Source: an optimization exercise on an open RTL-to-GDS flow (aim: small area, a short achievable clock period and few clock cycles). Production flows keep margins and buffers that such runs may drop.
Where RTL was checked, it was by simulation tests only, not by an equivalence proof against the original.
The series may have gaps, and a smaller design here may also do less where the tests do not look.
The RTL of runs 2, 3 and 5 to 9 was laid out without a check of its function.

===== flow/run.sh =====
#!/bin/bash
# synth_recipe.tcl (not shown) runs the flow's synth.tcl, then flattens the netlist and writes it again
# the make line also repeats each setting of config.mk as NAME=value (left out here)
make -C /OpenROAD-flow-scripts/flow DESIGN_CONFIG=/design/flow/config.mk WORK_HOME=/design/flow/orfs CLKGATE_MAP_FILE= SYNTH_SCRIPT=/design/flow/synth_recipe.tcl finish

===== flow/config.mk =====
export PLATFORM = sky130hd
export DESIGN_NAME = Gcd
export DESIGN_NICKNAME = Gcd
export VERILOG_FILES = /design/flow/design.v
export SDC_FILE = /design/flow/constraint.sdc
export NUM_CORES = 4
export LEC_CHECK = 0
export CAP_MARGIN = 20
export CORE_MARGIN = 2
export CORE_UTILIZATION = 40
export PLACE_DENSITY = 0.6
export SLEW_MARGIN = 20

===== flow/constraint.sdc =====
create_clock -name core_clock -period 4.5 [get_ports {clk}]
set_input_delay 0.9000 -clock core_clock [delete_from_list [all_inputs] [get_ports {clk}]]
set_output_delay 0.9000 -clock core_clock [all_outputs]
set_load 0.01 [all_outputs]

===== flow/design.v =====
`timescale 1ns / 1ps
module Gcd(
	input [15:0] d1,
	input [15:0] d2,
	input clk,
	input rst,
	input start,
	output ready,
	output [15:0] gcd,
	output finished_flag
); 
reg [15:0] 	tmp1;
reg [15:0] 	tmp2;
reg [15:0]  result_q;
reg 		busy;
reg enable;
always@(posedge clk)begin
	if(~rst)begin
		tmp1 <= 16'd0;
		tmp2 <= 16'd0;
		result_q <= 16'd0;
		busy <= 1'b0;
		enable <= 1'b0;
	end
	else begin
		enable <= 1'b0;
		if(!busy)begin
			if(start)begin
				tmp1 <= d1;
				tmp2 <= d2;
				busy <= 1'b1;
			end
		end
		else begin
			if(tmp1==tmp2 || tmp1 == 0 || tmp2 == 0)begin
				busy <= 1'b0;
				result_q <= (tmp2 == 0) ? tmp1 : tmp2;
				enable <= 1'b1;
			end
			else if(tmp1 > tmp2)begin
				tmp1 <= tmp1 - tmp2;
			end
			else begin
				tmp2 <= tmp2 - tmp1;
			end
		end
	end
end
assign ready = ~busy;
assign gcd = result_q;
assign finished_flag = enable;
endmodule

==> run_1/closeup.png <==
Region (41, 62) to (66, 87) um. Cells in gray, sequential cells in the stronger gray; small squares are vias.
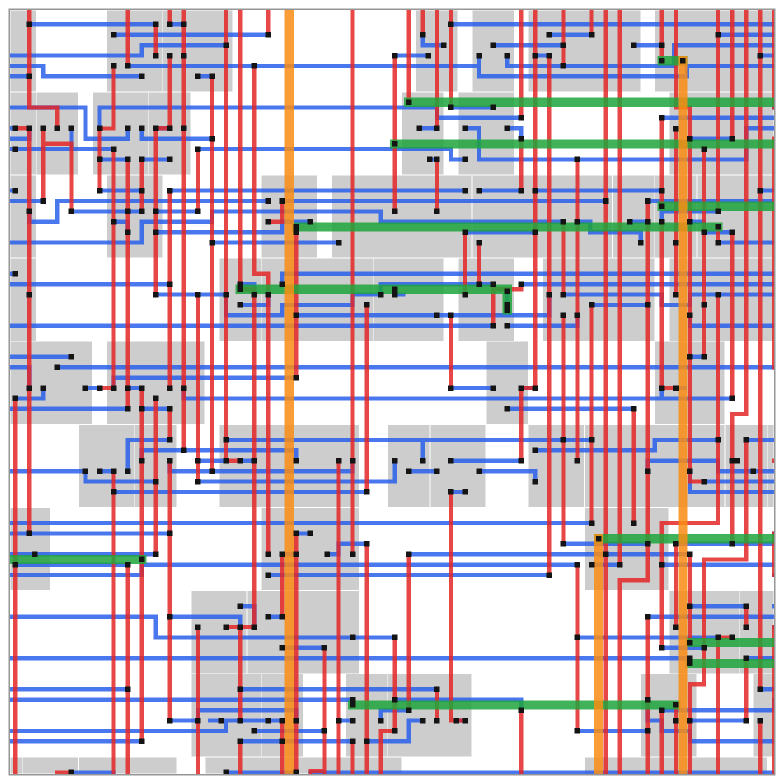
Red shows M2. Green shows M3. Orange shows M4. Blue shows M1.
Most frequent: nand2_1 (8), mux2i_1 (6), a21oi_1 (6). 48 logic cells have their middle in the window. Sequential cells in the window: 0.

==> run_1/port_trees.png <==
Scale: 4 px per um.
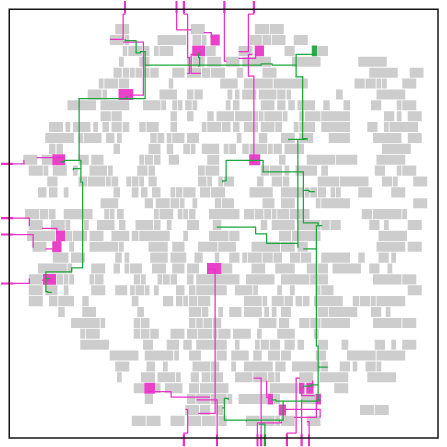
Magenta shows `d1`, bits 16, direction input, edge 7 south, 5 north, 4 west, end cells 16, buffers 16, wire 345 um. Green shows `ready`, bits 1, direction output, edge south, end cells 1, buffers 2, wire 381 um.
I/O pins: 53
count of input and output buffers: 52

==> run_1/gates.png <==
Scale: 4 px per um.
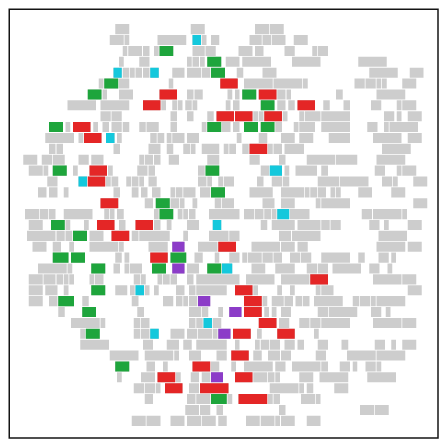
Purple shows xor and xnor cells, cells 6, most used xnor2_1. Cyan shows and/or cells, cells 12, most used or3_1. Green shows mux cells, cells 30, most used mux2i_1. Red shows fa/ha/maj cells, cells 33, most used ha_1.
multi-input combinational area share: 0.591
most common cell after layout, fill and taps aside: clkdlybuf4s50_1
fin cells: 695

==> run_1/congestion_map.png <==
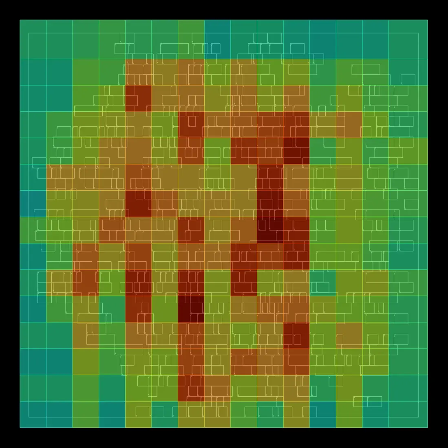
grt met3 use: 0.0310
met2 usage: 0.386
DR WL/cell: 19.7 um

==> summary.txt, run 1 <==
Drt
  • Post-Route WL: around 14000 um
  • DRC viols: 0
  • Via count: slightly above 4000
  • Detail Route Antenna Nets: 0
  • Drt first-iter violations: about 460
  • Vias per std cell: approximately 5.9
  • Detailed Routing Iterations Pass 1: 6

Job
  • MaxCap Viol Count: 0

Clocking
  • Post-CTS setup buffers: 0
  • Clk latency of the worst-skew pair: about 320 ps
  • Clk slew on worst S/H paths: 110 ps
  • Clk sink count: 50
  • H-tree depth: 2
  • Post-CTS Resized: 0
  • CTS Root Cell: clkbuf_8
  • CTS Hold Bufs: 0
  • Max clock buf depth: 2
  • CTS tree: built
  • Cts bufs inserted: 5

Yosys
  • Seq/Total Area, Yosys: 0.237
  • Synthesized flop and latch total: 50
  • Mapped Avg Cell Area: around 8.0 um2
  • Synth Flop Type: dfxtp_1
  • Synth unique cells: between 60 and 70
  • Syn. warnings: 1
  • Post-Syn Instances: approximately 530
  • Net Count, Synth: 599
  • Cell taking the most area after synthesis: dfxtp_1
  • Largest cells by area after synthesis: dfxtp_1 (24%), ha_1 (9.2%), mux2i_1 (6.2%)
  • Async S/R FF share, synth: 0
  • Number of synthesized flops with an enable pin: 0
  • Yosys top cell area share: 0.237
  • Mapped cell area: about 0.0042 mm2

Worst setup path
  • Slowest CP cell: nor4_4
  • FF-to-FF path depth: 8
  • Worst EP arrival: 3380 ps
  • Critical Path Source Type: flop
  • Crit path cell chain: inv_1 -> ha_1 -> nand4_4 -> nor4_4 -> nor3_2 -> a21oi_4 -> a21oi_2 -> a2111oi_2
  • Critical Path RT: 4720 ps
  • Crit Path Max Fanout: 12
  • Crit Path Class: flop to flop
  • R2R Path End: tmp2[12]
  • CP peak stage delay: just over 600 ps
  • Worst setup EP type: flop
  • R2R Path Start: tmp1[9]
  • Crit path capture: tmp2[12]
  • Flop2flop setup slack: 1330 ps
  • Worst setup path start: tmp1[9]

Global route
  • Met1 usage: 0.342
  • Initial antenna violation count: 0
  • GR peak layer: met2
  • Total grt overflow: 0
  • First-pass GRT wire length: 21400 um
  • Gr usage total: 0.242
  • Vias in the first global route: approximately 3900
  • Largest net degree at the start of global routing: 45

Status
  • Status: timing/DRC/antenna clean

Timing
  • Min cycle time layout: approximately 3200 ps
  • Slew HR: 0.310
  • Slew Limit Fails: 0
  • Final Hold Fails: 0
  • Setup slack after layout: about 1300 ps
  • Final setup viols: 0
  • Unrepaired setup endpoints after global routing: no
  • Post-route setup TNS: 0 ps
  • Tcrit/Tclk final: 0.704
  • Fin Clk Skew: between 15 and 20 ps
  • Worst slew pin tran: about 1000 ps
  • Maximum clock rate: 316 MHz

Placement
  • Placed Instances: between 600 and 700
  • Detail Placement HPWL: between 10000 and 15000 um
  • Final Wtd Congestion: between 0.9 and 1
  • Post-place setup slack: ~1400 ps

Final layout
  • Share of cells above drive strength 1: 0.0662
  • Core Util, Final: 0.477
  • Footprint of the multi-input gates: between 0.002 and 0.003 mm2
  • P&R area growth vs syn: 16.0%
  • Ant. Diodes: 0
  • Reg area: around 0.001 mm2
  • Filler cells: between 1000 and 1500
  • Final #Nets: 626

Floorplan
  • Core ar.: 0.0103 mm2
  • Starting Density: 0.411
  • Die X: 107 um
  • Die Y: between 100 and 150 um
  • Die ar.: 0.0114 mm2
  • Rows: 37

Min path
  • Hold Crit Class: flop to flop
Testbench counts for the RTL of run 1, summed over its fixed seeds: cycles 513,033.
## run 1: placed cells by master, fill, tap and decap left out, types with 3 or more instances in the layout
cell | Yosys | final
xnor2_1 | 4 | 4
o31ai_1 | 3 | 3
a311oi_1 | 3 | 3
nand2b_1 | 6 | 6
o21ai_0 | 26 | 26
nand4_1 | 5 | 5
or3_1 | 4 | 4
a211oi_1 | 33 | 33
nand3_1 | 3 | 3
a21o_1 | 3 | 3
buf_4 | 6 | 4
a221o_1 | 4 | 4
o211a_1 | 5 | 5
o221ai_1 | 4 | 4
clkdlybuf4s50_1 | 0 | 52
o21a_1 | 4 | 4
a31oi_1 | 5 | 5
ha_1 | 31 | 31
and2_1 | 3 | 3
nor2_1 | 39 | 39
clkbuf_8 | 0 | 6
inv_1 | 38 | 38
o211ai_1 | 8 | 8
a22o_1 | 3 | 3
a21oi_1 | 46 | 46
mux2_2 | 4 | 4
nor2b_1 | 18 | 18
nor4_1 | 8 | 8
mux2i_1 | 26 | 26
o31a_1 | 4 | 4
a221oi_1 | 4 | 4
nand2_1 | 46 | 46
nor3_1 | 9 | 9
dfxtp_1 | 50 | 50
## run 1: sequential cells by signal, summed over array words and instances, names as in the netlist
name / cells
tmp2: 16
result_q: 16
enable: 1
tmp1: 16
busy: 1
## run 1: worst max-delay path, delay by kind of cell, from the launching register on
family	cells	cell delay, ps
AOI/OAI and AO/OA	3	790
adders and majority gates	1	550
buffers and inverters	1	80
DFF	1	490
and+or+nand+nor	3	1150
## run 1: cell usage after synthesis (5+ instances only)
cell,instances
o21ai_0,26
dfxtp_1,50
nand2b_1,6
nor2_1,39
a211oi_1,33
nor3_1,9
o211a_1,5
ha_1,31
inv_1,38
nor4_1,8
nor2b_1,18
buf_4,6
a31oi_1,5
mux2i_1,26
nand4_1,5
clkbuf_1,13
buf_2,16
a21oi_1,46
nand2_1,46
o211ai_1,8
## run 1: cell families (layout without fill, tap and decap cells)
kind of cell | Yosys count | after routing | share of synthesized area
XOR/XNOR | 6 | 6 | 0.0124
AO/OA/AOI/OAI | 181 | 181 | 0.309
AND/OR/NAND/NOR | 155 | 155 | 0.191
multiplexers | 30 | 30 | 0.0722
buffers and inverters | 76 | 104 | 0.0776
adder cells (fa/ha/maj) | 33 | 33 | 0.101
flip-flops | 50 | 50 | 0.237
## run 1: routing by layer
layer,up-vias,share of wire
met3,30,0.065
li1,2000,-
met2,191,0.46
met5,-,0
met4,0,0.023
met1,1914,0.45
## run 1: how the worst min path moves through the flow
stage | slack (ps) | from | cells past startpoint | to
3_3_place_gp | 490 | result_q[2] | 2 | result_q[2]
3_5_place_dp | 490 | result_q[0] | 2 | result_q[0]
5_1_grt | 530 | result_q[0] | 2 | result_q[0]
2_1_floorplan | 480 | tmp2[7] | 2 | tmp2[7]
6_report | 500 | result_q[2] | 2 | result_q[2]
4_1_cts | 510 | result_q[0] | 2 | result_q[0]
## run 1: per-stage QoR
step / hold slack [ps] / cell area (um2)
6_report: 502 / 4900
5_1_grt: 525 / 4900
4_1_cts: 506 / 4890
3_5_place_dp: 492 / 4770
3_3_place_gp: 488 / 4770
2_1_floorplan: 479 / 4230
## run 1: layout make-up
cell class | instances | area share
Clock inverter | 2 | 0.00791
Clock buffer | 6 | 0.0168
Multi-Input combinational cell | 405 | 0.591
Tap cell | 136 | 0.0347
Inverter | 39 | 0.0299
Timing Repair Buffer | 57 | 0.115
Sequential cell | 50 | 0.204
--- run 2 (diff from run 1) ---
==> flow/design.v (replaced) <==
`timescale 1ns / 1ps
module Gcd(
	input [15:0] d1,
	input [15:0] d2,
	input clk,
	input rst,
	input start,
	output ready,
	output [15:0] gcd,
	output finished_flag
);
reg [15:0] a;
reg [15:0] b;
reg        busy;
wire done = (a == b) | (a == 16'd0) | (b == 16'd0);
assign ready         = ~busy | done;
assign finished_flag = busy & done;
assign gcd           = a | b;
wire [15:0] p = a | b;
wire [15:0] zp;
genvar gi;
generate
	for (gi = 0; gi < 16; gi = gi + 1) begin : g_zp
		assign zp[gi] = ~|p[gi:0];
	end
endgenerate
wire [15:0] lo = p & {zp[14:0], 1'b1};
wire a_even = ~|(a & lo);    
wire b_even = ~|(b & lo);    
wire [15:0] y = a_even ? a : axb;
wire c1 = ~|(y & {zp[14:0], 1'b1});
wire c2 = ~|(y & {zp[13:0], 2'b11});
wire c3 = ~|(y & {zp[12:0], 3'b111});
wire [15:0] axb = a ^ b;
wire [15:0] ox;
generate
	for (gi = 0; gi < 16; gi = gi + 1) begin : g_ox
		if (gi == 0) begin : g0
			assign ox[gi] = 1'b0;
		end else begin : gn
			assign ox[gi] = |axb[gi-1:0];
		end
	end
endgenerate
wire [16:0] dab = {1'b0, a} - {1'b0, b};
wire        a_lt_b = dab[16];
wire [15:0] dabs = dab[15:0] ^ (ox & {16{a_lt_b}});
wire [15:0] x  = a_even ? a : dabs;
wire [15:0] a_step = c3 ? {3'b0, x[15:3]} : c2 ? {2'b0, x[15:2]} : c1 ? {1'b0, x[15:1]} : x;
wire b_take_a = ~a_even & (b_even | a_lt_b);
always @(posedge clk) begin
	if (ready) begin
		a <= d1;
		b <= d2;
	end else begin
		a <= a_step;
		if (b_take_a)
			b <= a;
	end
	if (~rst)
		busy <= 1'b0;
	else if (ready)
		busy <= start;
end
endmodule
--- a/flow/config.mk
+++ b/flow/config.mk
@@ -5,8 +5,10 @@
 export SDC_FILE = /design/flow/constraint.sdc
 export NUM_CORES = 4
 export LEC_CHECK = 0
+export ABC_AREA = 1
 export CAP_MARGIN = 20
 export CORE_MARGIN = 2
 export CORE_UTILIZATION = 40
 export PLACE_DENSITY = 0.6
+export SETUP_SLACK_MARGIN = 1.2
 export SLEW_MARGIN = 20
==> run_2/route_heat.png <==
Scale: 3 px per um. The die is cut into 22 by 22 equal tiles; dark blue is low, red is high, scaled to the fullest tile. Values are wire area over tile area, all layers added.
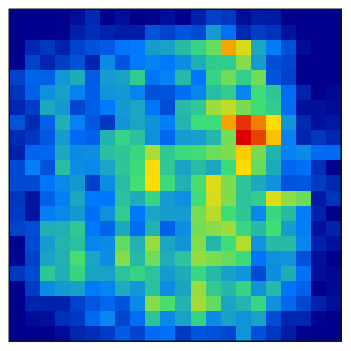
The mean over all tiles is 0.23. The densest ninth of the die: center. 10% of the tiles are nearly empty. The fullest tile reaches 0.83.
Post-Route WL: 17300 um
via count: 5487

==> run_2/gates.png <==
Scale: 3 px per um.
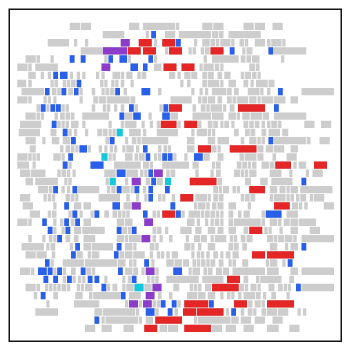
Red shows fa/ha/maj cells, cells 34, most used ha_1. Purple shows xor and xnor cells, cells 13, most used xor2_1. Cyan shows and/or cells, cells 5, most used or2_2. Blue shows aoi and oai cells, cells 101, most used a21oi_1.
multi-input combinational area share: 0.558
fin cells: 1008
most common cell after layout, fill and taps aside: nand2_1

==> run 2 against run 1 <==
Still clean on timing, DRC and antenna. Die area up 6.5%. First-iteration DRC count up 22%. Sequential share of layout area down 7.0 points. Flip-flop and latch count down 17. Synthesized area up 6.7%. Synthesized cell count up 41%. Count of clock-buffer cells in the layout up 2. Global-route usage up 3.8 points. Critical path type is now flop to output pin. Critical endpoint is now finished_flag.
==> summary.txt, run 2 <==
Worst setup path
  • Crit Path Class: flop to output pin (was flop to flop)
  • Critical Path Source Type: flop (unchanged)
  • Worst EP arrival: 2360 ps (was 3380 ps)
  • R2R Path Start: b[10] (was tmp1[9])
  • Worst setup EP type: output pin (was flop)
  • Critical Path RT: 3600 ps (was 4720 ps)
  • Flop2flop setup slack: 1270 ps (was 1330 ps)
  • Crit path cell chain: buf_4 -> nor4_1 -> nand4_1 -> o41ai_1 -> a21oi_2 -> nand2b_4 -> inv_1 -> clkdlybuf4s15_2 (was inv_1 -> ha_1 -> nand4_4 -> nor4_4 -> nor3_2 -> a21oi_4 -> a21oi_2 -> a2111oi_2)

Yosys
  • Net Count, Synth: 820 (was 599)
  • Most frequent cell after synthesis: nand2_1 (was dfxtp_1)
  • Syn. warnings: 1 (unchanged)
  • Mapped cell area: 0.00451 mm2 (was 0.00423 mm2)
  • Seq/Total Area, Yosys: 0.184 (was 0.237)
  • Cell taking the most area after synthesis: nand2_1 (was dfxtp_1)
  • Largest cells by area after synthesis: nand2_1 (18%), edfxtp_1 (11%), nand3_1 (11%) (was dfxtp_1 (24%), ha_1 (9.2%), mux2i_1 (6.2%))
  • Mapped Avg Cell Area: 6.01 um2 (was 7.96 um2)
  • Post-synth top cells: nand2_1 (214), inv_1 (108), nand3_1 (97) (was dfxtp_1 (50), a21oi_1 (46), nand2_1 (46))
  • Post-Syn Instances: 751 (was 531)
  • Synth unique cells: 42 (was 67)
  • Synth Flop Type: edfxtp_1 (was dfxtp_1)
  • Yosys top cell area share: 0.178 (was 0.237)

Drt
  • Drt first-iter violations: 558 (was 459)
  • Detail Route Antenna Nets: 0 (unchanged)
  • DRC viols: 0 (unchanged)
  • Detailed Routing Iterations Pass 1: 5 (was 6)
  • Vias per std cell: 5.44 (was 5.95)

Status
  • Status: timing/DRC/antenna clean (unchanged)

Timing
  • Slew HR: 0.599 (was 0.310)
  • Post-route setup TNS: 0 ps (unchanged)
  • Slew Limit Fails: 0 (unchanged)
  • Final Hold Fails: 0 (unchanged)
  • Worst slew pin tran: 597 ps (was 1030 ps)
  • Unrepaired setup endpoints after global routing: yes (was no)
  • Fin Clk Skew: 8.77 ps (was 15.9 ps)
  • Tcrit/Tclk final: 0.724 (was 0.704)
  • Hold WS: 727 ps (was 502 ps)

Final layout
  • Leading cell types in the layout, fill and taps excluded: nand2_1 (198), nand3_1 (95), inv_1 (91), buf_4 (66), clkdlybuf4s50_1 (50) (was clkdlybuf4s50_1 (52), dfxtp_1 (50), a21oi_1 (46), nand2_1 (46), nor2_1 (39))
  • Share of cells above drive strength 1: 0.219 (was 0.0662)
  • Ant. Diodes: 0 (unchanged)
  • P&R area growth vs syn: 38.9% (was 16.0%)
  • Final #Nets: 936 (was 626)
  • Post-route cell area: 0.00627 mm2 (was 0.00490 mm2)

Floorplan
  • Core ar.: 0.0109 mm2 (was 0.0103 mm2)
  • Die ar.: 0.0121 mm2 (was 0.0114 mm2)
  • Rows: 38 (was 37)
  • Die Y: 110 um (was 107 um)

Min path
  • Hold Path Origin: a[14] (was result_q[2])
  • Hold Path Stages: 2 (unchanged)
  • Hold Crit Class: flop to flop (unchanged)
  • Hold EP: b[14] (was result_q[2])

Global route
  • Met1 usage: 0.414 (was 0.342)
  • Vias in the first global route: 4926 (was 3865)
  • First-pass GRT wire length: 25600 um (was 21400 um)
  • GR peak layer: met1 (was met2)
  • Gr usage total: 0.280 (was 0.242)
  • Largest net degree at the start of global routing: 59 (was 45)

Placement
  • Detail Placement HPWL: 12900 um (was 10300 um)

Clocking
  • Max clock buf depth: 2 (unchanged)
  • CTS Hold Bufs: 0 (unchanged)
  • CTS Root Cell: clkbuf_16 (was clkbuf_8)
  • H-tree depth: 2 (unchanged)
  • Clk sink count: 33 (was 50)
  • Clk latency of the worst-skew pair: 300 ps (was 320 ps)
  • Clk slew on worst S/H paths: 60 ps (was 110 ps)

Job
  • MaxCap Viol Count: 0 (unchanged)
==> run_2/congestion_map.png <==
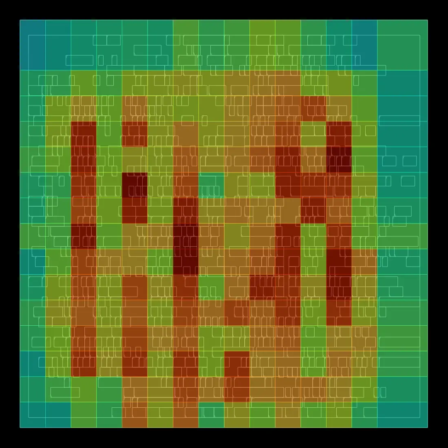
DR WL/cell: 17.2 um
met2 usage: 0.413
grt met3 use: 0.0341

## run 2: cell count changes after synthesis, sizes merged, moves of 8 or more
cell	before	now
a211oi	33	0
buf	24	11
dfxtp	50	16
edfxtp	0	17
inv	39	112
mux2i	26	0
nand2	46	219
nand3	3	98
nand4	8	24
nor2	40	67
nor2b	18	0
o21ai	30	39
xor2	2	10
## run 2: metrics by stage
| stage | setup WS, ps | cells | util |
|---|---|---|---|
| final | 1240 | 1008 | 0.573 |
| after floorplan | 1220 | 751 | - |
| after global routing | 1100 | 1008 | 0.573 |
| after detailed placement | 550 | 936 | 0.474 |
| after CTS | 1190 | 959 | 0.515 |
| after global placement | 566 | 936 | 0.474 |
## run 2: routing by layer
metal,routed length (um),part of all wire,up-vias
li1,-,-,2695
met1,8050,0.46,2509
met2,7420,0.43,253
met3,1400,0.081,30
met4,460,0.027,0
met5,0,0,-
## run 2: layout make-up
class	instances	area [um2]
inverter	112	437
clock buffer	8	146
multi-input combinational	587	3500
fill	1094	4670
sequential	33	842
tap	140	175
timing repair buffer	128	1170
## run 2: critical path, delay by kind of cell, from the launching register on
kind / cells / cell delay [ps]
flops: 1 / 420
buf+inv: 3 / 430
compound gates: 2 / 280
simple gates: 3 / 920
## run 2: kinds of logic after synthesis
logic type,Yosys count,synth area share
AO/OA/AOI/OAI,104,0.125
XOR/XNOR,13,0.0283
adder cells (fa/ha/maj),34,0.0960
buffers and inverters,132,0.120
flip-flops,33,0.184
AND/OR/NAND/NOR,435,0.447
## run 2: what timing repair did
item	in CTS	in global routing
endpoints found under the setup margin	35	27
resized for setup	48	74
gates cloned	1	3
pin swaps	7	30
buffers inserted	14	46
## run 2: how the worst max path moves through the flow
stage | cells past startpoint | slack [ps] | startpoint | to
floorplan | 12 | 1220 | a[0] | ready
global placement | 19 | 570 | a[3] | a[1]
detailed placement | 20 | 550 | a[0] | a[1]
CTS | 20 | 1190 | a[0] | a[1]
global route | 23 | 1100 | b[7] | a[12]
finish | 8 | 1240 | b[0] | finished_flag
--- run 3 (diff from run 2) ---
--- a/flow/config.mk
+++ b/flow/config.mk
@@ -10,5 +10,4 @@
 export CORE_MARGIN = 2
 export CORE_UTILIZATION = 40
 export PLACE_DENSITY = 0.6
-export SETUP_SLACK_MARGIN = 1.2
 export SLEW_MARGIN = 20
==> run_3/route_heat.png <==
Scale: 3 px per um. The die is cut into 22 by 22 equal tiles; dark blue is low, red is high, scaled to the fullest tile. Values are wire area over tile area, all layers added.
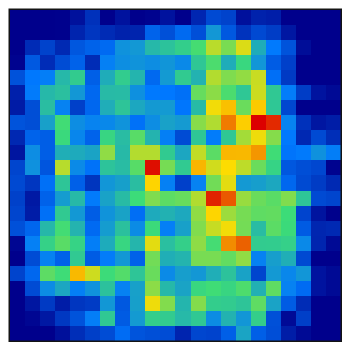
11% of the tiles are nearly empty. The mean over all tiles is 0.21. 20% of the tiles are over half the peak. The emptiest ninth of the die: north-west. The fullest tile reaches 0.69. The densest ninth of the die: center.
via count: 5117
Post-Route WL: 15900 um
DR WL/cell: 16.8 um
gr usage total: 0.273

==> run_3/congestion_map.png <==
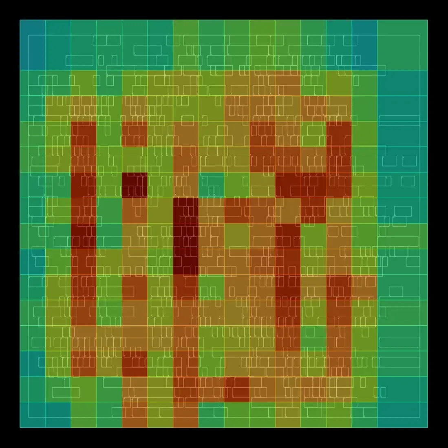
Core Util, Final: 0.488
GR peak layer: met1
met1 usage: 0.409
met2 usage: 0.391

==> run 3 against run 2 <==
Still clean. Wire length fell by 8.3%. Non-clock buffer count down 63. Worst setup slack got worse by 830 ps. Critical path type is now flop to flop. Critical endpoint is now a[1].
==> summary.txt, run 3 <==
Status
  • Status: timing/DRC/antenna clean (unchanged)

Timing
  • Slew HR: 0.599 (about the same)
  • Setup slack after layout: 410 ps (was 1240 ps)
  • Post-route setup TNS: 0 ps (unchanged)
  • Worst slew pin tran: 601 ps (was 597 ps)
  • Unrepaired setup endpoints after global routing: no (was yes)
  • Maximum clock rate: 245 MHz (was 307 MHz)
  • Fin Clk Skew: 3.10 ps (was 8.77 ps)
  • Final setup viols: 0 (unchanged)
  • Tcrit/Tclk final: 0.909 (was 0.724)
  • Final Hold Fails: 0 (unchanged)
  • Min cycle time layout: 4090 ps (was 3260 ps)
  • Slew Limit Fails: 0 (unchanged)
  • Hold WS: 717 ps (was 727 ps)

Worst setup path
  • R2R Path End: a[1] (was a[9])
  • R2R Path Start: a[0] (was b[10])
  • Flop2flop setup slack: 410 ps (was 1270 ps)
  • Worst EP arrival: 4280 ps (was 2360 ps)
  • CP peak stage delay: 430 ps (was 550 ps)
  • Slowest CP cell: edfxtp_1 (was nor4_1)
  • Worst setup EP type: flop (was output pin)
  • Crit Path Class: flop to flop (was flop to output pin)
  • FF-to-FF path depth: 20 (was 23)
  • Critical path's most frequent cell: nand2_1
  • Critical Path RT: 4690 ps (was 3600 ps)
  • Crit Path Max Fanout: 18 (was 2)
  • Critical Path Source Type: flop (unchanged)
  • Crit path cell chain: inv_1 -> ha_1 -> inv_1 -> nand2_1 -> nand2_1 -> nor2_1 -> nand2_1 -> nor3_2 -> nand3_4 -> inv_2 -> nand2_1 -> nand3_1 -> nand2_1 -> nor2_1 -> nand2_1 -> nor2_4 -> inv_2 -> nand3_1 -> nand2_1 -> a21oi_1 (was buf_4 -> nor4_1 -> nand4_1 -> o41ai_1 -> a21oi_2 -> nand2b_4 -> inv_1 -> clkdlybuf4s15_2)

Final layout
  • Ant. Diodes: 0 (unchanged)
  • Leading cell types in the layout, fill and taps excluded: nand2_1 (213), inv_1 (108), nand3_1 (97), nor2_1 (53), clkdlybuf4s50_1 (52) (was nand2_1 (198), nand3_1 (95), inv_1 (91), buf_4 (66), clkdlybuf4s50_1 (50))
  • Filler cells: 1175 (was 1094)
  • Share of cells above drive strength 1: 0.0622 (was 0.219)
  • Most common cell after layout, fill and taps aside: nand2_1 (unchanged)
  • Largest regs: a x16, b x16, busy x1 (unchanged)
  • Final #Nets: 872 (was 936)
  • Post-route cell area: 0.00533 mm2 (was 0.00627 mm2)
  • P&R area growth vs syn: 18.3% (was 38.9%)

Floorplan
  • Core ar.: 0.0109 mm2 (unchanged)
  • Die Y: 110 um (unchanged)
  • Rows: 38 (unchanged)
  • Starting Density: 0.412 (unchanged)
  • Die X: 110 um (unchanged)
  • Die ar.: 0.0121 mm2 (unchanged)
  • I/O pins: 53 (unchanged)

Yosys
  • Synth unique cells: 42 (unchanged)
  • Number of synthesized flops with an enable pin: 17 (unchanged)
  • Yosys top cell area share: 0.178 (unchanged)
  • Async S/R FF share, synth: 0 (unchanged)
  • Seq/Total Area, Yosys: 0.184 (unchanged)
  • Most frequent cell after synthesis: nand2_1 (unchanged)
  • Post-synth top cells: nand2_1 (214), inv_1 (108), nand3_1 (97) (unchanged)
  • Syn. warnings: 1 (unchanged)
  • Post-Syn Instances: 751 (unchanged)
  • Synth Flop Type: edfxtp_1 (unchanged)
  • Largest cells by area after synthesis: nand2_1 (18%), edfxtp_1 (11%), nand3_1 (11%) (unchanged)
  • Cell taking the most area after synthesis: nand2_1 (unchanged)
  • Net Count, Synth: 820 (unchanged)
  • Mapped Avg Cell Area: 6.01 um2 (unchanged)
  • Mapped cell area: 0.00451 mm2 (unchanged)
  • Synthesized flop and latch total: 33 (unchanged)

Drt
  • Detail Route Antenna Nets: 0 (unchanged)
  • Drt first-iter violations: 443 (was 558)
  • Detailed Routing Iterations Pass 1: 5 (unchanged)
  • Vias per std cell: 5.42 (was 5.44)
  • DRC viols: 0 (unchanged)

Clocking
  • Max clock buf depth: 2 (unchanged)
  • Clk sink count: 33 (unchanged)
  • H-tree depth: 2 (unchanged)
  • CTS tree: built (unchanged)
  • Clk latency of the worst-skew pair: 300 ps (about the same)
  • Clk slew on worst S/H paths: 60 ps (about the same)
  • Post-CTS Resized: 0 (was 48)
  • CTS Hold Bufs: 0 (unchanged)
  • Post-CTS setup buffers: 0 (was 14)
  • CTS Root Cell: clkbuf_16 (unchanged)
  • Cts bufs inserted: 5 (unchanged)

Global route
  • Largest net degree at the start of global routing: 59 (unchanged)
  • Vias in the first global route: 4813 (was 4926)
  • First-pass GRT wire length: 24900 um (was 25600 um)
  • Initial antenna violation count: 0 (unchanged)
  • Total grt overflow: 0 (unchanged)

Job
  • MaxCap Viol Count: 0 (unchanged)

Placement
  • Count of input and output buffers: 52 (unchanged)
  • Area post-placement: 0.00519 mm2 (unchanged)
  • Post-place setup slack: 550 ps (unchanged)
  • Final Wtd Congestion: 0.999 (unchanged)
  • Detail Placement HPWL: 12900 um (unchanged)

Min path
  • Hold Path Stages: 2 (unchanged)
  • Hold Path Origin: a[14] (unchanged)
  • Hold Crit Class: flop to flop (unchanged)
  • Hold EP: b[14] (unchanged)
==> run_3/gates.png <==
Scale: 3 px per um.
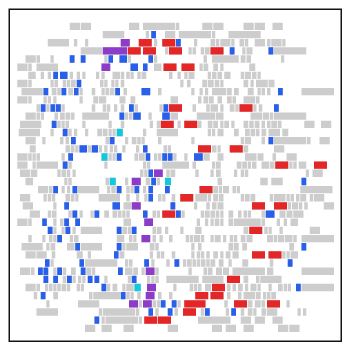
Cyan shows and/or cells, cells 5, most used or2_2. Red shows fa/ha/maj cells, cells 34, most used ha_1. Blue shows aoi and oai cells, cells 101, most used a21oi_1. Purple shows xor and xnor cells, cells 13, most used xor2_1.
multi-input combinational area share: 0.589
fin cells: 944

[run 3: how the worst max path moves through the flow]
stage               slack (ps)  endpoint  depth (start not counted)  start
floorplan                 1220     ready                         12   a[0]
global placement           570      a[1]                         19   a[3]
detailed placement         550      a[1]                         20   a[0]
CTS                        480      a[1]                         20   a[0]
global route               110      a[1]                         21   a[3]
finish                     410      a[1]                         20   a[0]
[run 3: through the flow]
stage	cells	utilization
2_1_floorplan	751	-
3_3_place_gp	936	0.474
3_5_place_dp	936	0.474
4_1_cts	944	0.488
5_1_grt	944	0.488
6_report	944	0.488
[run 3: cells by family after synthesis]
group / synth area share
DFF: 0.184
adders and majority gates: 0.0960
buffers and inverters: 0.120
AOI/OAI and AO/OA: 0.125
xor gates and xnor gates: 0.0283
and+or+nand+nor: 0.447
[run 3: critical path: cells and delay by family, from the launching register on]
family                     cells  cell delay [ps]
AOI/OAI and AO/OA              1              250
adders and majority gates      1              330
buffers and inverters          4              740
DFF                            1              430
and+or+nand+nor               14             2220
[run 3: area by class of cell]
type	instances	area [um2]	area share
Inverter	112	420	0.0788
Clock buffer	8	146	0.0274
Sequential cell	33	831	0.156
Tap cell	140	175	0.0328
Timing Repair Buffer	65	618	0.116
Multi-Input combinational cell	586	3140	0.589
[run 3: metal layers]
metal | wire (um) | vias up | GRT usage | part of all wire
li1 | - | 2568 | - | -
met1 | 7760 | 2320 | 0.409 | 0.49
met2 | 6480 | 204 | 0.391 | 0.41
met3 | 1200 | 25 | 0.0341 | 0.075
met4 | 457 | 0 | 0.109 | 0.029
met5 | 0 | - | 0 | 0
--- run 4 (diff from run 3) ---
--- a/flow/design.v
+++ b/flow/design.v
@@ -27,24 +27,14 @@
 wire [15:0] lo = p & {zp[14:0], 1'b1};
 wire a_even = ~|(a & lo);    
 wire b_even = ~|(b & lo);    
-wire [15:0] y = a_even ? a : axb;
+wire [15:0] y = a_even ? a : (a ^ b);
 wire c1 = ~|(y & {zp[14:0], 1'b1});
 wire c2 = ~|(y & {zp[13:0], 2'b11});
 wire c3 = ~|(y & {zp[12:0], 3'b111});
-wire [15:0] axb = a ^ b;
-wire [15:0] ox;
-generate
-	for (gi = 0; gi < 16; gi = gi + 1) begin : g_ox
-		if (gi == 0) begin : g0
-			assign ox[gi] = 1'b0;
-		end else begin : gn
-			assign ox[gi] = |axb[gi-1:0];
-		end
-	end
-endgenerate
 wire [16:0] dab = {1'b0, a} - {1'b0, b};
+wire [15:0] dba = b - a;
 wire        a_lt_b = dab[16];
-wire [15:0] dabs = dab[15:0] ^ (ox & {16{a_lt_b}});
+wire [15:0] dabs = a_lt_b ? dba : dab[15:0];
 wire [15:0] x  = a_even ? a : dabs;
 wire [15:0] a_step = c3 ? {3'b0, x[15:3]} : c2 ? {2'b0, x[15:2]} : c1 ? {1'b0, x[15:1]} : x;
 wire b_take_a = ~a_even & (b_even | a_lt_b);
--- a/flow/config.mk
+++ b/flow/config.mk
@@ -5,7 +5,6 @@
 export SDC_FILE = /design/flow/constraint.sdc
 export NUM_CORES = 4
 export LEC_CHECK = 0
-export ABC_AREA = 1
 export CAP_MARGIN = 20
 export CORE_MARGIN = 2
 export CORE_UTILIZATION = 40
==> run_4/closeup.png <==
Region (45, 68) to (70, 93) um. Cells in gray, sequential cells in the stronger gray; small squares are vias.
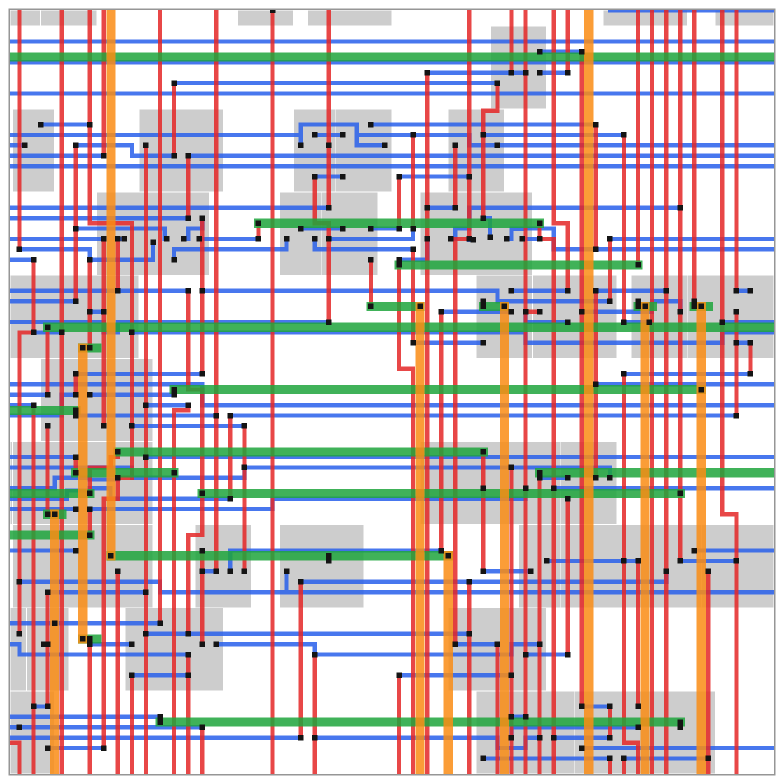
Green shows M3. Blue shows M1. Red shows M2. Orange shows M4.
Sequential cells in the window: 0. 31 logic cells have their middle in the window. Most frequent: ha_1 (6), a21oi_1 (5), buf_4 (4).

==> run_4/gates.png <==
Scale: 3 px per um.
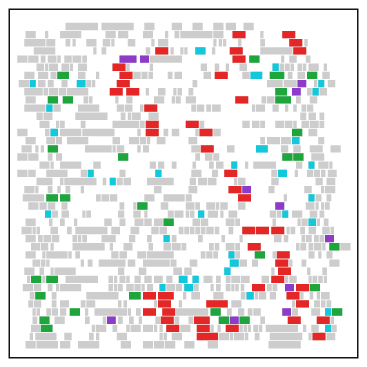
Purple shows xor and xnor cells, cells 11, most used xnor2_1. Green shows mux cells, cells 31, most used mux2i_1, where all over the die. Red shows fa/ha/maj cells, cells 50, most used ha_1. Cyan shows and/or cells, cells 33.
most common cell after layout, fill and taps aside: inv_1
multi-input combinational area share: 0.603

==> run 4 against run 3 <==
Die area is 10% higher. Wire length rose by 33%. Flip-flop and latch count unchanged. Global-route usage is 4.7 points higher. Via count up 7.3%. Synthesized area is 11% higher. Fmax fell by 6.0%. Count of clock-buffer cells in the layout shrank 1. Worst setup slack got worse by 260 ps. Non-clock buffer count up 40. Critical path type is now flop to output pin. Largest cell class unchanged.
==> summary.txt, run 4 <==
Worst setup path
  • Crit Path Class: flop to output pin (was flop to flop)
  • Worst setup EP type: output pin (was flop)
  • Flop2flop setup slack: 240 ps (was 410 ps)
  • Critical Path RT: 3600 ps (was 4690 ps)
  • Crit Path Max Fanout: 8 (was 18)
  • Worst EP arrival: 3450 ps (was 4280 ps)
  • FF-to-FF path depth: 12 (was 20)
  • R2R Path Start: a[13] (was a[0])
  • R2R Path End: a[7] (was a[1])
  • Critical Path Source Type: flop (unchanged)
  • Worst setup path start: a[13] (was a[0])
  • Crit path capture: ready (was a[1])

Placement
  • Detail Placement HPWL: 17100 um (was 12900 um)
  • Count of input and output buffers: 52 (unchanged)
  • Post-place setup slack: 298 ps (was 550 ps)
  • Final Wtd Congestion: 0.976 (was 0.999)

Yosys
  • Synth Flop Type: edfxtp_1 (unchanged)
  • Yosys top cell area share: 0.120 (was 0.178)
  • Net Count, Synth: 733 (was 820)
  • Synthesized flop and latch total: 33 (unchanged)
  • Syn. warnings: 1 (unchanged)
  • Mapped Avg Cell Area: 7.69 um2 (was 6.01 um2)
  • Largest family of logic cells by synthesized area: compound AO/OA/AOI/OAI gates (was simple AND/OR/NAND/NOR gates)
  • XOR/XNOR Fraction of Synth Area: 0.0208 (was 0.0283)
  • Number of synthesized flops with an enable pin: 17 (unchanged)
  • Post-synthesis simple-gate area fraction: 0.237 (was 0.447)
  • Synth Area in Adders: 0.128 (was 0.0960)
  • Async S/R FF share, synth: 0 (unchanged)
  • Compound-Gate Fraction of Synth Area: 0.278 (was 0.125)
  • Post-Syn Instances: 648 (was 751)
  • Largest cells by area after synthesis: ha_1 (12%), edfxtp_1 (10%), dfxtp_1 (6.4%) (was nand2_1 (18%), edfxtp_1 (11%), nand3_1 (11%))
  • Cell taking the most area after synthesis: ha_1 (was nand2_1)
  • Mapped cell area: 0.00499 mm2 (was 0.00451 mm2)
  • Post-synth top cells: inv_1 (61), ha_1 (48), nand2_1 (45) (was nand2_1 (214), inv_1 (108), nand3_1 (97))
  • Seq/Total Area, Yosys: 0.167 (was 0.184)
  • Mux cell area share after synthesis: 0.0655 (was 0)
  • Synth unique cells: 85 (was 42)
  • Most frequent cell after synthesis: inv_1 (was nand2_1)

Global route
  • First-pass GRT wire length: 31800 um (was 24900 um)
  • Largest net degree at the start of global routing: 52 (was 59)
  • Gr usage total: 0.320 (was 0.273)
  • Vias in the first global route: 5320 (was 4813)
  • Total grt overflow: 0 (unchanged)
  • Initial antenna violation count: 1 (was 0)
  • Met1 usage: 0.459 (was 0.409)

Floorplan
  • Die ar.: 0.0134 mm2 (was 0.0121 mm2)
  • Starting Density: 0.412 (about the same)
  • Die X: 116 um (was 110 um)
  • Core ar.: 0.0121 mm2 (was 0.0109 mm2)
  • Die Y: 116 um (was 110 um)
  • Rows: 40 (was 38)
  • I/O pins: 53 (unchanged)

Drt
  • Detailed Routing Iterations Pass 1: 5 (unchanged)
  • Detail Route Antenna Nets: 0 (unchanged)
  • Post-Route WL: 21100 um (was 15900 um)
  • Drt first-iter violations: 643 (was 443)
  • Via count: 5491 (was 5117)
  • Vias per std cell: 6.20 (was 5.42)
  • DRC viols: 0 (unchanged)

Final layout
  • Leading cell types in the layout, fill and taps excluded: inv_1 (61), clkdlybuf4s50_1 (52), buf_4 (51), ha_1 (46), nand2_1 (45) (was nand2_1 (213), inv_1 (108), nand3_1 (97), nor2_1 (53), clkdlybuf4s50_1 (52))
  • Ant. Diodes: 0 (unchanged)
  • P&R area growth vs syn: 21.3% (was 18.3%)
  • Final #Nets: 802 (was 872)
  • Largest regs: a x16, b x16, busy x1 (unchanged)
  • Share of cells above drive strength 1: 0.135 (was 0.0622)

Timing
  • Fin Clk Skew: 6.19 ps (was 3.10 ps)
  • Worst slew pin tran: 998 ps (was 601 ps)
  • Slew HR: 0.329 (was 0.599)
  • Tcrit/Tclk final: 0.967 (was 0.909)
  • Min cycle time layout: 4350 ps (was 4090 ps)
  • Unrepaired setup endpoints after global routing: no (unchanged)
  • Post-route setup TNS: 0 ps (unchanged)
  • Setup slack after layout: 150 ps (was 410 ps)
  • Maximum clock rate: 230 MHz (was 245 MHz)
  • Slew Limit Fails: 0 (unchanged)
  • Final Hold Fails: 0 (unchanged)
  • Final setup viols: 0 (unchanged)

Clocking
  • Clk sink count: 33 (unchanged)
  • Clk slew on worst S/H paths: 60 ps (about the same)
  • CTS tree: built (unchanged)
  • Clk latency of the worst-skew pair: 290 ps (was 300 ps)
  • Post-CTS setup buffers: 0 (unchanged)
  • CTS Hold Bufs: 0 (unchanged)
  • H-tree depth: 2 (unchanged)
  • CTS Root Cell: clkbuf_16 (unchanged)
  • Max clock buf depth: 2 (unchanged)
  • Cts bufs inserted: 5 (unchanged)

Status
  • Status: timing/DRC/antenna clean (unchanged)

Min path
  • Hold Crit Class: flop to flop (unchanged)

Job
  • MaxCap Viol Count: 0 (unchanged)
Testbench counts for the RTL of run 4, summed over its fixed seeds: cycles 23,269.
==> run_4/congestion_map.png <==
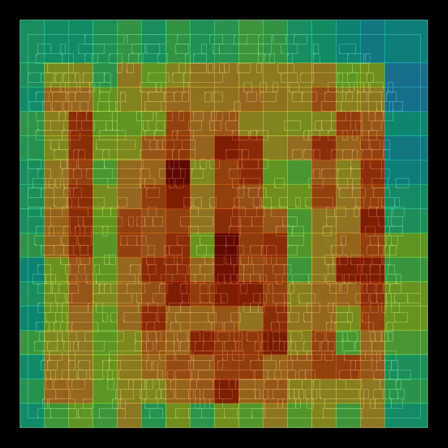
DR WL/cell: 23.9 um
met2 usage: 0.477
GR peak layer: met2
Core Util, Final: 0.499
grt met3 use: 0.0680

==> run 4: cell count changes after synthesis, moves of 12 or more <==
cell / before / now
nand2_1: 214 / 45
nand3_1: 97 / 33
inv_1: 108 / 61
mux2i_1: 0 / 23
ha_1: 33 / 48
nor2_1: 53 / 39
clkbuf_1: 9 / 21
==> run 4: logic make-up (layout without fill, tap and decap cells) <==
| group | after synthesis | count (layout) |
|---|---|---|
| AO/OA/AOI/OAI | 193 | 193 |
| multiplexers | 31 | 31 |
| buffers and inverters | 105 | 175 |
| flip-flops | 33 | 33 |
| XOR/XNOR | 11 | 11 |
| AND/OR/NAND/NOR | 225 | 225 |
| adder cells (fa/ha/maj) | 50 | 50 |
==> run 4: area by class of cell <==
type	instances	area, um2
Multi-Input combinational cell	510	3650
Tap cell	168	210
Timing Repair Buffer	105	943
Sequential cell	33	831
Clock inverter	1	6.26
Clock buffer	7	164
Inverter	62	246
Fill cell	1258	6060
==> run 4: critical path, stage by stage (launching register included) <==
cell,delay (ps)
dfxtp_1,490
inv_1,150
ha_1,380
or4_4,540
nor4_2,310
nand4_1,230
and3_1,270
and2_1,190
inv_1,80
clkdlybuf4s50_1,530
==> run 4: per-stage QoR <==
stage                util  cell area (um2)  hold slack, ps  instances
floorplan               -             4990             669        648
global placement    0.484             5870             666        878
detailed placement  0.484             5870             685        878
CTS                 0.498             6040             701        886
global route        0.499             6050             737        886
finish              0.499             6050             689        886
==> run 4: per-layer routing <==
layer | wire, um | vias up
li1 | - | 2559
met1 | 9670 | 2630
met2 | 8910 | 256
met3 | 1860 | 46
met4 | 693 | 0
met5 | 0 | -
==> run 4: worst min-delay path by stage <==
| stage | startpoint | to | slack [ps] | cells after the start |
|---|---|---|---|---|
| after floorplan | a[15] | b[15] | 670 | 2 |
| after global placement | a[14] | b[14] | 670 | 2 |
| after detailed placement | a[14] | b[14] | 690 | 2 |
| after CTS | a[14] | b[14] | 700 | 2 |
| after global routing | a[14] | b[14] | 740 | 2 |
| final | a[14] | b[14] | 690 | 2 |
==> run 4: timing repair <==
action	CTS	global route
endpoints found under the hold margin	0	0
resized for setup	0	3
setup endpoints to repair	0	8
==> run_4/route_heat.png <==
Scale: 3 px per um. The die is cut into 23 by 23 equal tiles; dark blue is low, red is high, scaled to the fullest tile. Values are wire area over tile area, all layers added.
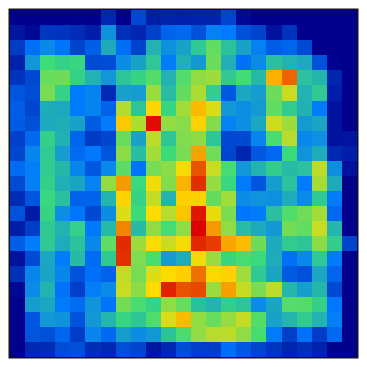

--- run 5 (diff from run 4) ---
==> flow/design.v (replaced) <==
`timescale 1ns / 1ps
module Gcd(
	input [15:0] d1,
	input [15:0] d2,
	input clk,
	input rst,
	input start,
	output ready,
	output [15:0] gcd,
	output finished_flag
);
reg [15:0] a;
reg [15:0] b;
reg        busy;
function [3:0] enc;
	input [15:0] h;
	begin
		enc[0] = |(h & 16'hAAAA);
		enc[1] = |(h & 16'hCCCC);
		enc[2] = |(h & 16'hF0F0);
		enc[3] = |(h & 16'hFF00);
	end
endfunction
wire [15:0] axb = a ^ b;
wire done = ~|axb | ~|a | ~|b;
assign ready         = ~busy | done;
assign finished_flag = busy & done;
assign gcd           = a | b;
function [15:0] lowbit;
	input [15:0] v;
	reg [15:0] o;
	integer l, i;
	begin
		o = v;
		for (l = 0; l < 4; l = l + 1)
			for (i = 0; i < 16; i = i + 1)
				if ((i >> l) & 1)
					o[i] = o[i] | o[((i >> l) << l) - 1];
		lowbit = v & ~{o[14:0], 1'b0};
	end
endfunction
wire [15:0] p  = a | b;
wire [15:0] lo = lowbit(p);      
wire [15:0] la = lowbit(a);
wire [15:0] lx = lowbit(axb);
wire a_even = ~|(a & lo);    
wire b_even = ~|(b & lo);    
wire [3:0]  tk = enc(lo);
wire [3:0]  ty = enc(la) ^ enc(lx) ^ tk;
wire [4:0]  sd = {1'b0, ty} - {1'b0, tk};
wire [2:0]  s  = sd[3] ? 3'd7 : sd[2:0];
genvar gi;
wire [15:0] ox;
generate
	for (gi = 0; gi < 16; gi = gi + 1) begin : g_ox
		if (gi == 0) begin : g0
			assign ox[gi] = 1'b0;
		end else begin : gn
			assign ox[gi] = |axb[gi-1:0];
		end
	end
endgenerate
reg [15:0] cg, cp;
reg [16:0] cy;
integer li, ii;
always @* begin
	cg = a & ~b;
	cp = ~axb;
	cg[0] = cg[0] | cp[0];    
	for (li = 0; li < 4; li = li + 1)
		for (ii = (2 << li) - 1; ii < 16; ii = ii + (2 << li)) begin
			cg[ii] = cg[ii] | (cp[ii] & cg[ii - (1 << li)]);
			cp[ii] = cp[ii] & cp[ii - (1 << li)];
		end
	for (li = 2; li >= 0; li = li - 1)
		for (ii = 3 * (1 << li) - 1; ii < 16; ii = ii + (2 << li)) begin
			cg[ii] = cg[ii] | (cp[ii] & cg[ii - (1 << li)]);
			cp[ii] = cp[ii] & cp[ii - (1 << li)];
		end
	cy = {cg, 1'b1};
end
wire [15:0] dab_lo = ~axb ^ cy[15:0];
wire        a_lt_b = ~cy[16];
wire [16:0] dab = {a_lt_b, dab_lo};
wire [15:0] dabs = dab[15:0] ^ (ox & {16{a_lt_b}});
wire [15:0] x = a_even ? a : dabs;
wire [15:0] a_step = x >> s;
wire b_take_a = ~a_even & (b_even | a_lt_b);
always @(posedge clk) begin
	if (ready) begin
		a <= d1;
		b <= d2;
	end else begin
		a <= a_step;
		if (b_take_a)
			b <= a;
	end
	if (~rst)
		busy <= 1'b0;
	else if (ready)
		busy <= start;
end
endmodule
--- a/flow/config.mk
+++ b/flow/config.mk
@@ -5,8 +5,10 @@
 export SDC_FILE = /design/flow/constraint.sdc
 export NUM_CORES = 4
 export LEC_CHECK = 0
+export ABC_AREA = 1
 export CAP_MARGIN = 20
 export CORE_MARGIN = 2
 export CORE_UTILIZATION = 40
 export PLACE_DENSITY = 0.6
+export SETUP_SLACK_MARGIN = 0
 export SLEW_MARGIN = 20
==> run_5/route_heat.png <==
Scale: 3 px per um. The die is cut into 22 by 22 equal tiles; dark blue is low, red is high, scaled to the fullest tile. Values are wire area over tile area, all layers added.
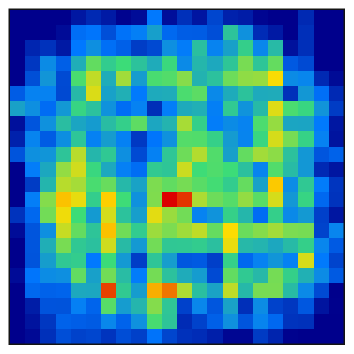
The densest ninth of the die: center. 8.9% of the tiles are nearly empty. The mean over all tiles is 0.20. 22% of the tiles are over half the peak. The fullest tile reaches 0.61.
Post-Route WL: 15600 um
DR WL/cell: 17.1 um
gr usage total: 0.260
via count: 4935

==> run_5/port_trees.png <==
Scale: 4 px per um.
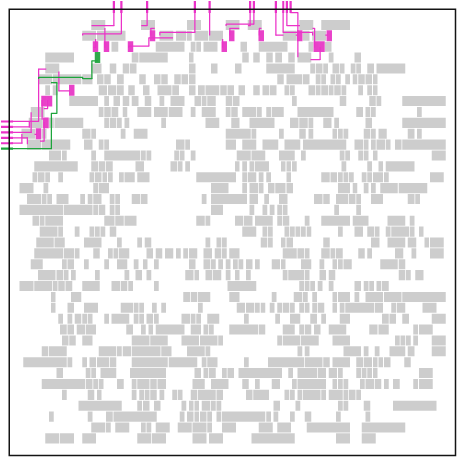
Magenta shows `d1`, bits 16, direction input, edge 11 north, 5 west, end cells 16, buffers 16, wire 218 um. Green shows `ready`, bits 1, direction output, edge west, end cells 1, buffers 1, wire 49.0 um.

==> run_5/closeup.png <==
Region (43, 65) to (68, 90) um. Cells in gray, sequential cells in the stronger gray; small squares are vias.
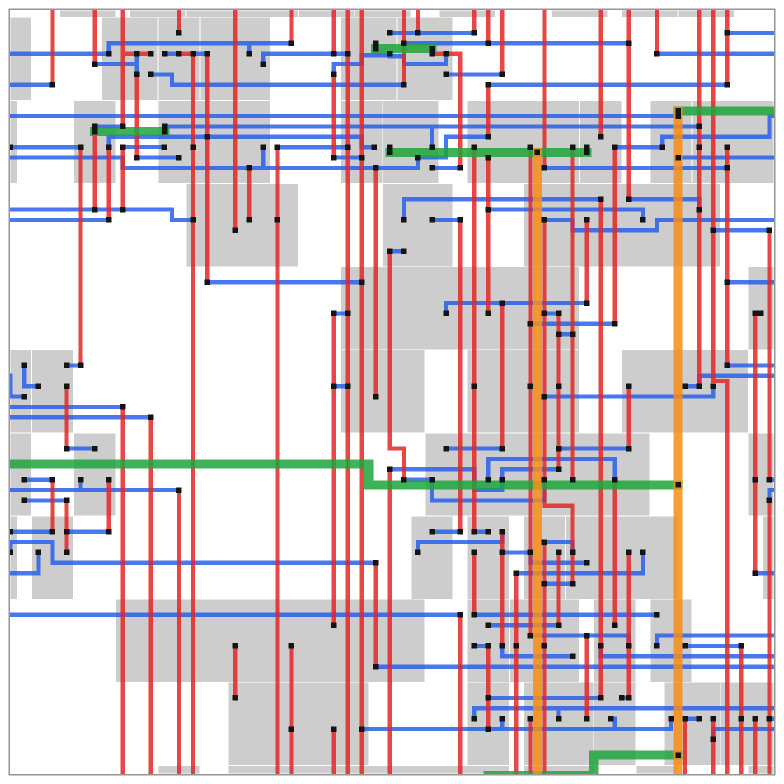
Blue shows M1. Red shows M2. Green shows M3. Orange shows M4.
Most frequent: nand2_1 (12), nand3_2 (7), nand3_1 (5). Sequential cells in the window: 0. 43 logic cells have their middle in the window.

==> run 5 against run 4 <==
Still clean. Non-clock buffer count is 41 lower. Via count is 10% lower. Clock skew is 3.0 ps higher. Wire length is 26% lower. Critical endpoint is now a[7].
==> summary.txt, run 5 <==
Status
  • Status: timing/DRC/antenna clean (unchanged)

Timing
  • Min cycle time layout: 4120 ps (was 4350 ps)
  • Slew Limit Fails: 0 (unchanged)
  • Post-route setup TNS: 0 ps (unchanged)
  • Final setup viols: 0 (unchanged)
  • Maximum clock rate: 243 MHz (was 230 MHz)
  • Fin Clk Skew: 9.15 ps (was 6.19 ps)
  • Unrepaired setup endpoints after global routing: no (unchanged)
  • Tcrit/Tclk final: 0.915 (was 0.967)
  • Setup slack after layout: 385 ps (was 150 ps)
  • Slew HR: 0.482 (was 0.329)
  • Final Hold Fails: 0 (unchanged)

Yosys
  • Seq/Total Area, Yosys: 0.181 (was 0.167)
  • Most frequent cell after synthesis: nand2_1 (was inv_1)
  • XOR/XNOR Fraction of Synth Area: 0.0289 (was 0.0208)
  • Synthesized flop and latch total: 33 (unchanged)
  • Synth Area in Adders: 0.125 (was 0.128)
  • Mapped Avg Cell Area: 6.38 um2 (was 7.69 um2)
  • Synth Flop Type: edfxtp_1 (unchanged)
  • Largest cells by area after synthesis: nand2_1 (16%), nand3_1 (11%), edfxtp_1 (11%) (was ha_1 (12%), edfxtp_1 (10%), dfxtp_1 (6.4%))
  • Async S/R FF share, synth: 0 (unchanged)
  • Synth unique cells: 46 (was 85)
  • Syn. warnings: 1 (unchanged)
  • Post-Syn Instances: 720 (was 648)
  • Yosys top cell area share: 0.161 (was 0.120)
  • Number of synthesized flops with an enable pin: 17 (unchanged)
  • Cell taking the most area after synthesis: nand2_1 (was ha_1)
  • Post-synth top cells: nand2_1 (197), inv_1 (105), nand3_1 (102) (was inv_1 (61), ha_1 (48), nand2_1 (45))
  • Net Count, Synth: 796 (was 733)
  • Post-synthesis simple-gate area fraction: 0.447 (was 0.237)
  • Mux cell area share after synthesis: 0 (was 0.0655)
  • Mapped cell area: 0.00459 mm2 (was 0.00499 mm2)

Drt
  • DRC viols: 0 (unchanged)
  • Detail Route Antenna Nets: 0 (unchanged)
  • Drt first-iter violations: 363 (was 643)
  • Vias per std cell: 5.38 (was 6.20)

Min path
  • Hold Path Origin: busy (was a[14])
  • Hold Crit Class: flop to flop (unchanged)

Job
  • MaxCap Viol Count: 0 (unchanged)

Global route
  • Vias in the first global route: 4908 (was 5320)
  • Initial antenna violation count: 0 (was 1)
  • First-pass GRT wire length: 25400 um (was 31800 um)

Placement
  • Placed Instances: 909 (was 878)
  • Final Wtd Congestion: 0.970 (was 0.976)
  • Detail Placement HPWL: 13000 um (was 17100 um)
  • Post-place setup slack: 307 ps (was 298 ps)
  • Count of input and output buffers: 52 (unchanged)

Final layout
  • Most common cell after layout, fill and taps aside: nand2_1 (was inv_1)
  • Largest regs: a x16, b x16, busy x1 (unchanged)
  • Final #Nets: 849 (was 802)
  • P&R area growth vs syn: 18.3% (was 21.3%)
  • Ant. Diodes: 0 (unchanged)
  • Leading cell types in the layout, fill and taps excluded: nand2_1 (197), inv_1 (105), nand3_1 (102), clkdlybuf4s50_1 (52), nor2_1 (40) (was inv_1 (61), clkdlybuf4s50_1 (52), buf_4 (51), ha_1 (46), nand2_1 (45))
  • Fin cells: 917 (was 886)

Clocking
  • Post-CTS Resized: 0 (unchanged)
  • Clk latency of the worst-skew pair: 300 ps (was 290 ps)
  • Clk sink count: 33 (unchanged)
  • Cts bufs inserted: 5 (unchanged)
  • Post-CTS setup buffers: 0 (unchanged)
  • CTS Root Cell: clkbuf_16 (unchanged)
  • Max clock buf depth: 2 (unchanged)
  • Clk slew on worst S/H paths: 60 ps (about the same)
  • CTS tree: built (unchanged)

Floorplan
  • Die Y: 111 um (was 116 um)
  • Die X: 111 um (was 116 um)
  • Rows: 39 (was 40)
  • Die ar.: 0.0124 mm2 (was 0.0134 mm2)

Worst setup path
  • Crit Path Class: flop to flop (was flop to output pin)
  • Worst setup EP type: flop (was output pin)
  • CP peak stage delay: 510 ps (was 540 ps)
  • Worst EP arrival: 4340 ps (was 3450 ps)
  • CP delay by family, top: simple AND/OR/NAND/NOR gates (unchanged)
  • Critical Path RT: 4720 ps (was 3600 ps)
  • Crit path cell chain: inv_1 -> ha_1 -> nor2_1 -> nand2_1 -> nor2_4 -> nand2_1 -> or2_2 -> o221ai_1 -> xnor2_1 -> ha_1 -> nor2_1 -> nand2_2 -> nand3_2 -> nand2_4 -> a21oi_2 -> nand3_1 -> nand3_1 (was inv_1 -> ha_1 -> or4_4 -> nor4_2 -> nand4_1 -> and3_1 -> and2_1 -> inv_1 -> clkdlybuf4s50_1)
  • Crit Path Max Fanout: 18 (was 8)
  • CP bufs+invs: 1 (was 3)
  • R2R Path Start: a[5] (was a[13])
  • Worst setup path start: a[5] (was a[13])
  • Slowest CP cell: a21oi_2 (was or4_4)
-- run 5: changes by cell type in the layout (fill, tap and decap cells not counted), moves of 20 or more --
cell / delta
nand2_1: +152
nand3_1: +69
inv_1: +44
buf_4: -39
mux2i_1: -23
a21oi_1: -20
-- run 5: logic make-up after synthesis --
family	count (synthesis)
xor gates and xnor gates	13
buffers and inverters	131
DFF	33
and+or+nand+nor	423
adders and majority gates	41
AOI/OAI and AO/OA	79
-- run 5: final cells by class --
class | instances | area (um2)
clock buffers | 8 | 168
fillers | 1181 | 5890
inverters | 113 | 429
multi-input cells | 556 | 3220
flip-flops and latches | 33 | 831
well taps | 143 | 179
repair buffers | 64 | 611
-- run 5: final timing paths --
path | endpoint | slack [ps] | cells after the start
setup / recovery | a[7] | 380 | 17
hold / removal | a[1] | 670 | 4
setup reg to reg | a[7] | 380 | 17
hold reg to reg | a[1] | 670 | 4
-- run 5: per-layer routing --
layer / share of wire / vias up / global-route usage
met5: 0 / - / 0
met3: 0.044 / 31 / 0.0470
met4: 0.028 / 0 / 0.0856
met2: 0.49 / 142 / 0.453
li1: - / 2468 / -
met1: 0.44 / 2294 / 0.323
-- run 5: metrics by stage --
| step | hold slack (ps) | cell area [um2] |
|---|---|---|
| 6_report | 667 | 5440 |
| 2_1_floorplan | 581 | 4590 |
| 5_1_grt | 708 | 5440 |
| 4_1_cts | 677 | 5420 |
| 3_5_place_dp | 670 | 5250 |
| 3_3_place_gp | 670 | 5250 |
-- run 5: tightest hold or removal path, stage by stage, from the launching register on --
cell	delay (ps)
dfxtp_1	300
inv_1	50
nor2_1	120
nand2_1	100
nand3_1	50
--- run 6 (diff from run 5) ---
--- a/flow/config.mk
+++ b/flow/config.mk
@@ -10,5 +10,5 @@
 export CORE_MARGIN = 2
 export CORE_UTILIZATION = 40
 export PLACE_DENSITY = 0.6
-export SETUP_SLACK_MARGIN = 0
+export SETUP_SLACK_MARGIN = 1.0
 export SLEW_MARGIN = 20
==> run_6/congestion_map.png <==
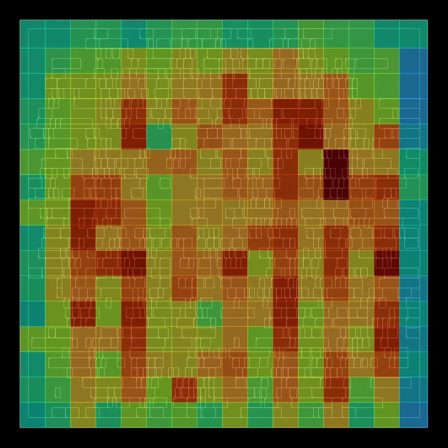
DR WL/cell: 17.7 um
Core Util, Final: 0.562

==> run_6/closeup.png <==
Region (43, 65) to (68, 90) um. Cells in gray, sequential cells in the stronger gray; small squares are vias.
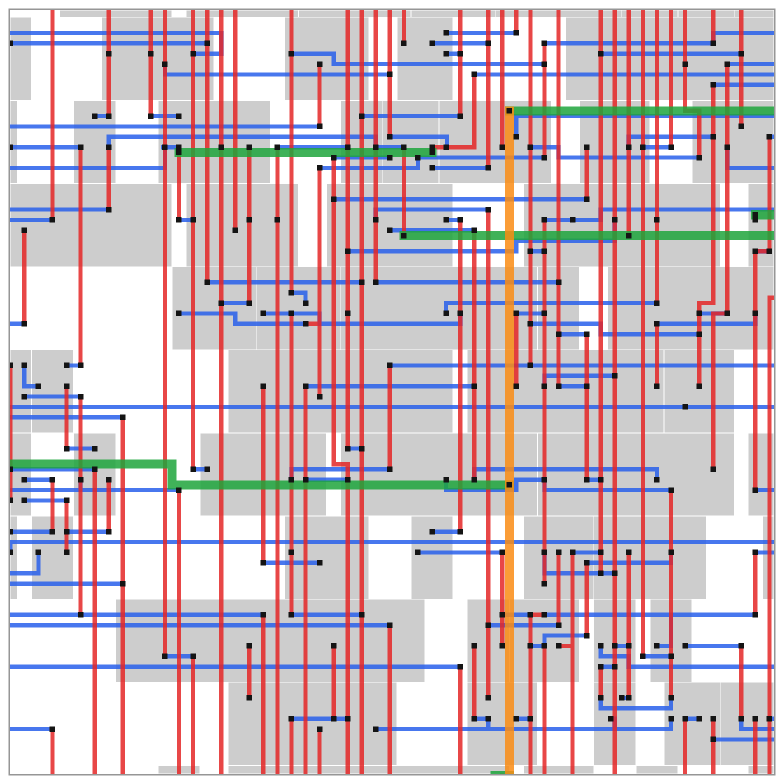
Blue shows M1. Red shows M2. Green shows M3. Orange shows M4.
Sequential cells in the window: 0. 44 logic cells have their middle in the window. Most frequent: nand2_1 (8), nand3_2 (5), nand3_4 (5).

==> run_6/port_trees.png <==
Scale: 4 px per um.
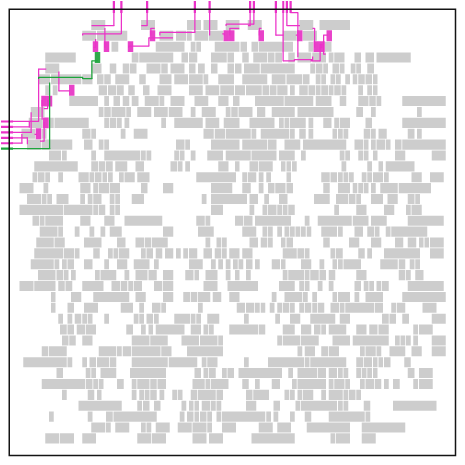
Magenta shows `d1`, bits 16, direction input, edge 11 north, 5 west, end cells 16, buffers 16, wire 233 um. Green shows `ready`, bits 1, direction output, edge west, end cells 1, buffers 1, wire 45.7 um.

==> run 6 against run 5 <==
Still clean on timing, DRC and antenna. Non-clock buffer count grew 45. Synthesized cell count unchanged. Core utilization increased by 8.1 points. Die area unchanged. Critical endpoint is now a[0].
==> summary.txt, run 6 <==
Status
  • Status: timing/DRC/antenna clean (unchanged)

Timing
  • Slew HR: 0.476 (was 0.482)
  • Fin Clk Skew: 7.44 ps (was 9.15 ps)
  • Final Hold Fails: 0 (unchanged)
  • Post-route setup TNS: 0 ps (unchanged)
  • Maximum clock rate: 291 MHz (was 243 MHz)
  • Min cycle time layout: 3440 ps (was 4120 ps)
  • Worst slew pin tran: 785 ps (was 775 ps)
  • Final setup viols: 0 (unchanged)
  • Setup slack after layout: 1060 ps (was 385 ps)
  • Unrepaired setup endpoints after global routing: yes (was no)
  • Tcrit/Tclk final: 0.764 (was 0.915)
  • Slew Limit Fails: 0 (unchanged)
  • Hold WS: 610 ps (was 667 ps)

Drt
  • Detailed Routing Iterations Pass 1: 6 (was 5)
  • Drt first-iter violations: 292 (was 363)
  • DRC viols: 0 (unchanged)
  • Post-Route WL: 17100 um (was 15600 um)
  • Vias per std cell: 5.45 (was 5.38)
  • Via count: 5263 (was 4935)
  • Detail Route Antenna Nets: 0 (unchanged)

Yosys
  • Mapped Avg Cell Area: 6.38 um2 (unchanged)
  • Async S/R FF share, synth: 0 (unchanged)
  • Synthesized flop and latch total: 33 (unchanged)
  • Mapped cell area: 0.00459 mm2 (unchanged)
  • Yosys top cell area share: 0.161 (unchanged)
  • Net Count, Synth: 796 (unchanged)
  • Largest cells by area after synthesis: nand2_1 (16%), nand3_1 (11%), edfxtp_1 (11%) (unchanged)
  • Synth Flop Type: edfxtp_1 (unchanged)
  • Post-Syn Instances: 720 (unchanged)
  • Syn. warnings: 1 (unchanged)
  • Synth unique cells: 46 (unchanged)
  • Number of synthesized flops with an enable pin: 17 (unchanged)
  • Most frequent cell after synthesis: nand2_1 (unchanged)
  • Post-synth top cells: nand2_1 (197), inv_1 (105), nand3_1 (102) (unchanged)
  • Cell taking the most area after synthesis: nand2_1 (unchanged)
  • Seq/Total Area, Yosys: 0.181 (unchanged)

Floorplan
  • Starting Density: 0.406 (unchanged)
  • Core ar.: 0.0113 mm2 (unchanged)
  • I/O pins: 53 (unchanged)
  • Die ar.: 0.0124 mm2 (unchanged)
  • Die Y: 111 um (unchanged)
  • Die X: 111 um (unchanged)
  • Rows: 39 (unchanged)

Clocking
  • CTS tree: built (unchanged)
  • CTS Root Cell: clkbuf_16 (unchanged)
  • Clk latency of the worst-skew pair: 300 ps (about the same)
  • CTS Hold Bufs: 0 (unchanged)
  • H-tree depth: 2 (unchanged)
  • Clk sink count: 33 (unchanged)
  • Cts bufs inserted: 5 (unchanged)
  • Max clock buf depth: 2 (unchanged)
  • Clk slew on worst S/H paths: 60 ps (about the same)

Final layout
  • Share of cells above drive strength 1: 0.266 (was 0.103)
  • Reg area: 861 um2 (was 831 um2)
  • Filler cells: 1087 (was 1181)
  • Footprint of the multi-input gates: 0.00368 mm2 (was 0.00322 mm2)
  • Final #Nets: 897 (was 849)
  • Ant. Diodes: 0 (unchanged)
  • P&R area growth vs syn: 38.4% (was 18.3%)
  • Post-route cell area: 0.00636 mm2 (was 0.00544 mm2)
  • Leading cell types in the layout, fill and taps excluded: nand2_1 (187), nand3_1 (85), inv_1 (84), clkdlybuf4s50_1 (51), buf_4 (48) (was nand2_1 (197), inv_1 (105), nand3_1 (102), clkdlybuf4s50_1 (52), nor2_1 (40))
  • Most common cell after layout, fill and taps aside: nand2_1 (unchanged)
  • Largest regs: a x16, b x16, busy x1 (unchanged)

Worst setup path
  • Flop2flop setup slack: 1060 ps (was 380 ps)
  • CP peak stage delay: 430 ps (was 510 ps)
  • Crit Path Class: flop to flop (unchanged)
  • Crit Path Max Fanout: 8 (was 18)
  • Critical Path Source Type: flop (unchanged)
  • Worst EP arrival: 3490 ps (was 4340 ps)
  • Critical Path RT: 4550 ps (was 4720 ps)
  • Crit path cell chain: inv_2 -> ha_4 -> nor2_2 -> nand2_2 -> nor2_4 -> nand2_2 -> or2_4 -> o221ai_4 -> xnor2_1 -> ha_2 -> xnor2_4 -> buf_4 -> nand3_4 -> nand2_1 -> nand3_1 -> nand3_1 -> nand3_2 (was inv_1 -> ha_1 -> nor2_1 -> nand2_1 -> nor2_4 -> nand2_1 -> or2_2 -> o221ai_1 -> xnor2_1 -> ha_1 -> nor2_1 -> nand2_2 -> nand3_2 -> nand2_4 -> a21oi_2 -> nand3_1 -> nand3_1)
  • Worst setup EP type: flop (unchanged)

Global route
  • Initial antenna violation count: 0 (unchanged)
  • Largest net degree at the start of global routing: 28 (unchanged)
  • Total grt overflow: 0 (unchanged)
  • Gr usage total: 0.271 (was 0.260)
  • First-pass GRT wire length: 26500 um (was 25400 um)
  • Vias in the first global route: 5078 (was 4908)

Min path
  • Hold Crit Class: flop to flop (unchanged)

Placement
  • Post-place setup slack: 307 ps (unchanged)
  • Detail Placement HPWL: 13000 um (unchanged)
  • Final Wtd Congestion: 0.970 (unchanged)
  • Area post-placement: 0.00525 mm2 (unchanged)
  • Count of input and output buffers: 52 (unchanged)

Job
  • MaxCap Viol Count: 0 (unchanged)
## run 6: metal layers
metal,track usage,vias up,share of wire
li1,-,2567,-
met1,0.339,2488,0.42
met2,0.470,169,0.50
met3,0.0454,39,0.050
met4,0.0938,0,0.027
met5,0,-,0
## run 6: final timing paths
path,to,start,cells past startpoint
setup / recovery,a[0],b[4],17
hold / removal,a[1],busy,4
setup reg to reg,a[0],b[4],17
hold reg to reg,a[1],busy,4
## run 6: cell type report
class | count | area share
tap | 143 | 0.0281
sequential | 33 | 0.135
multi-input combinational | 558 | 0.580
inverter | 113 | 0.0693
timing repair inverter | 1 | 0.00138
clock buffer | 8 | 0.0264
timing repair buffer | 109 | 0.160
## run 6: timing repair
item / 4_1_cts / 5_1_grt
gates cloned: 2 / 1
pin swaps: 11 / 29
gates resized for setup: 50 / 86
endpoints found under the setup margin: 19 / 34
buffers inserted: 20 / 25
hold endpoints to repair: 0 / 0
## run 6: metrics by stage
step            util  std cells
3_3_place_gp   0.464        909
4_1_cts        0.515        939
2_1_floorplan      -        720
3_5_place_dp   0.464        909
5_1_grt        0.562        965
6_report       0.562        965
## run 6: critical path: cells and delay by family, from the launching register on
kind | cells | cell delay, ps
DFF | 1 | 430
and+or+nand+nor | 10 | 1380
xor gates and xnor gates | 2 | 360
adders and majority gates | 2 | 530
buffers and inverters | 2 | 280
AOI/OAI and AO/OA | 1 | 200
## run 6: logic make-up (layout without fill, tap and decap cells)
| family | count (synthesis) | in the layout | share of synthesized area |
|---|---|---|---|
| adders and majority gates | 41 | 41 | 0.125 |
| xor gates and xnor gates | 13 | 13 | 0.0289 |
| and+or+nand+nor | 423 | 425 | 0.447 |
| DFF | 33 | 33 | 0.181 |
| buffers and inverters | 131 | 231 | 0.121 |
| AOI/OAI and AO/OA | 79 | 79 | 0.0975 |
==> run_6/gates.png <==
Scale: 3 px per um.
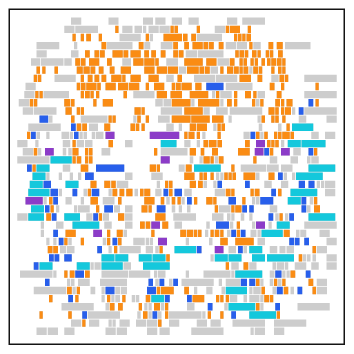

--- run 7 (diff from run 6) ---
--- a/flow/config.mk
+++ b/flow/config.mk
@@ -8,7 +8,7 @@
 export ABC_AREA = 1
 export CAP_MARGIN = 20
 export CORE_MARGIN = 2
-export CORE_UTILIZATION = 40
-export PLACE_DENSITY = 0.6
-export SETUP_SLACK_MARGIN = 1.0
+export CORE_UTILIZATION = 65
+export PLACE_DENSITY = 0.8
+export SETUP_SLACK_MARGIN = 0
 export SLEW_MARGIN = 20
==> run_7/gates.png <==
Scale: 4 px per um.
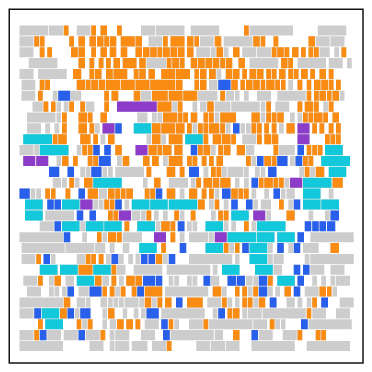
Orange shows nand cells, cells 358, most used nand2_1, where all over the die. Purple shows xor and xnor cells, cells 13, most used xnor2_1. Blue shows aoi and oai cells, cells 77, most used o21ai_0. Cyan shows fa/ha/maj cells, cells 41, most used ha_1.
multi-input combinational area share: 0.612
most common cell after layout, fill and taps aside: nand2_1

==> run_7/port_trees.png <==
Scale: 6 px per um.
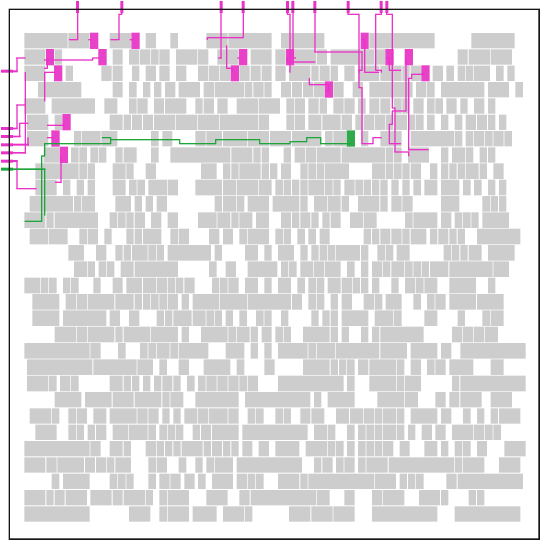
Magenta shows `d1`, bits 16, direction input, edge 10 north, 6 west, end cells 16, buffers 16, wire 275 um. Green shows `ready`, bits 1, direction output, edge west, end cells 1, buffers 1, wire 86.6 um.

==> run 7 against run 6 <==
Flip-flop and latch count unchanged. Critical path type unchanged. Fmax down 17%. Critical endpoint unchanged. Design area down 18%. Hold slack better by 60 ps.
==> summary.txt, run 7 <==
Status
  • Status: timing/DRC/antenna clean (unchanged)

Yosys
  • Most frequent cell after synthesis: nand2_1 (unchanged)
  • Async S/R FF share, synth: 0 (unchanged)
  • Yosys top cell area share: 0.161 (unchanged)
  • Syn. warnings: 1 (unchanged)
  • Number of synthesized flops with an enable pin: 17 (unchanged)
  • Mapped Avg Cell Area: 6.38 um2 (unchanged)
  • Synth Flop Type: edfxtp_1 (unchanged)
  • Cell taking the most area after synthesis: nand2_1 (unchanged)
  • Seq/Total Area, Yosys: 0.181 (unchanged)
  • Mapped cell area: 0.00459 mm2 (unchanged)
  • Post-synth top cells: nand2_1 (197), inv_1 (105), nand3_1 (102) (unchanged)

Global route
  • Gr usage total: 0.390 (was 0.271)
  • Total grt overflow: 0 (unchanged)
  • Vias in the first global route: 4949 (was 5078)
  • Largest net degree at the start of global routing: 35 (was 28)
  • First-pass GRT wire length: 23600 um (was 26500 um)
  • Initial antenna violation count: 0 (unchanged)

Final layout
  • Leading cell types in the layout, fill and taps excluded: nand2_1 (197), inv_1 (105), nand3_1 (102), clkdlybuf4s50_1 (52), nor2_1 (40) (was nand2_1 (187), nand3_1 (85), inv_1 (84), clkdlybuf4s50_1 (51), buf_4 (48))
  • Filler cells: 566 (was 1087)
  • Reg area: 831 um2 (was 861 um2)
  • Share of cells above drive strength 1: 0.0977 (was 0.266)
  • Fin cells: 864 (was 965)
  • Ant. Diodes: 0 (unchanged)
  • P&R area growth vs syn: 13.9% (was 38.4%)
  • Footprint of the multi-input gates: 0.00321 mm2 (was 0.00368 mm2)

Worst setup path
  • Critical Path RT: 4540 ps (was 4550 ps)
  • Crit Path Max Fanout: 14 (was 8)
  • Worst EP arrival: 4210 ps (was 3490 ps)
  • Worst setup EP type: flop (unchanged)
  • R2R Path Start: a[3] (was b[4])
  • CP bufs+invs: 3 (was 2)
  • R2R Path End: a[0] (unchanged)
  • CP peak stage delay: 450 ps (was 430 ps)
  • Critical Path Source Type: flop (unchanged)
  • Slowest CP cell: dfxtp_1 (was edfxtp_1)
  • Flop2flop setup slack: 330 ps (was 1060 ps)

Clocking
  • Max clock buf depth: 2 (unchanged)
  • CTS Root Cell: clkbuf_8 (was clkbuf_16)
  • Clk slew on worst S/H paths: 70 ps (was 60 ps)
  • Clk latency of the worst-skew pair: 300 ps (about the same)
  • Post-CTS setup buffers: 0 (was 20)
  • CTS tree: built (unchanged)
  • CTS Hold Bufs: 0 (unchanged)

Placement
  • Detail Placement HPWL: 11600 um (was 13000 um)
  • Area post-placement: 0.00515 mm2 (was 0.00525 mm2)
  • Final Wtd Congestion: 1.00 (was 0.970)
  • Count of input and output buffers: 52 (unchanged)
  • Placed Instances: 856 (was 909)

Floorplan
  • Die Y: 88.1 um (was 111 um)
  • I/O pins: 53 (unchanged)
  • Die X: 88.1 um (was 111 um)
  • Die ar.: 0.00776 mm2 (was 0.0124 mm2)
  • Starting Density: 0.673 (was 0.406)

Drt
  • Vias per std cell: 6.06 (was 5.45)
  • DRC viols: 0 (unchanged)
  • Via count: 5232 (was 5263)
  • Drt first-iter violations: 581 (was 292)
  • Post-Route WL: 14600 um (was 17100 um)
  • Detail Route Antenna Nets: 0 (unchanged)

Timing
  • Fin Clk Skew: 11.3 ps (was 7.44 ps)
  • Tcrit/Tclk final: 0.926 (was 0.764)
  • Final Hold Fails: 0 (unchanged)
  • Unrepaired setup endpoints after global routing: no (was yes)
  • Slew Limit Fails: 0 (unchanged)

Min path
  • Hold EP: a[1] (unchanged)
  • Hold Path Stages: 4 (unchanged)

Job
  • MaxCap Viol Count: 0 (unchanged)
==> run_7/congestion_map.png <==
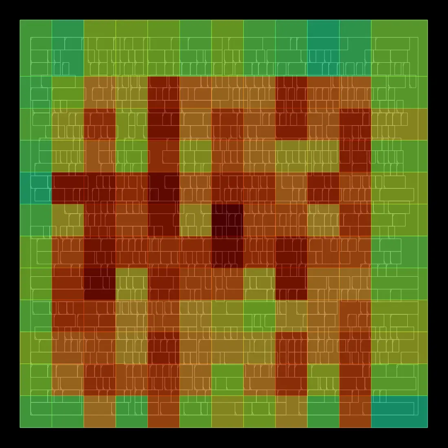
Core Util, Final: 0.766
grt met3 use: 0.0594
DR WL/cell: 16.9 um

-- run 7: cell counts after synthesis --
No cell type changed its count.
-- run 7: worst max-delay path by stage --
stage	start	end	slack, ps	depth (start not counted)
after floorplan	a[3]	a[0]	1050	18
after global placement	a[6]	a[0]	640	19
after detailed placement	a[3]	a[0]	480	19
after CTS	a[6]	a[0]	450	19
after global routing	a[5]	a[0]	60	19
final	a[3]	a[0]	330	19
-- run 7: worst min-delay path, delay by kind of cell (launching register included) --
kind                   cells  cell delay [ps]
AND/OR/NAND/NOR            3              250
flip-flops                 1              320
buffers and inverters      1               50
-- run 7: layout make-up --
type	instances	area share
Sequential cell	33	0.159
Clock inverter	3	0.00335
Multi-Input combinational cell	556	0.612
Inverter	113	0.0815
Timing Repair Buffer	58	0.108
Clock buffer	5	0.0131
Tap cell	96	0.0229
-- run 7: metrics by stage --
stage | setup WS [ps] | hold WS [ps]
6_report | 335 | 670
5_1_grt | 63.0 | 743
4_1_cts | 451 | 677
3_5_place_dp | 479 | 665
3_3_place_gp | 635 | 630
2_1_floorplan | 1050 | 581
-- run 7: per-layer routing --
metal,track usage,routed length [um]
met3,0.0594,1260
met2,0.679,7100
met4,0.180,686
met1,0.473,5520
met5,0,0
-- run 7: cells by family (layout without fill, tap and decap cells) --
logic type / count (synthesis) / count (layout) / share of synthesized area
fa+ha+maj: 41 / 41 / 0.125
buf+inv: 131 / 179 / 0.121
simple gates: 423 / 423 / 0.447
flops: 33 / 33 / 0.181
compound gates: 79 / 79 / 0.0975
xor+xnor: 13 / 13 / 0.0289
--- run 8 (diff from run 7) ---
--- a/flow/config.mk
+++ b/flow/config.mk
@@ -10,5 +10,5 @@
 export CORE_MARGIN = 2
 export CORE_UTILIZATION = 65
 export PLACE_DENSITY = 0.8
-export SETUP_SLACK_MARGIN = 0
+export SETUP_SLACK_MARGIN = 0.6
 export SLEW_MARGIN = 20
==> run_8/gates.png <==
Scale: 4 px per um.
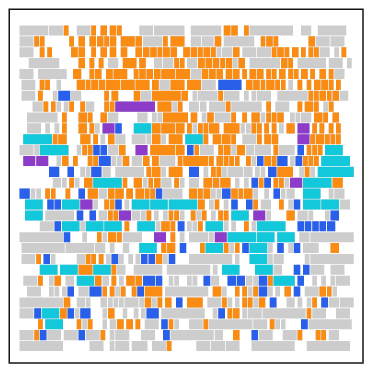
Purple shows xor and xnor cells, cells 13, most used xnor2_1. Cyan shows fa/ha/maj cells, cells 41, most used ha_1. Orange shows nand cells, cells 359, most used nand2_1, where all over the die. Blue shows aoi and oai cells, cells 77, most used o21ai_0.
fin cells: 889
multi-input combinational area share: 0.600

==> run_8/congestion_map.png <==
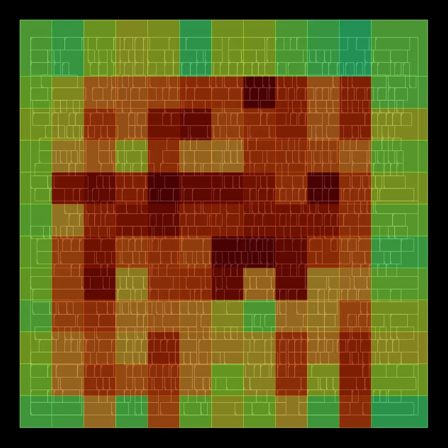
Core Util, Final: 0.810
gr usage total: 0.394
met1 usage: 0.477

==> run_8/route_heat.png <==
Scale: 4 px per um. The die is cut into 18 by 18 equal tiles; dark blue is low, red is high, scaled to the fullest tile. Values are wire area over tile area, all layers added.
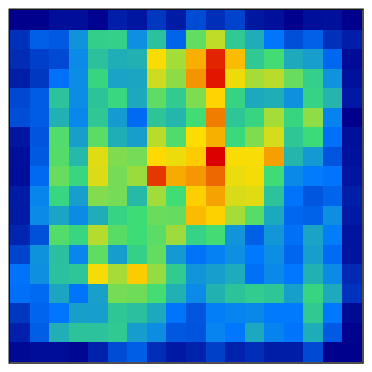
The densest ninth of the die: center. 26% of the tiles are over half the peak. 3.4% of the tiles are nearly empty. The fullest tile reaches 1.0. The mean over all tiles is 0.38.
DR WL/cell: 18.2 um
via count: 5641
Post-Route WL: 16200 um

==> run 8 against run 7 <==
First-iteration DRC count grew 60%. Global-route usage grew 0.37 points. Critical path depth grew 1. Non-clock buffer count grew 22. Design area grew 5.6%. Count of clock-buffer cells in the layout is the same. Synthesized cell count is the same. Worst setup slack gained 340 ps. Register-to-register slack gained 340 ps. Hold slack lost 47 ps.
==> summary.txt, run 8 <==
Global route
  • Total grt overflow: 0 (unchanged)
  • Initial antenna violation count: 0 (unchanged)
  • First-pass GRT wire length: 23800 um (was 23600 um)
  • Vias in the first global route: 4959 (was 4949)
  • Largest net degree at the start of global routing: 35 (unchanged)

Timing
  • Worst slew pin tran: 689 ps (was 700 ps)
  • Maximum clock rate: 261 MHz (was 240 MHz)
  • Final Hold Fails: 0 (unchanged)
  • Slew Limit Fails: 0 (unchanged)
  • Slew HR: 0.540 (was 0.533)
  • Tcrit/Tclk final: 0.850 (was 0.926)
  • Min cycle time layout: 3830 ps (was 4170 ps)
  • Fin Clk Skew: 12.8 ps (was 11.3 ps)
  • Unrepaired setup endpoints after global routing: yes (was no)
  • Post-route setup TNS: 0 ps (unchanged)
  • Final setup viols: 0 (unchanged)

Yosys
  • Cell taking the most area after synthesis: nand2_1 (unchanged)
  • Post-synthesis simple-gate area fraction: 0.447 (unchanged)
  • Seq/Total Area, Yosys: 0.181 (unchanged)
  • Yosys top cell area share: 0.161 (unchanged)
  • Synthesized flop and latch total: 33 (unchanged)
  • Synth Flop Type: edfxtp_1 (unchanged)
  • Post-synth top cells: nand2_1 (197), inv_1 (105), nand3_1 (102) (unchanged)
  • Mux cell area share after synthesis: 0 (unchanged)
  • Compound-Gate Fraction of Synth Area: 0.0975 (unchanged)
  • XOR/XNOR Fraction of Synth Area: 0.0289 (unchanged)
  • Synth Area in Adders: 0.125 (unchanged)
  • Number of synthesized flops with an enable pin: 17 (unchanged)
  • Post-Syn Instances: 720 (unchanged)
  • Synth unique cells: 46 (unchanged)
  • Mapped cell area: 0.00459 mm2 (unchanged)
  • Async S/R FF share, synth: 0 (unchanged)
  • Largest family of logic cells by synthesized area: simple AND/OR/NAND/NOR gates (unchanged)
  • Largest cells by area after synthesis: nand2_1 (16%), nand3_1 (11%), edfxtp_1 (11%) (unchanged)
  • Syn. warnings: 1 (unchanged)
  • Most frequent cell after synthesis: nand2_1 (unchanged)
  • Net Count, Synth: 796 (unchanged)
  • Mapped Avg Cell Area: 6.38 um2 (unchanged)

Final layout
  • Share of cells above drive strength 1: 0.149 (was 0.0977)
  • Most common cell after layout, fill and taps aside: nand2_1 (unchanged)
  • Largest regs: a x16, b x16, busy x1 (unchanged)
  • Leading cell types in the layout, fill and taps excluded: nand2_1 (195), inv_1 (104), nand3_1 (102), clkdlybuf4s50_1 (52), nor2_1 (35) (was nand2_1 (197), inv_1 (105), nand3_1 (102), clkdlybuf4s50_1 (52), nor2_1 (40))
  • Ant. Diodes: 0 (unchanged)
  • P&R area growth vs syn: 20.4% (was 13.9%)
  • Final #Nets: 868 (was 843)
  • Footprint of the multi-input gates: 0.00332 mm2 (was 0.00321 mm2)
  • Reg area: 841 um2 (was 831 um2)
  • Post-route cell area: 0.00553 mm2 (was 0.00524 mm2)
  • Filler cells: 511 (was 566)

Clocking
  • Clk sink count: 33 (unchanged)
  • Cts bufs inserted: 5 (unchanged)
  • CTS Root Cell: clkbuf_8 (unchanged)
  • CTS tree: built (unchanged)
  • Clk latency of the worst-skew pair: 300 ps (about the same)
  • H-tree depth: 2 (unchanged)
  • Clk slew on worst S/H paths: 80 ps (was 70 ps)
  • Max clock buf depth: 2 (unchanged)
  • CTS Hold Bufs: 0 (unchanged)

Drt
  • Detail Route Antenna Nets: 0 (unchanged)
  • Vias per std cell: 6.35 (was 6.06)
  • DRC viols: 0 (unchanged)
  • Detailed Routing Iterations Pass 1: 16 (was 6)
  • Drt first-iter violations: 928 (was 581)

Worst setup path
  • Critical Path Source Type: flop (unchanged)
  • Crit Path Class: flop to flop (unchanged)
  • CP peak stage delay: 400 ps (was 450 ps)
  • Worst setup EP type: flop (unchanged)
  • FF-to-FF path depth: 20 (was 19)
  • Worst EP arrival: 3980 ps (was 4210 ps)
  • Crit path cell chain: inv_1 -> ha_1 -> nor2_2 -> nand2_2 -> nor2_4 -> nand2_1 -> or2_2 -> o221ai_1 -> xnor2_1 -> ha_1 -> inv_1 -> nand3_2 -> nand2_1 -> nand3_4 -> nand3_4 -> clkinvlp_4 -> nand2_1 -> nand3_1 -> nand3_1 -> nand3_1 (was inv_1 -> ha_1 -> nor2_2 -> nand2_2 -> nor2_4 -> nand2_1 -> or2_2 -> o221ai_1 -> xnor2_1 -> ha_1 -> inv_1 -> nand3_2 -> nand2_1 -> nand3_2 -> nand3_2 -> inv_2 -> nand3_1 -> nand3_1 -> nand3_1)
  • Slowest CP cell: dfxtp_2 (was dfxtp_1)
  • Critical Path RT: 4650 ps (was 4540 ps)
  • Flop2flop setup slack: 670 ps (was 330 ps)
  • Crit Path Max Fanout: 8 (was 14)
  • R2R Path Start: a[6] (was a[3])
  • R2R Path End: a[11] (was a[0])

Placement
  • Final Wtd Congestion: 1.00 (unchanged)
  • Detail Placement HPWL: 11600 um (unchanged)
  • Area post-placement: 0.00515 mm2 (unchanged)
  • Count of input and output buffers: 52 (unchanged)

Min path
  • Hold EP: a[3] (was a[1])
  • Hold Path Origin: busy (unchanged)
  • Hold Path Stages: 4 (unchanged)
  • Hold Crit Class: flop to flop (unchanged)

Floorplan
  • Die Y: 88.1 um (unchanged)
  • Core ar.: 0.00683 mm2 (unchanged)
  • Die X: 88.1 um (unchanged)
  • Die ar.: 0.00776 mm2 (unchanged)
  • Starting Density: 0.673 (unchanged)
  • I/O pins: 53 (unchanged)
  • Rows: 30 (unchanged)

Status
  • Status: timing/DRC/antenna clean (unchanged)

Job
  • MaxCap Viol Count: 0 (unchanged)
-- run 8: cell counts after synthesis --
Identical to the previous run, type by type.
-- run 8: kinds of logic (layout without fill, tap and decap cells) --
family / after synthesis / count (layout)
AO/OA/AOI/OAI: 79 / 79
flip-flops: 33 / 33
XOR/XNOR: 13 / 13
buffers and inverters: 131 / 201
AND/OR/NAND/NOR: 423 / 426
adder cells (fa/ha/maj): 41 / 41
-- run 8: worst max-delay path by stage --
stage,cells after the start,slack [ps],end,from
CTS,20,600,a[9],a[6]
global route,19,540,a[7],a[13]
floorplan,18,1050,a[0],a[3]
detailed placement,19,480,a[0],a[3]
finish,20,670,a[11],a[6]
global placement,19,640,a[0],a[6]
-- run 8: area by class of cell --
type | count | area share
multi-input combinational | 559 | 0.600
sequential | 33 | 0.152
timing repair buffer | 80 | 0.132
inverter | 113 | 0.0787
tap | 96 | 0.0217
clock buffer | 5 | 0.0124
clock inverter | 3 | 0.00317
-- run 8: timing repair --
item / in CTS / in global routing
resized for setup: 3 / 28
buffers inserted: 0 / 22
pin swaps: 0 / 4
setup endpoints to repair: 9 / 18
cloned: 0 / 3
endpoints found under the hold margin: 0 / 0
-- run 8: critical path, delay by kind of cell, from the launching register on --
family                     cells  cell delay, ps
xor gates and xnor gates       1             100
and+or+nand+nor               13            1910
adders and majority gates      2             620
DFF                            1             400
buffers and inverters          3             380
AOI/OAI and AO/OA              1             230
-- run 8: per-stage QoR --
stage	hold WS [ps]	setup slack (ps)	utilization	cells
2_1_floorplan	581	1050	-	720
4_1_cts	677	602	0.769	864
6_report	623	674	0.810	889
5_1_grt	687	544	0.810	889
3_3_place_gp	630	635	0.754	856
3_5_place_dp	665	479	0.754	856
-- run 8: routing by layer --
metal,track usage,up-vias,part of all wire
met2,0.687,458,0.46
met3,0.0650,138,0.11
li1,-,2516,-
met1,0.477,2529,0.35
met5,0,-,0
met4,0.174,0,0.072
==> run_8/closeup.png <==
Region (32, 49) to (57, 74) um. Cells in gray, sequential cells in the stronger gray; small squares are vias.
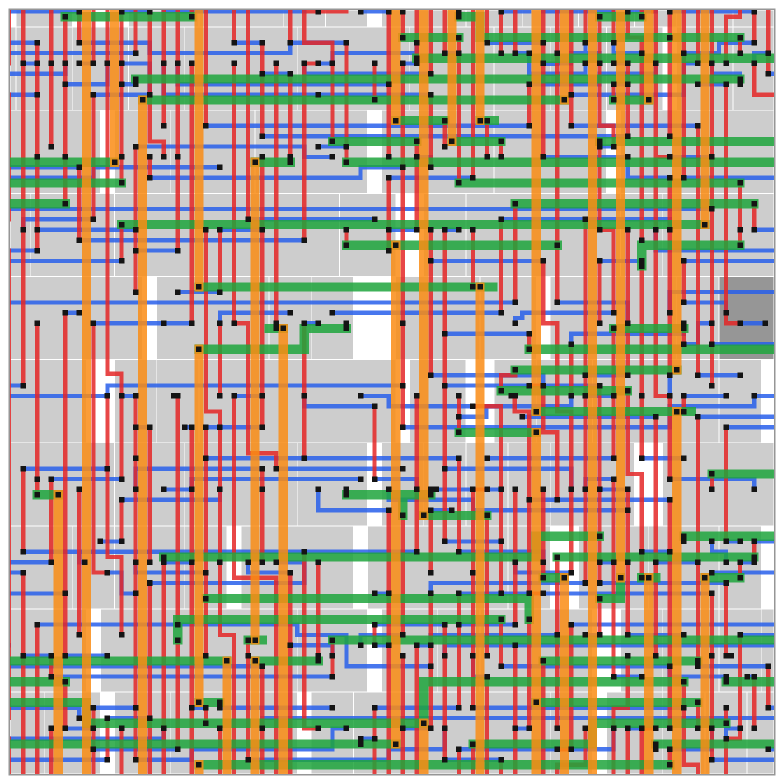

--- run 9 (diff from run 8) ---
==> flow/flow/run.sh (new file) <==
#!/bin/bash
# Standard layout, except that synthesis leaves the adder cells (fa/ha) to
# abc instead of mapping them first (ADDER_MAP_FILE empty).
set -euo pipefail
bash standard.sh ADDER_MAP_FILE= synth > synth.log 2>&1
bash standard.sh > layout.log 2>&1
==> flow/standard.sh (new file) <==
#!/bin/bash
# synth_recipe.tcl (not shown) runs the flow's synth.tcl, then flattens the netlist and writes it again
# the make line also repeats each setting of config.mk as NAME=value (left out here)
make -C /OpenROAD-flow-scripts/flow DESIGN_CONFIG=/design/flow/config.mk WORK_HOME=/design/flow/orfs CLKGATE_MAP_FILE= SYNTH_SCRIPT=/design/flow/synth_recipe.tcl "${@:-finish}"
--- a/flow/config.mk
+++ b/flow/config.mk
@@ -8,7 +8,6 @@
 export ABC_AREA = 1
 export CAP_MARGIN = 20
 export CORE_MARGIN = 2
-export CORE_UTILIZATION = 65
-export PLACE_DENSITY = 0.8
-export SETUP_SLACK_MARGIN = 0.6
+export CORE_UTILIZATION = 40
+export PLACE_DENSITY = 0.6
 export SLEW_MARGIN = 20
removed: flow/run.sh
==> run_9/closeup.png <==
Region (41, 62) to (66, 87) um. Cells in gray, sequential cells in the stronger gray; small squares are vias.
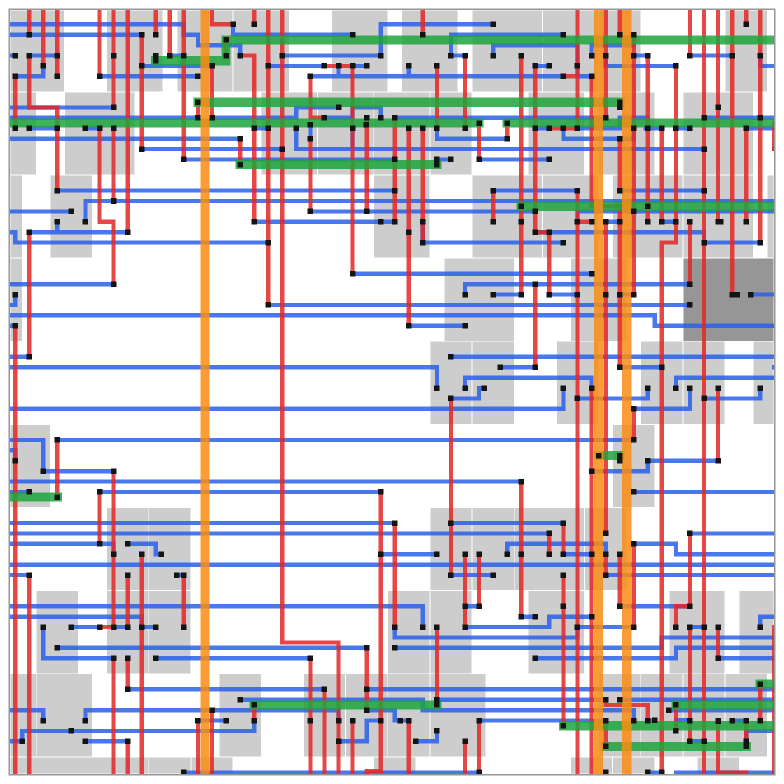
Green shows M3. Red shows M2. Orange shows M4. Blue shows M1.
Most frequent: nand2_1 (21), nand3_1 (17), inv_1 (5). Sequential cells in the window: 0. 57 logic cells have their middle in the window.

==> run_9/gates.png <==
Scale: 4 px per um.
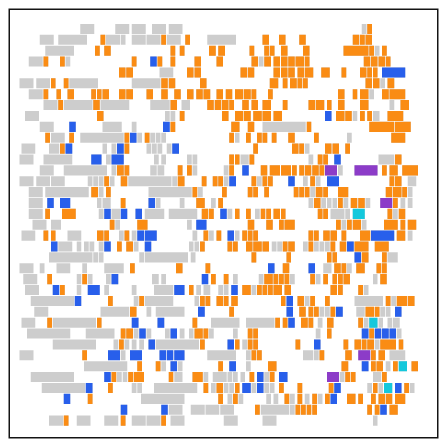
Cyan shows and/or cells, cells 4, most used and2_1, where south-east. Blue shows aoi and oai cells, cells 80, most used o21ai_0. Purple shows xor and xnor cells, cells 5. Orange shows nand cells, cells 418, most used nand2_1, where all over the die.
fin cells: 933
multi-input combinational area share: 0.583

==> run_9/congestion_map.png <==
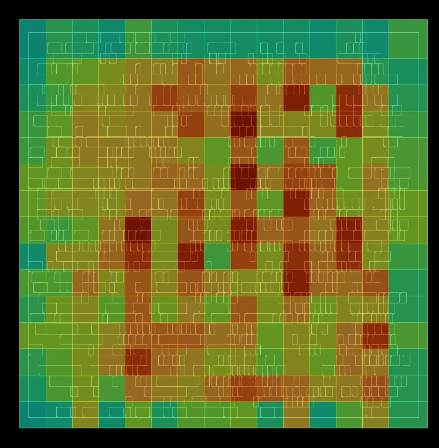
Core Util, Final: 0.481
met1 usage: 0.424

==> run 9 against run 8 <==
Sequential share of layout area is 1.6 points higher. Register-to-register slack worse by 120 ps. Non-clock buffer count shrank 25. Final cell count is 4.9% higher. Count of clock-buffer cells in the layout increased by 1. Die area is 47% higher. Clock skew is essentially flat. Fmax down 3.0%.
==> summary.txt, run 9 <==
Status
  • Status: timing/DRC/antenna clean (unchanged)

Clocking
  • Post-CTS setup buffers: 0 (unchanged)
  • Clk slew on worst S/H paths: 80 ps (about the same)
  • Cts bufs inserted: 5 (unchanged)
  • CTS Hold Bufs: 0 (unchanged)
  • Clk sink count: 33 (unchanged)
  • Max clock buf depth: 2 (unchanged)
  • H-tree depth: 2 (unchanged)
  • CTS tree: built (unchanged)
  • Clk latency of the worst-skew pair: 300 ps (about the same)
  • CTS Root Cell: clkbuf_8 (unchanged)
  • Post-CTS Resized: 0 (was 3)

Yosys
  • Most frequent cell after synthesis: nand2_1 (unchanged)
  • Number of synthesized flops with an enable pin: 17 (unchanged)
  • Yosys top cell area share: 0.213 (was 0.161)
  • Post-Syn Instances: 750 (was 720)
  • Syn. warnings: 1 (unchanged)
  • Mapped Avg Cell Area: 5.63 um2 (was 6.38 um2)
  • Synth unique cells: 50 (was 46)
  • Async S/R FF share, synth: 0 (unchanged)
  • Mapped cell area: 0.00422 mm2 (was 0.00459 mm2)
  • Net Count, Synth: 785 (was 796)
  • Largest cells by area after synthesis: nand2_1 (21%), nand3_1 (15%), edfxtp_1 (12%) (was nand2_1 (16%), nand3_1 (11%), edfxtp_1 (11%))
  • Cell taking the most area after synthesis: nand2_1 (unchanged)
  • Post-synth top cells: nand2_1 (239), nand3_1 (126), inv_1 (87) (was nand2_1 (197), inv_1 (105), nand3_1 (102))
  • Seq/Total Area, Yosys: 0.197 (was 0.181)
  • Synth Flop Type: edfxtp_1 (unchanged)
  • Synthesized flop and latch total: 33 (unchanged)

Final layout
  • P&R area growth vs syn: 17.1% (was 20.4%)
  • Most common cell after layout, fill and taps aside: nand2_1 (unchanged)
  • Leading cell types in the layout, fill and taps excluded: nand2_1 (239), nand3_1 (125), inv_1 (87), nor2_1 (64), clkdlybuf4s50_1 (52) (was nand2_1 (195), inv_1 (104), nand3_1 (102), clkdlybuf4s50_1 (52), nor2_1 (35))
  • Share of cells above drive strength 1: 0.0954 (was 0.149)
  • Largest regs: a x16, b x16, busy x1 (unchanged)
  • Final #Nets: 831 (was 868)
  • Ant. Diodes: 0 (unchanged)

Global route
  • Largest net degree at the start of global routing: 51 (was 35)
  • Vias in the first global route: 4597 (was 4959)
  • Initial antenna violation count: 0 (unchanged)
  • Gr usage total: 0.279 (was 0.394)
  • Grt met3 use: 0.0328 (was 0.0650)
  • Met2 usage: 0.409 (was 0.687)
  • First-pass GRT wire length: 24500 um (was 23800 um)
  • GR peak layer: met1 (was met2)
  • Total grt overflow: 0 (unchanged)

Drt
  • Drt first-iter violations: 517 (was 928)
  • Vias per std cell: 5.49 (was 6.35)
  • Post-Route WL: 15800 um (was 16200 um)
  • DR WL/cell: 16.9 um (was 18.2 um)
  • Via count: 5118 (was 5641)
  • Detailed Routing Iterations Pass 1: 7 (was 16)
  • Detail Route Antenna Nets: 0 (unchanged)
  • DRC viols: 0 (unchanged)

Floorplan
  • Starting Density: 0.411 (was 0.673)
  • Core ar.: 0.0103 mm2 (was 0.00683 mm2)
  • Rows: 37 (was 30)
  • Die ar.: 0.0114 mm2 (was 0.00776 mm2)
  • Die X: 107 um (was 88.1 um)
  • I/O pins: 53 (unchanged)
  • Die Y: 107 um (was 88.1 um)

Timing
  • Tcrit/Tclk final: 0.877 (was 0.850)
  • Min cycle time layout: 3950 ps (was 3830 ps)
  • Post-route setup TNS: 0 ps (unchanged)
  • Fin Clk Skew: 13.1 ps (was 12.8 ps)
  • Worst slew pin tran: 730 ps (was 689 ps)
  • Slew Limit Fails: 0 (unchanged)
  • Setup slack after layout: 555 ps (was 674 ps)
  • Slew HR: 0.512 (was 0.540)
  • Unrepaired setup endpoints after global routing: no (was yes)
  • Final setup viols: 0 (unchanged)
  • Final Hold Fails: 0 (unchanged)
  • Maximum clock rate: 253 MHz (was 261 MHz)

Job
  • MaxCap Viol Count: 0 (unchanged)

Worst setup path
  • Crit Path Max Fanout: 18 (was 8)
  • Worst EP arrival: 3990 ps (was 3980 ps)
  • Critical Path Source Type: flop (unchanged)
  • Critical Path RT: 4550 ps (was 4650 ps)
  • Worst setup EP type: flop (unchanged)
  • Crit Path Class: flop to flop (unchanged)

Min path
  • Hold Crit Class: flop to flop (unchanged)

Placement
  • Count of input and output buffers: 52 (unchanged)
  • Post-place setup slack: 619 ps (was 479 ps)
  • Detail Placement HPWL: 13200 um (was 11600 um)
  • Final Wtd Congestion: 0.968 (was 1.00)
run 9: cell types whose count changed after synthesis, sizes merged, moves of 3 or more:
cell | before | now
nand2 | 211 | 261
ha | 33 | 0
nor2 | 53 | 75
nand3 | 120 | 132
fa | 8 | 0
o21ai | 38 | 46
nand4 | 22 | 15
inv | 113 | 107
o22ai | 7 | 1
xnor2 | 8 | 2
nand3b | 5 | 10
o21bai | 4 | 0
nor4 | 5 | 2
run 9: metal layers:
layer  share of wire  routed length, um  up-vias
met1            0.48               7630     2322
met2            0.41               6500      238
met5               0                  0        -
li1                -                  -     2534
met4           0.031                487        0
met3           0.074               1160       24
run 9: kinds of logic (layout without fill, tap and decap cells):
| logic type | count (synthesis) | in the layout | synth area share |
|---|---|---|---|
| simple gates | 505 | 505 | 0.558 |
| buf+inv | 125 | 172 | 0.121 |
| compound gates | 81 | 81 | 0.111 |
| flops | 33 | 33 | 0.197 |
| xor+xnor | 5 | 5 | 0.0122 |
| other cells | 1 | 1 | 0.000888 |
run 9: worst paths after layout:
check / endpoint / slack [ps] / start / cells past startpoint
setup / recovery: a[0] / 550 / a[0] / 17
hold / removal: b[6] / 730 / a[6] / 2
setup reg to reg: a[0] / 550 / a[0] / 17
hold reg to reg: b[6] / 730 / a[6] / 2
run 9: final cells by class:
type / count / area, um2
clock buffer: 6 / 72.6
clock inverter: 2 / 33.8
fill: 1126 / 5330
inverter: 109 / 410
multi-input combinational: 592 / 2880
sequential: 33 / 831
tap: 136 / 170
timing repair buffer: 55 / 543
run 9: worst max-delay path: stages, from the launching register on:
cell and delay [ps]:
edfxtp_1 490, nor2_1 310, nand2_1 170, nor2_2 280, inv_2 110, nor2_8 180
inv_2 60, nor4_1 360, nor2_1 100, nand2_1 500, buf_4 290, nor2_1 50
a21oi_1 310, nand4_1 170, nand3_1 110, nand2_1 60, nand2_1 60, nand3_1 80
run 9: through the flow:
stage	utilization	hold WS (ps)	std cells	area [um2]
after floorplan	-	635	750	4220
after global placement	0.471	691	925	4840
after detailed placement	0.471	706	925	4840
after CTS	0.481	720	933	4940
after global routing	0.481	748	933	4940
final	0.481	726	933	4940
--- run 10 (diff from run 9) ---
--- a/flow/design.v
+++ b/flow/design.v
@@ -22,44 +22,36 @@
 	end
 endfunction
 wire [15:0] axb = a ^ b;
-wire done = ~|axb | ~|a | ~|b;
+wire done;
 assign ready         = ~busy | done;
 assign finished_flag = busy & done;
 assign gcd           = a | b;
-function [15:0] lowbit;
+function [15:0] pfx;
 	input [15:0] v;
-	reg [15:0] o;
 	integer l, i;
 	begin
-		o = v;
+		pfx = v;
 		for (l = 0; l < 4; l = l + 1)
 			for (i = 0; i < 16; i = i + 1)
 				if ((i >> l) & 1)
-					o[i] = o[i] | o[((i >> l) << l) - 1];
-		lowbit = v & ~{o[14:0], 1'b0};
+					pfx[i] = pfx[i] | pfx[((i >> l) << l) - 1];
 	end
 endfunction
+wire [15:0] pp = pfx(a | b);
+wire [15:0] pa = pfx(a);
+wire [15:0] px = pfx(axb);
 wire [15:0] p  = a | b;
-wire [15:0] lo = lowbit(p);      
-wire [15:0] la = lowbit(a);
-wire [15:0] lx = lowbit(axb);
+assign done = ~px[15] | ~pa[15] | ~|b;
+wire [15:0] lo = p & ~{pp[14:0], 1'b0};      
+wire [15:0] la = a & ~{pa[14:0], 1'b0};
+wire [15:0] lx = axb & ~{px[14:0], 1'b0};
 wire a_even = ~|(a & lo);    
 wire b_even = ~|(b & lo);    
 wire [3:0]  tk = enc(lo);
 wire [3:0]  ty = enc(la) ^ enc(lx) ^ tk;
 wire [4:0]  sd = {1'b0, ty} - {1'b0, tk};
 wire [2:0]  s  = sd[3] ? 3'd7 : sd[2:0];
-genvar gi;
-wire [15:0] ox;
-generate
-	for (gi = 0; gi < 16; gi = gi + 1) begin : g_ox
-		if (gi == 0) begin : g0
-			assign ox[gi] = 1'b0;
-		end else begin : gn
-			assign ox[gi] = |axb[gi-1:0];
-		end
-	end
-endgenerate
+wire [15:0] ox = {px[14:0], 1'b0};
 reg [15:0] cg, cp;
 reg [16:0] cy;
 integer li, ii;
--- a/flow/config.mk
+++ b/flow/config.mk
@@ -10,4 +10,5 @@
 export CORE_MARGIN = 2
 export CORE_UTILIZATION = 40
 export PLACE_DENSITY = 0.6
+export SETUP_SLACK_MARGIN = 0
 export SLEW_MARGIN = 20
==> run_10/route_heat.png <==
Scale: 4 px per um. The die is cut into 21 by 21 equal tiles; dark blue is low, red is high, scaled to the fullest tile. Values are wire area over tile area, all layers added.
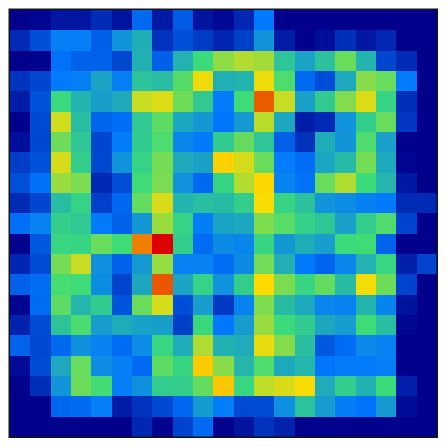
The mean over all tiles is 0.20. 13% of the tiles are nearly empty. The fullest tile reaches 0.64. 20% of the tiles are over half the peak. The densest ninth of the die: center.
Post-Route WL: 14200 um
gr usage total: 0.248

==> run_10/port_trees.png <==
Scale: 4 px per um.
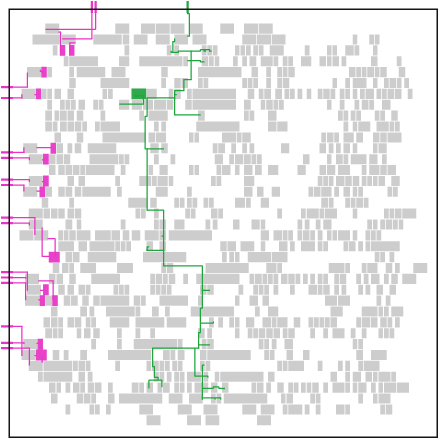
Magenta shows `d1`, bits 16, direction input, edge 14 west, 2 north, end cells 16, buffers 16, wire 160 um. Green shows `ready`, bits 1, direction output, edge north, end cells 1, buffers 2, wire 228 um.

==> run 10 against run 9 <==
Count of clock-buffer cells in the layout rose by 1. Via count fell by 3.5%. Fmax up 7.6%. Register-to-register slack better by 280 ps. Critical path depth rose by 3. Non-clock buffer count rose by 1. Core utilization shrank 0.35 points. Sequential share of layout area is 0.12 points higher. Flip-flop and latch count unchanged. Critical path type unchanged.
==> summary.txt, run 10 <==
Drt
  • Detailed Routing Iterations Pass 1: 5 (was 7)
  • DR WL/cell: 15.4 um (was 16.9 um)
  • Vias per std cell: 5.36 (was 5.49)
  • Drt first-iter violations: 417 (was 517)
  • DRC viols: 0 (unchanged)
  • Via count: 4939 (was 5118)
  • Detail Route Antenna Nets: 0 (unchanged)

Final layout
  • Share of cells above drive strength 1: 0.0903 (was 0.0954)
  • P&R area growth vs syn: 16.4% (was 17.1%)
  • Fin cells: 922 (was 933)
  • Largest regs: a x16, b x16, busy x1 (unchanged)
  • Core Util, Final: 0.478 (was 0.481)
  • Most common cell after layout, fill and taps aside: nand2_1 (unchanged)
  • Ant. Diodes: 0 (unchanged)
  • Final #Nets: 820 (was 831)
  • Leading cell types in the layout, fill and taps excluded: nand2_1 (238), nand3_1 (119), inv_1 (80), nor2_1 (69), clkdlybuf4s50_1 (52) (was nand2_1 (239), nand3_1 (125), inv_1 (87), nor2_1 (64), clkdlybuf4s50_1 (52))
  • Filler cells: 1149 (was 1126)
  • Post-route cell area: 0.00491 mm2 (was 0.00494 mm2)

Yosys
  • Synthesized flop and latch total: 33 (unchanged)
  • Synth unique cells: 44 (was 50)
  • Largest cells by area after synthesis: nand2_1 (21%), nand3_1 (14%), edfxtp_1 (12%) (was nand2_1 (21%), nand3_1 (15%), edfxtp_1 (12%))
  • Net Count, Synth: 774 (was 785)
  • Mapped Avg Cell Area: 5.70 um2 (was 5.63 um2)
  • Post-Syn Instances: 739 (was 750)
  • Mapped cell area: 0.00422 mm2 (about the same)
  • Synth Flop Type: edfxtp_1 (unchanged)
  • Most frequent cell after synthesis: nand2_1 (unchanged)
  • Number of synthesized flops with an enable pin: 17 (unchanged)
  • Yosys top cell area share: 0.212 (was 0.213)
  • Seq/Total Area, Yosys: 0.197 (about the same)
  • Syn. warnings: 1 (unchanged)
  • Async S/R FF share, synth: 0 (unchanged)
  • Post-synth top cells: nand2_1 (238), nand3_1 (120), inv_1 (80) (was nand2_1 (239), nand3_1 (126), inv_1 (87))
  • Cell taking the most area after synthesis: nand2_1 (unchanged)

Placement
  • Placed Instances: 914 (was 925)
  • Post-place setup slack: 876 ps (was 619 ps)
  • Final Wtd Congestion: 0.906 (was 0.968)
  • Detail Placement HPWL: 12000 um (was 13200 um)
  • Area post-placement: 0.00483 mm2 (was 0.00484 mm2)
  • Count of input and output buffers: 52 (unchanged)

Worst setup path
  • Crit Path Class: flop to flop (unchanged)
  • CP peak stage delay: 430 ps (was 500 ps)
  • CP delay by family, top: simple AND/OR/NAND/NOR gates (unchanged)
  • Worst setup EP type: flop (unchanged)
  • Slowest CP cell: nand2_1 (unchanged)
  • Critical path's most frequent cell: nand2_1 (unchanged)
  • CP bufs+invs: 3 (unchanged)
  • Crit path cell chain: nor2_1 -> nand2_1 -> nor2_4 -> nand2_2 -> nor2_4 -> inv_1 -> nor3_1 -> nand2_1 -> o21ai_0 -> nor2_1 -> nand2_1 -> buf_4 -> nand2_1 -> o21ai_0 -> inv_1 -> nand3_1 -> nand2_1 -> nand2_1 -> nand3_1 -> nand3_1 (was nor2_1 -> nand2_1 -> nor2_2 -> inv_2 -> nor2_8 -> inv_2 -> nor4_1 -> nor2_1 -> nand2_1 -> buf_4 -> nor2_1 -> a21oi_1 -> nand4_1 -> nand3_1 -> nand2_1 -> nand2_1 -> nand3_1)
  • Worst EP arrival: 3820 ps (was 3990 ps)
  • Crit Path Max Fanout: 15 (was 18)
  • Critical Path RT: 4650 ps (was 4550 ps)
  • Critical Path Source Type: flop (unchanged)

Clocking
  • Clk sink count: 33 (unchanged)
  • Post-CTS Resized: 0 (unchanged)
  • Post-CTS setup buffers: 0 (unchanged)
  • Cts bufs inserted: 5 (unchanged)
  • Max clock buf depth: 2 (unchanged)
  • Clk slew on worst S/H paths: 70 ps (was 80 ps)
  • Clk latency of the worst-skew pair: 280 ps (was 300 ps)
  • CTS tree: built (unchanged)
  • CTS Hold Bufs: 0 (unchanged)
  • H-tree depth: 2 (unchanged)
  • CTS Root Cell: clkbuf_8 (unchanged)

Timing
  • Final setup viols: 0 (unchanged)
  • Slew Limit Fails: 0 (unchanged)
  • Slew HR: 0.500 (was 0.512)
  • Maximum clock rate: 273 MHz (was 253 MHz)
  • Tcrit/Tclk final: 0.815 (was 0.877)
  • Post-route setup TNS: 0 ps (unchanged)
  • Unrepaired setup endpoints after global routing: no (unchanged)
  • Worst slew pin tran: 748 ps (was 730 ps)
  • Final Hold Fails: 0 (unchanged)
  • Fin Clk Skew: 6.79 ps (was 13.1 ps)
  • Setup slack after layout: 833 ps (was 555 ps)
  • Min cycle time layout: 3670 ps (was 3950 ps)

Global route
  • Vias in the first global route: 4401 (was 4597)
  • Largest net degree at the start of global routing: 30 (was 51)
  • First-pass GRT wire length: 22100 um (was 24500 um)
  • Total grt overflow: 0 (unchanged)
  • Initial antenna violation count: 0 (unchanged)

Min path
  • Hold Crit Class: flop to flop (unchanged)

Floorplan
  • Die ar.: 0.0114 mm2 (about the same)
  • Die Y: 107 um (about the same)
  • Rows: 37 (unchanged)
  • Starting Density: 0.410 (was 0.411)
  • Core ar.: 0.0103 mm2 (unchanged)
  • I/O pins: 53 (unchanged)
  • Die X: 107 um (about the same)

Status
  • Status: timing/DRC/antenna clean (unchanged)

Job
  • MaxCap Viol Count: 0 (unchanged)
Testbench counts for the RTL of run 10, summed over its fixed seeds: cycles 21,359.
==> run_10/closeup.png <==
Region (41, 62) to (66, 87) um. Cells in gray, sequential cells in the stronger gray; small squares are vias.
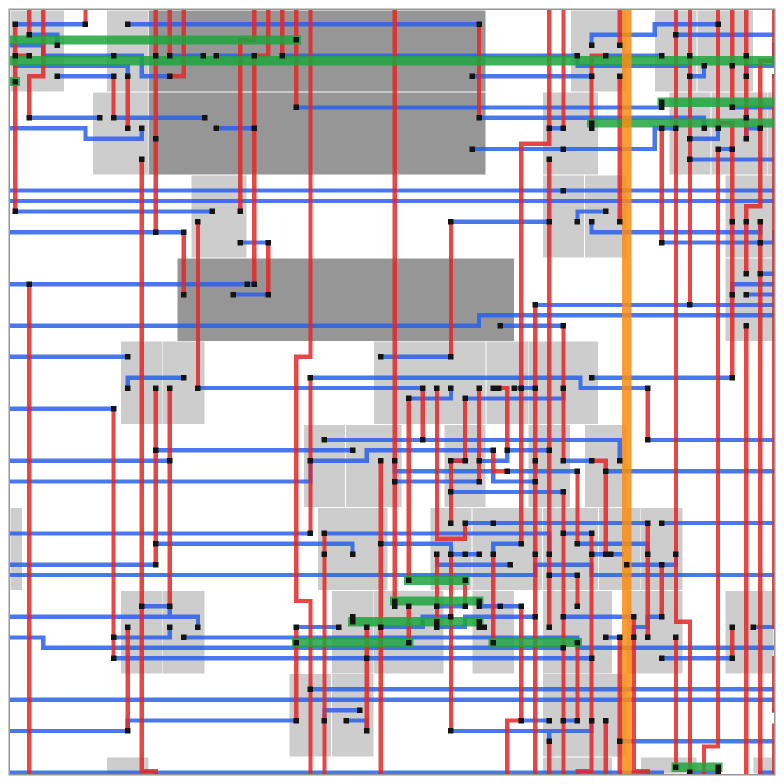
Blue shows M1. Green shows M3. Orange shows M4. Red shows M2.
Netlist names of flops here include `b` (3). Sequential cells in the window: 3. 44 logic cells have their middle in the window. Most frequent: nand2_1 (9), nor2_1 (5), nand4_1 (5).

## run 10: worst min-delay path, stage by stage, from the launching register on
cell and delay [ps]:
dfxtp_1 330, inv_1 100, o21ai_0 100
## run 10: cell type report
cell class | instances | area, um2 | share of cell area
clock buffers | 7 | 76.3 | 0.0155
multi-input cells | 595 | 2920 | 0.595
clock inverters | 1 | 5.00 | 0.00102
inverters | 94 | 353 | 0.0719
well taps | 136 | 170 | 0.0347
flip-flops and latches | 33 | 831 | 0.169
repair buffers | 56 | 551 | 0.112
## run 10: per-layer routing
metal  wire length (um)  vias up  global-route usage
met3                863       10              0.0231
met5                  0        -                   0
met4                138        0              0.0492
li1                   -     2498                   -
met2               6450      172               0.408
met1               6730     2259               0.354
## run 10: stage by stage
stage	hold slack [ps]
after floorplan	633
after global placement	665
after detailed placement	690
after CTS	699
after global routing	744
final	699
## run 10: logic make-up after synthesis
group / after synthesis / share of synthesized area
flip-flops: 33 / 0.197
other: 1 / 0.000890
XOR/XNOR: 18 / 0.0392
AND/OR/NAND/NOR: 496 / 0.544
AO/OA/AOI/OAI: 80 / 0.108
buffers and inverters: 111 / 0.111
## run 10: path summary, 6_finish.rpt
kind,startpoint,end,slack [ps],cells past startpoint
setup / recovery,a[0],a[0],830,20
setup reg to reg,a[0],a[0],830,20
hold / removal,a[1],b[1],700,2
hold reg to reg,a[1],b[1],700,2

==> layout pictures side by side <==
Port wiring.
(a)
Scale: 4 px per um.
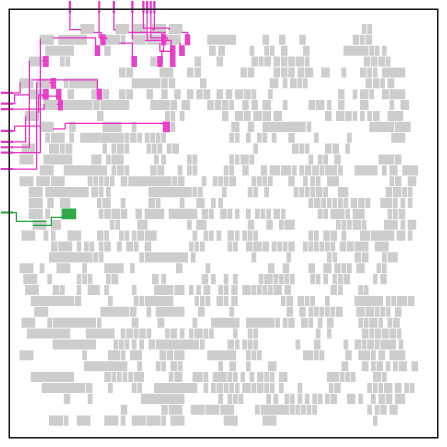
(b)
Scale: 6 px per um.
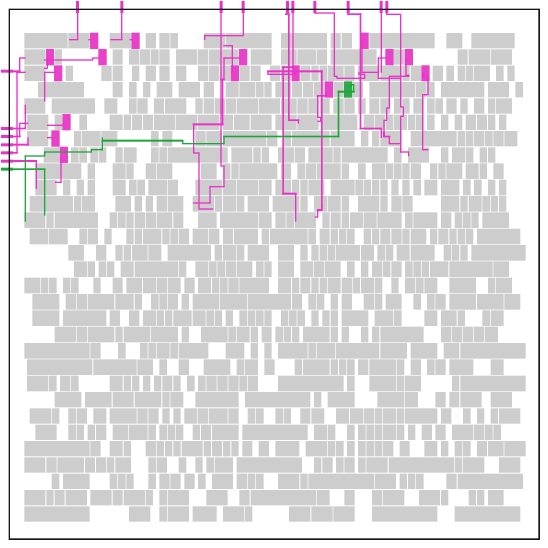
(c)
Scale: 4 px per um.
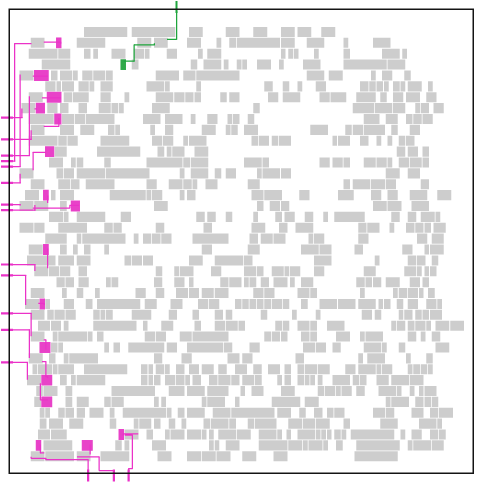
(d)
Scale: 4 px per um.
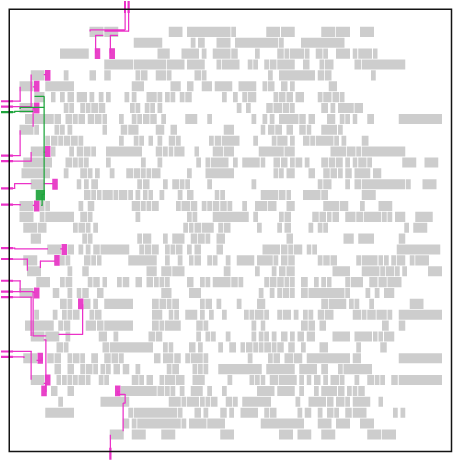
| from | picture |
|---|---|
| run 9 | (a) |
| run 3 | (d) |
| run 4 | (c) |
| run 8 | (b) |

## re-timing with driven ports
How much do the figures lean on ideal ports? The routed layouts below were timed once more, with nothing changed but the port constraints.
Step 1: set_driving_cell puts a clkbuf_16 on clk and a buf_2 on each other input, an assumption about the parent block.
Step 2, shift: input delay + t, output delay - t, t = (earliest + latest rising clock arrival at the registers) / 2. This alone moves slack from input paths to output paths.
Slacks: ideal ports / drivers / drivers and shift; pairs: ideal ports / drivers.
run | t (ns) | slack for setup (ns) | hold WS [ns] | worst register clock-pin slew, ns
run 1 | 0.353 | 1.333 / 1.333 / 1.333 | 0.502 / 0.502 / 0.502 | 0.12 / 0.12
run 2 | 0.336 | 1.242 / 1.205 / 1.267 | 0.727 / 0.727 / 0.727 | 0.06 / 0.06
run 3 | 0.337 | 0.410 / 0.410 / 0.410 | 0.717 / 0.717 / 0.717 | 0.06 / 0.06
run 4 | 0.325 | 0.150 / 0.111 / 0.245 | 0.689 / 0.689 / 0.689 | 0.06 / 0.06
run 5 | 0.333 | 0.385 / 0.385 / 0.385 | 0.667 / 0.667 / 0.667 | 0.06 / 0.06
run 6 | 0.332 | 1.060 / 1.060 / 1.060 | 0.610 / 0.610 / 0.610 | 0.06 / 0.06
run 7 | 0.326 | 0.335 / 0.335 / 0.335 | 0.670 / 0.670 / 0.670 | 0.08 / 0.08
run 8 | 0.330 | 0.674 / 0.666 / 0.674 | 0.623 / 0.623 / 0.623 | 0.09 / 0.09
run 9 | 0.316 | 0.555 / 0.555 / 0.555 | 0.726 / 0.726 / 0.726 | 0.08 / 0.08
run 10 | 0.312 | 0.833 / 0.814 / 0.833 | 0.699 / 0.699 / 0.699 | 0.07 / 0.07
After both steps every run listed still meets setup and hold.
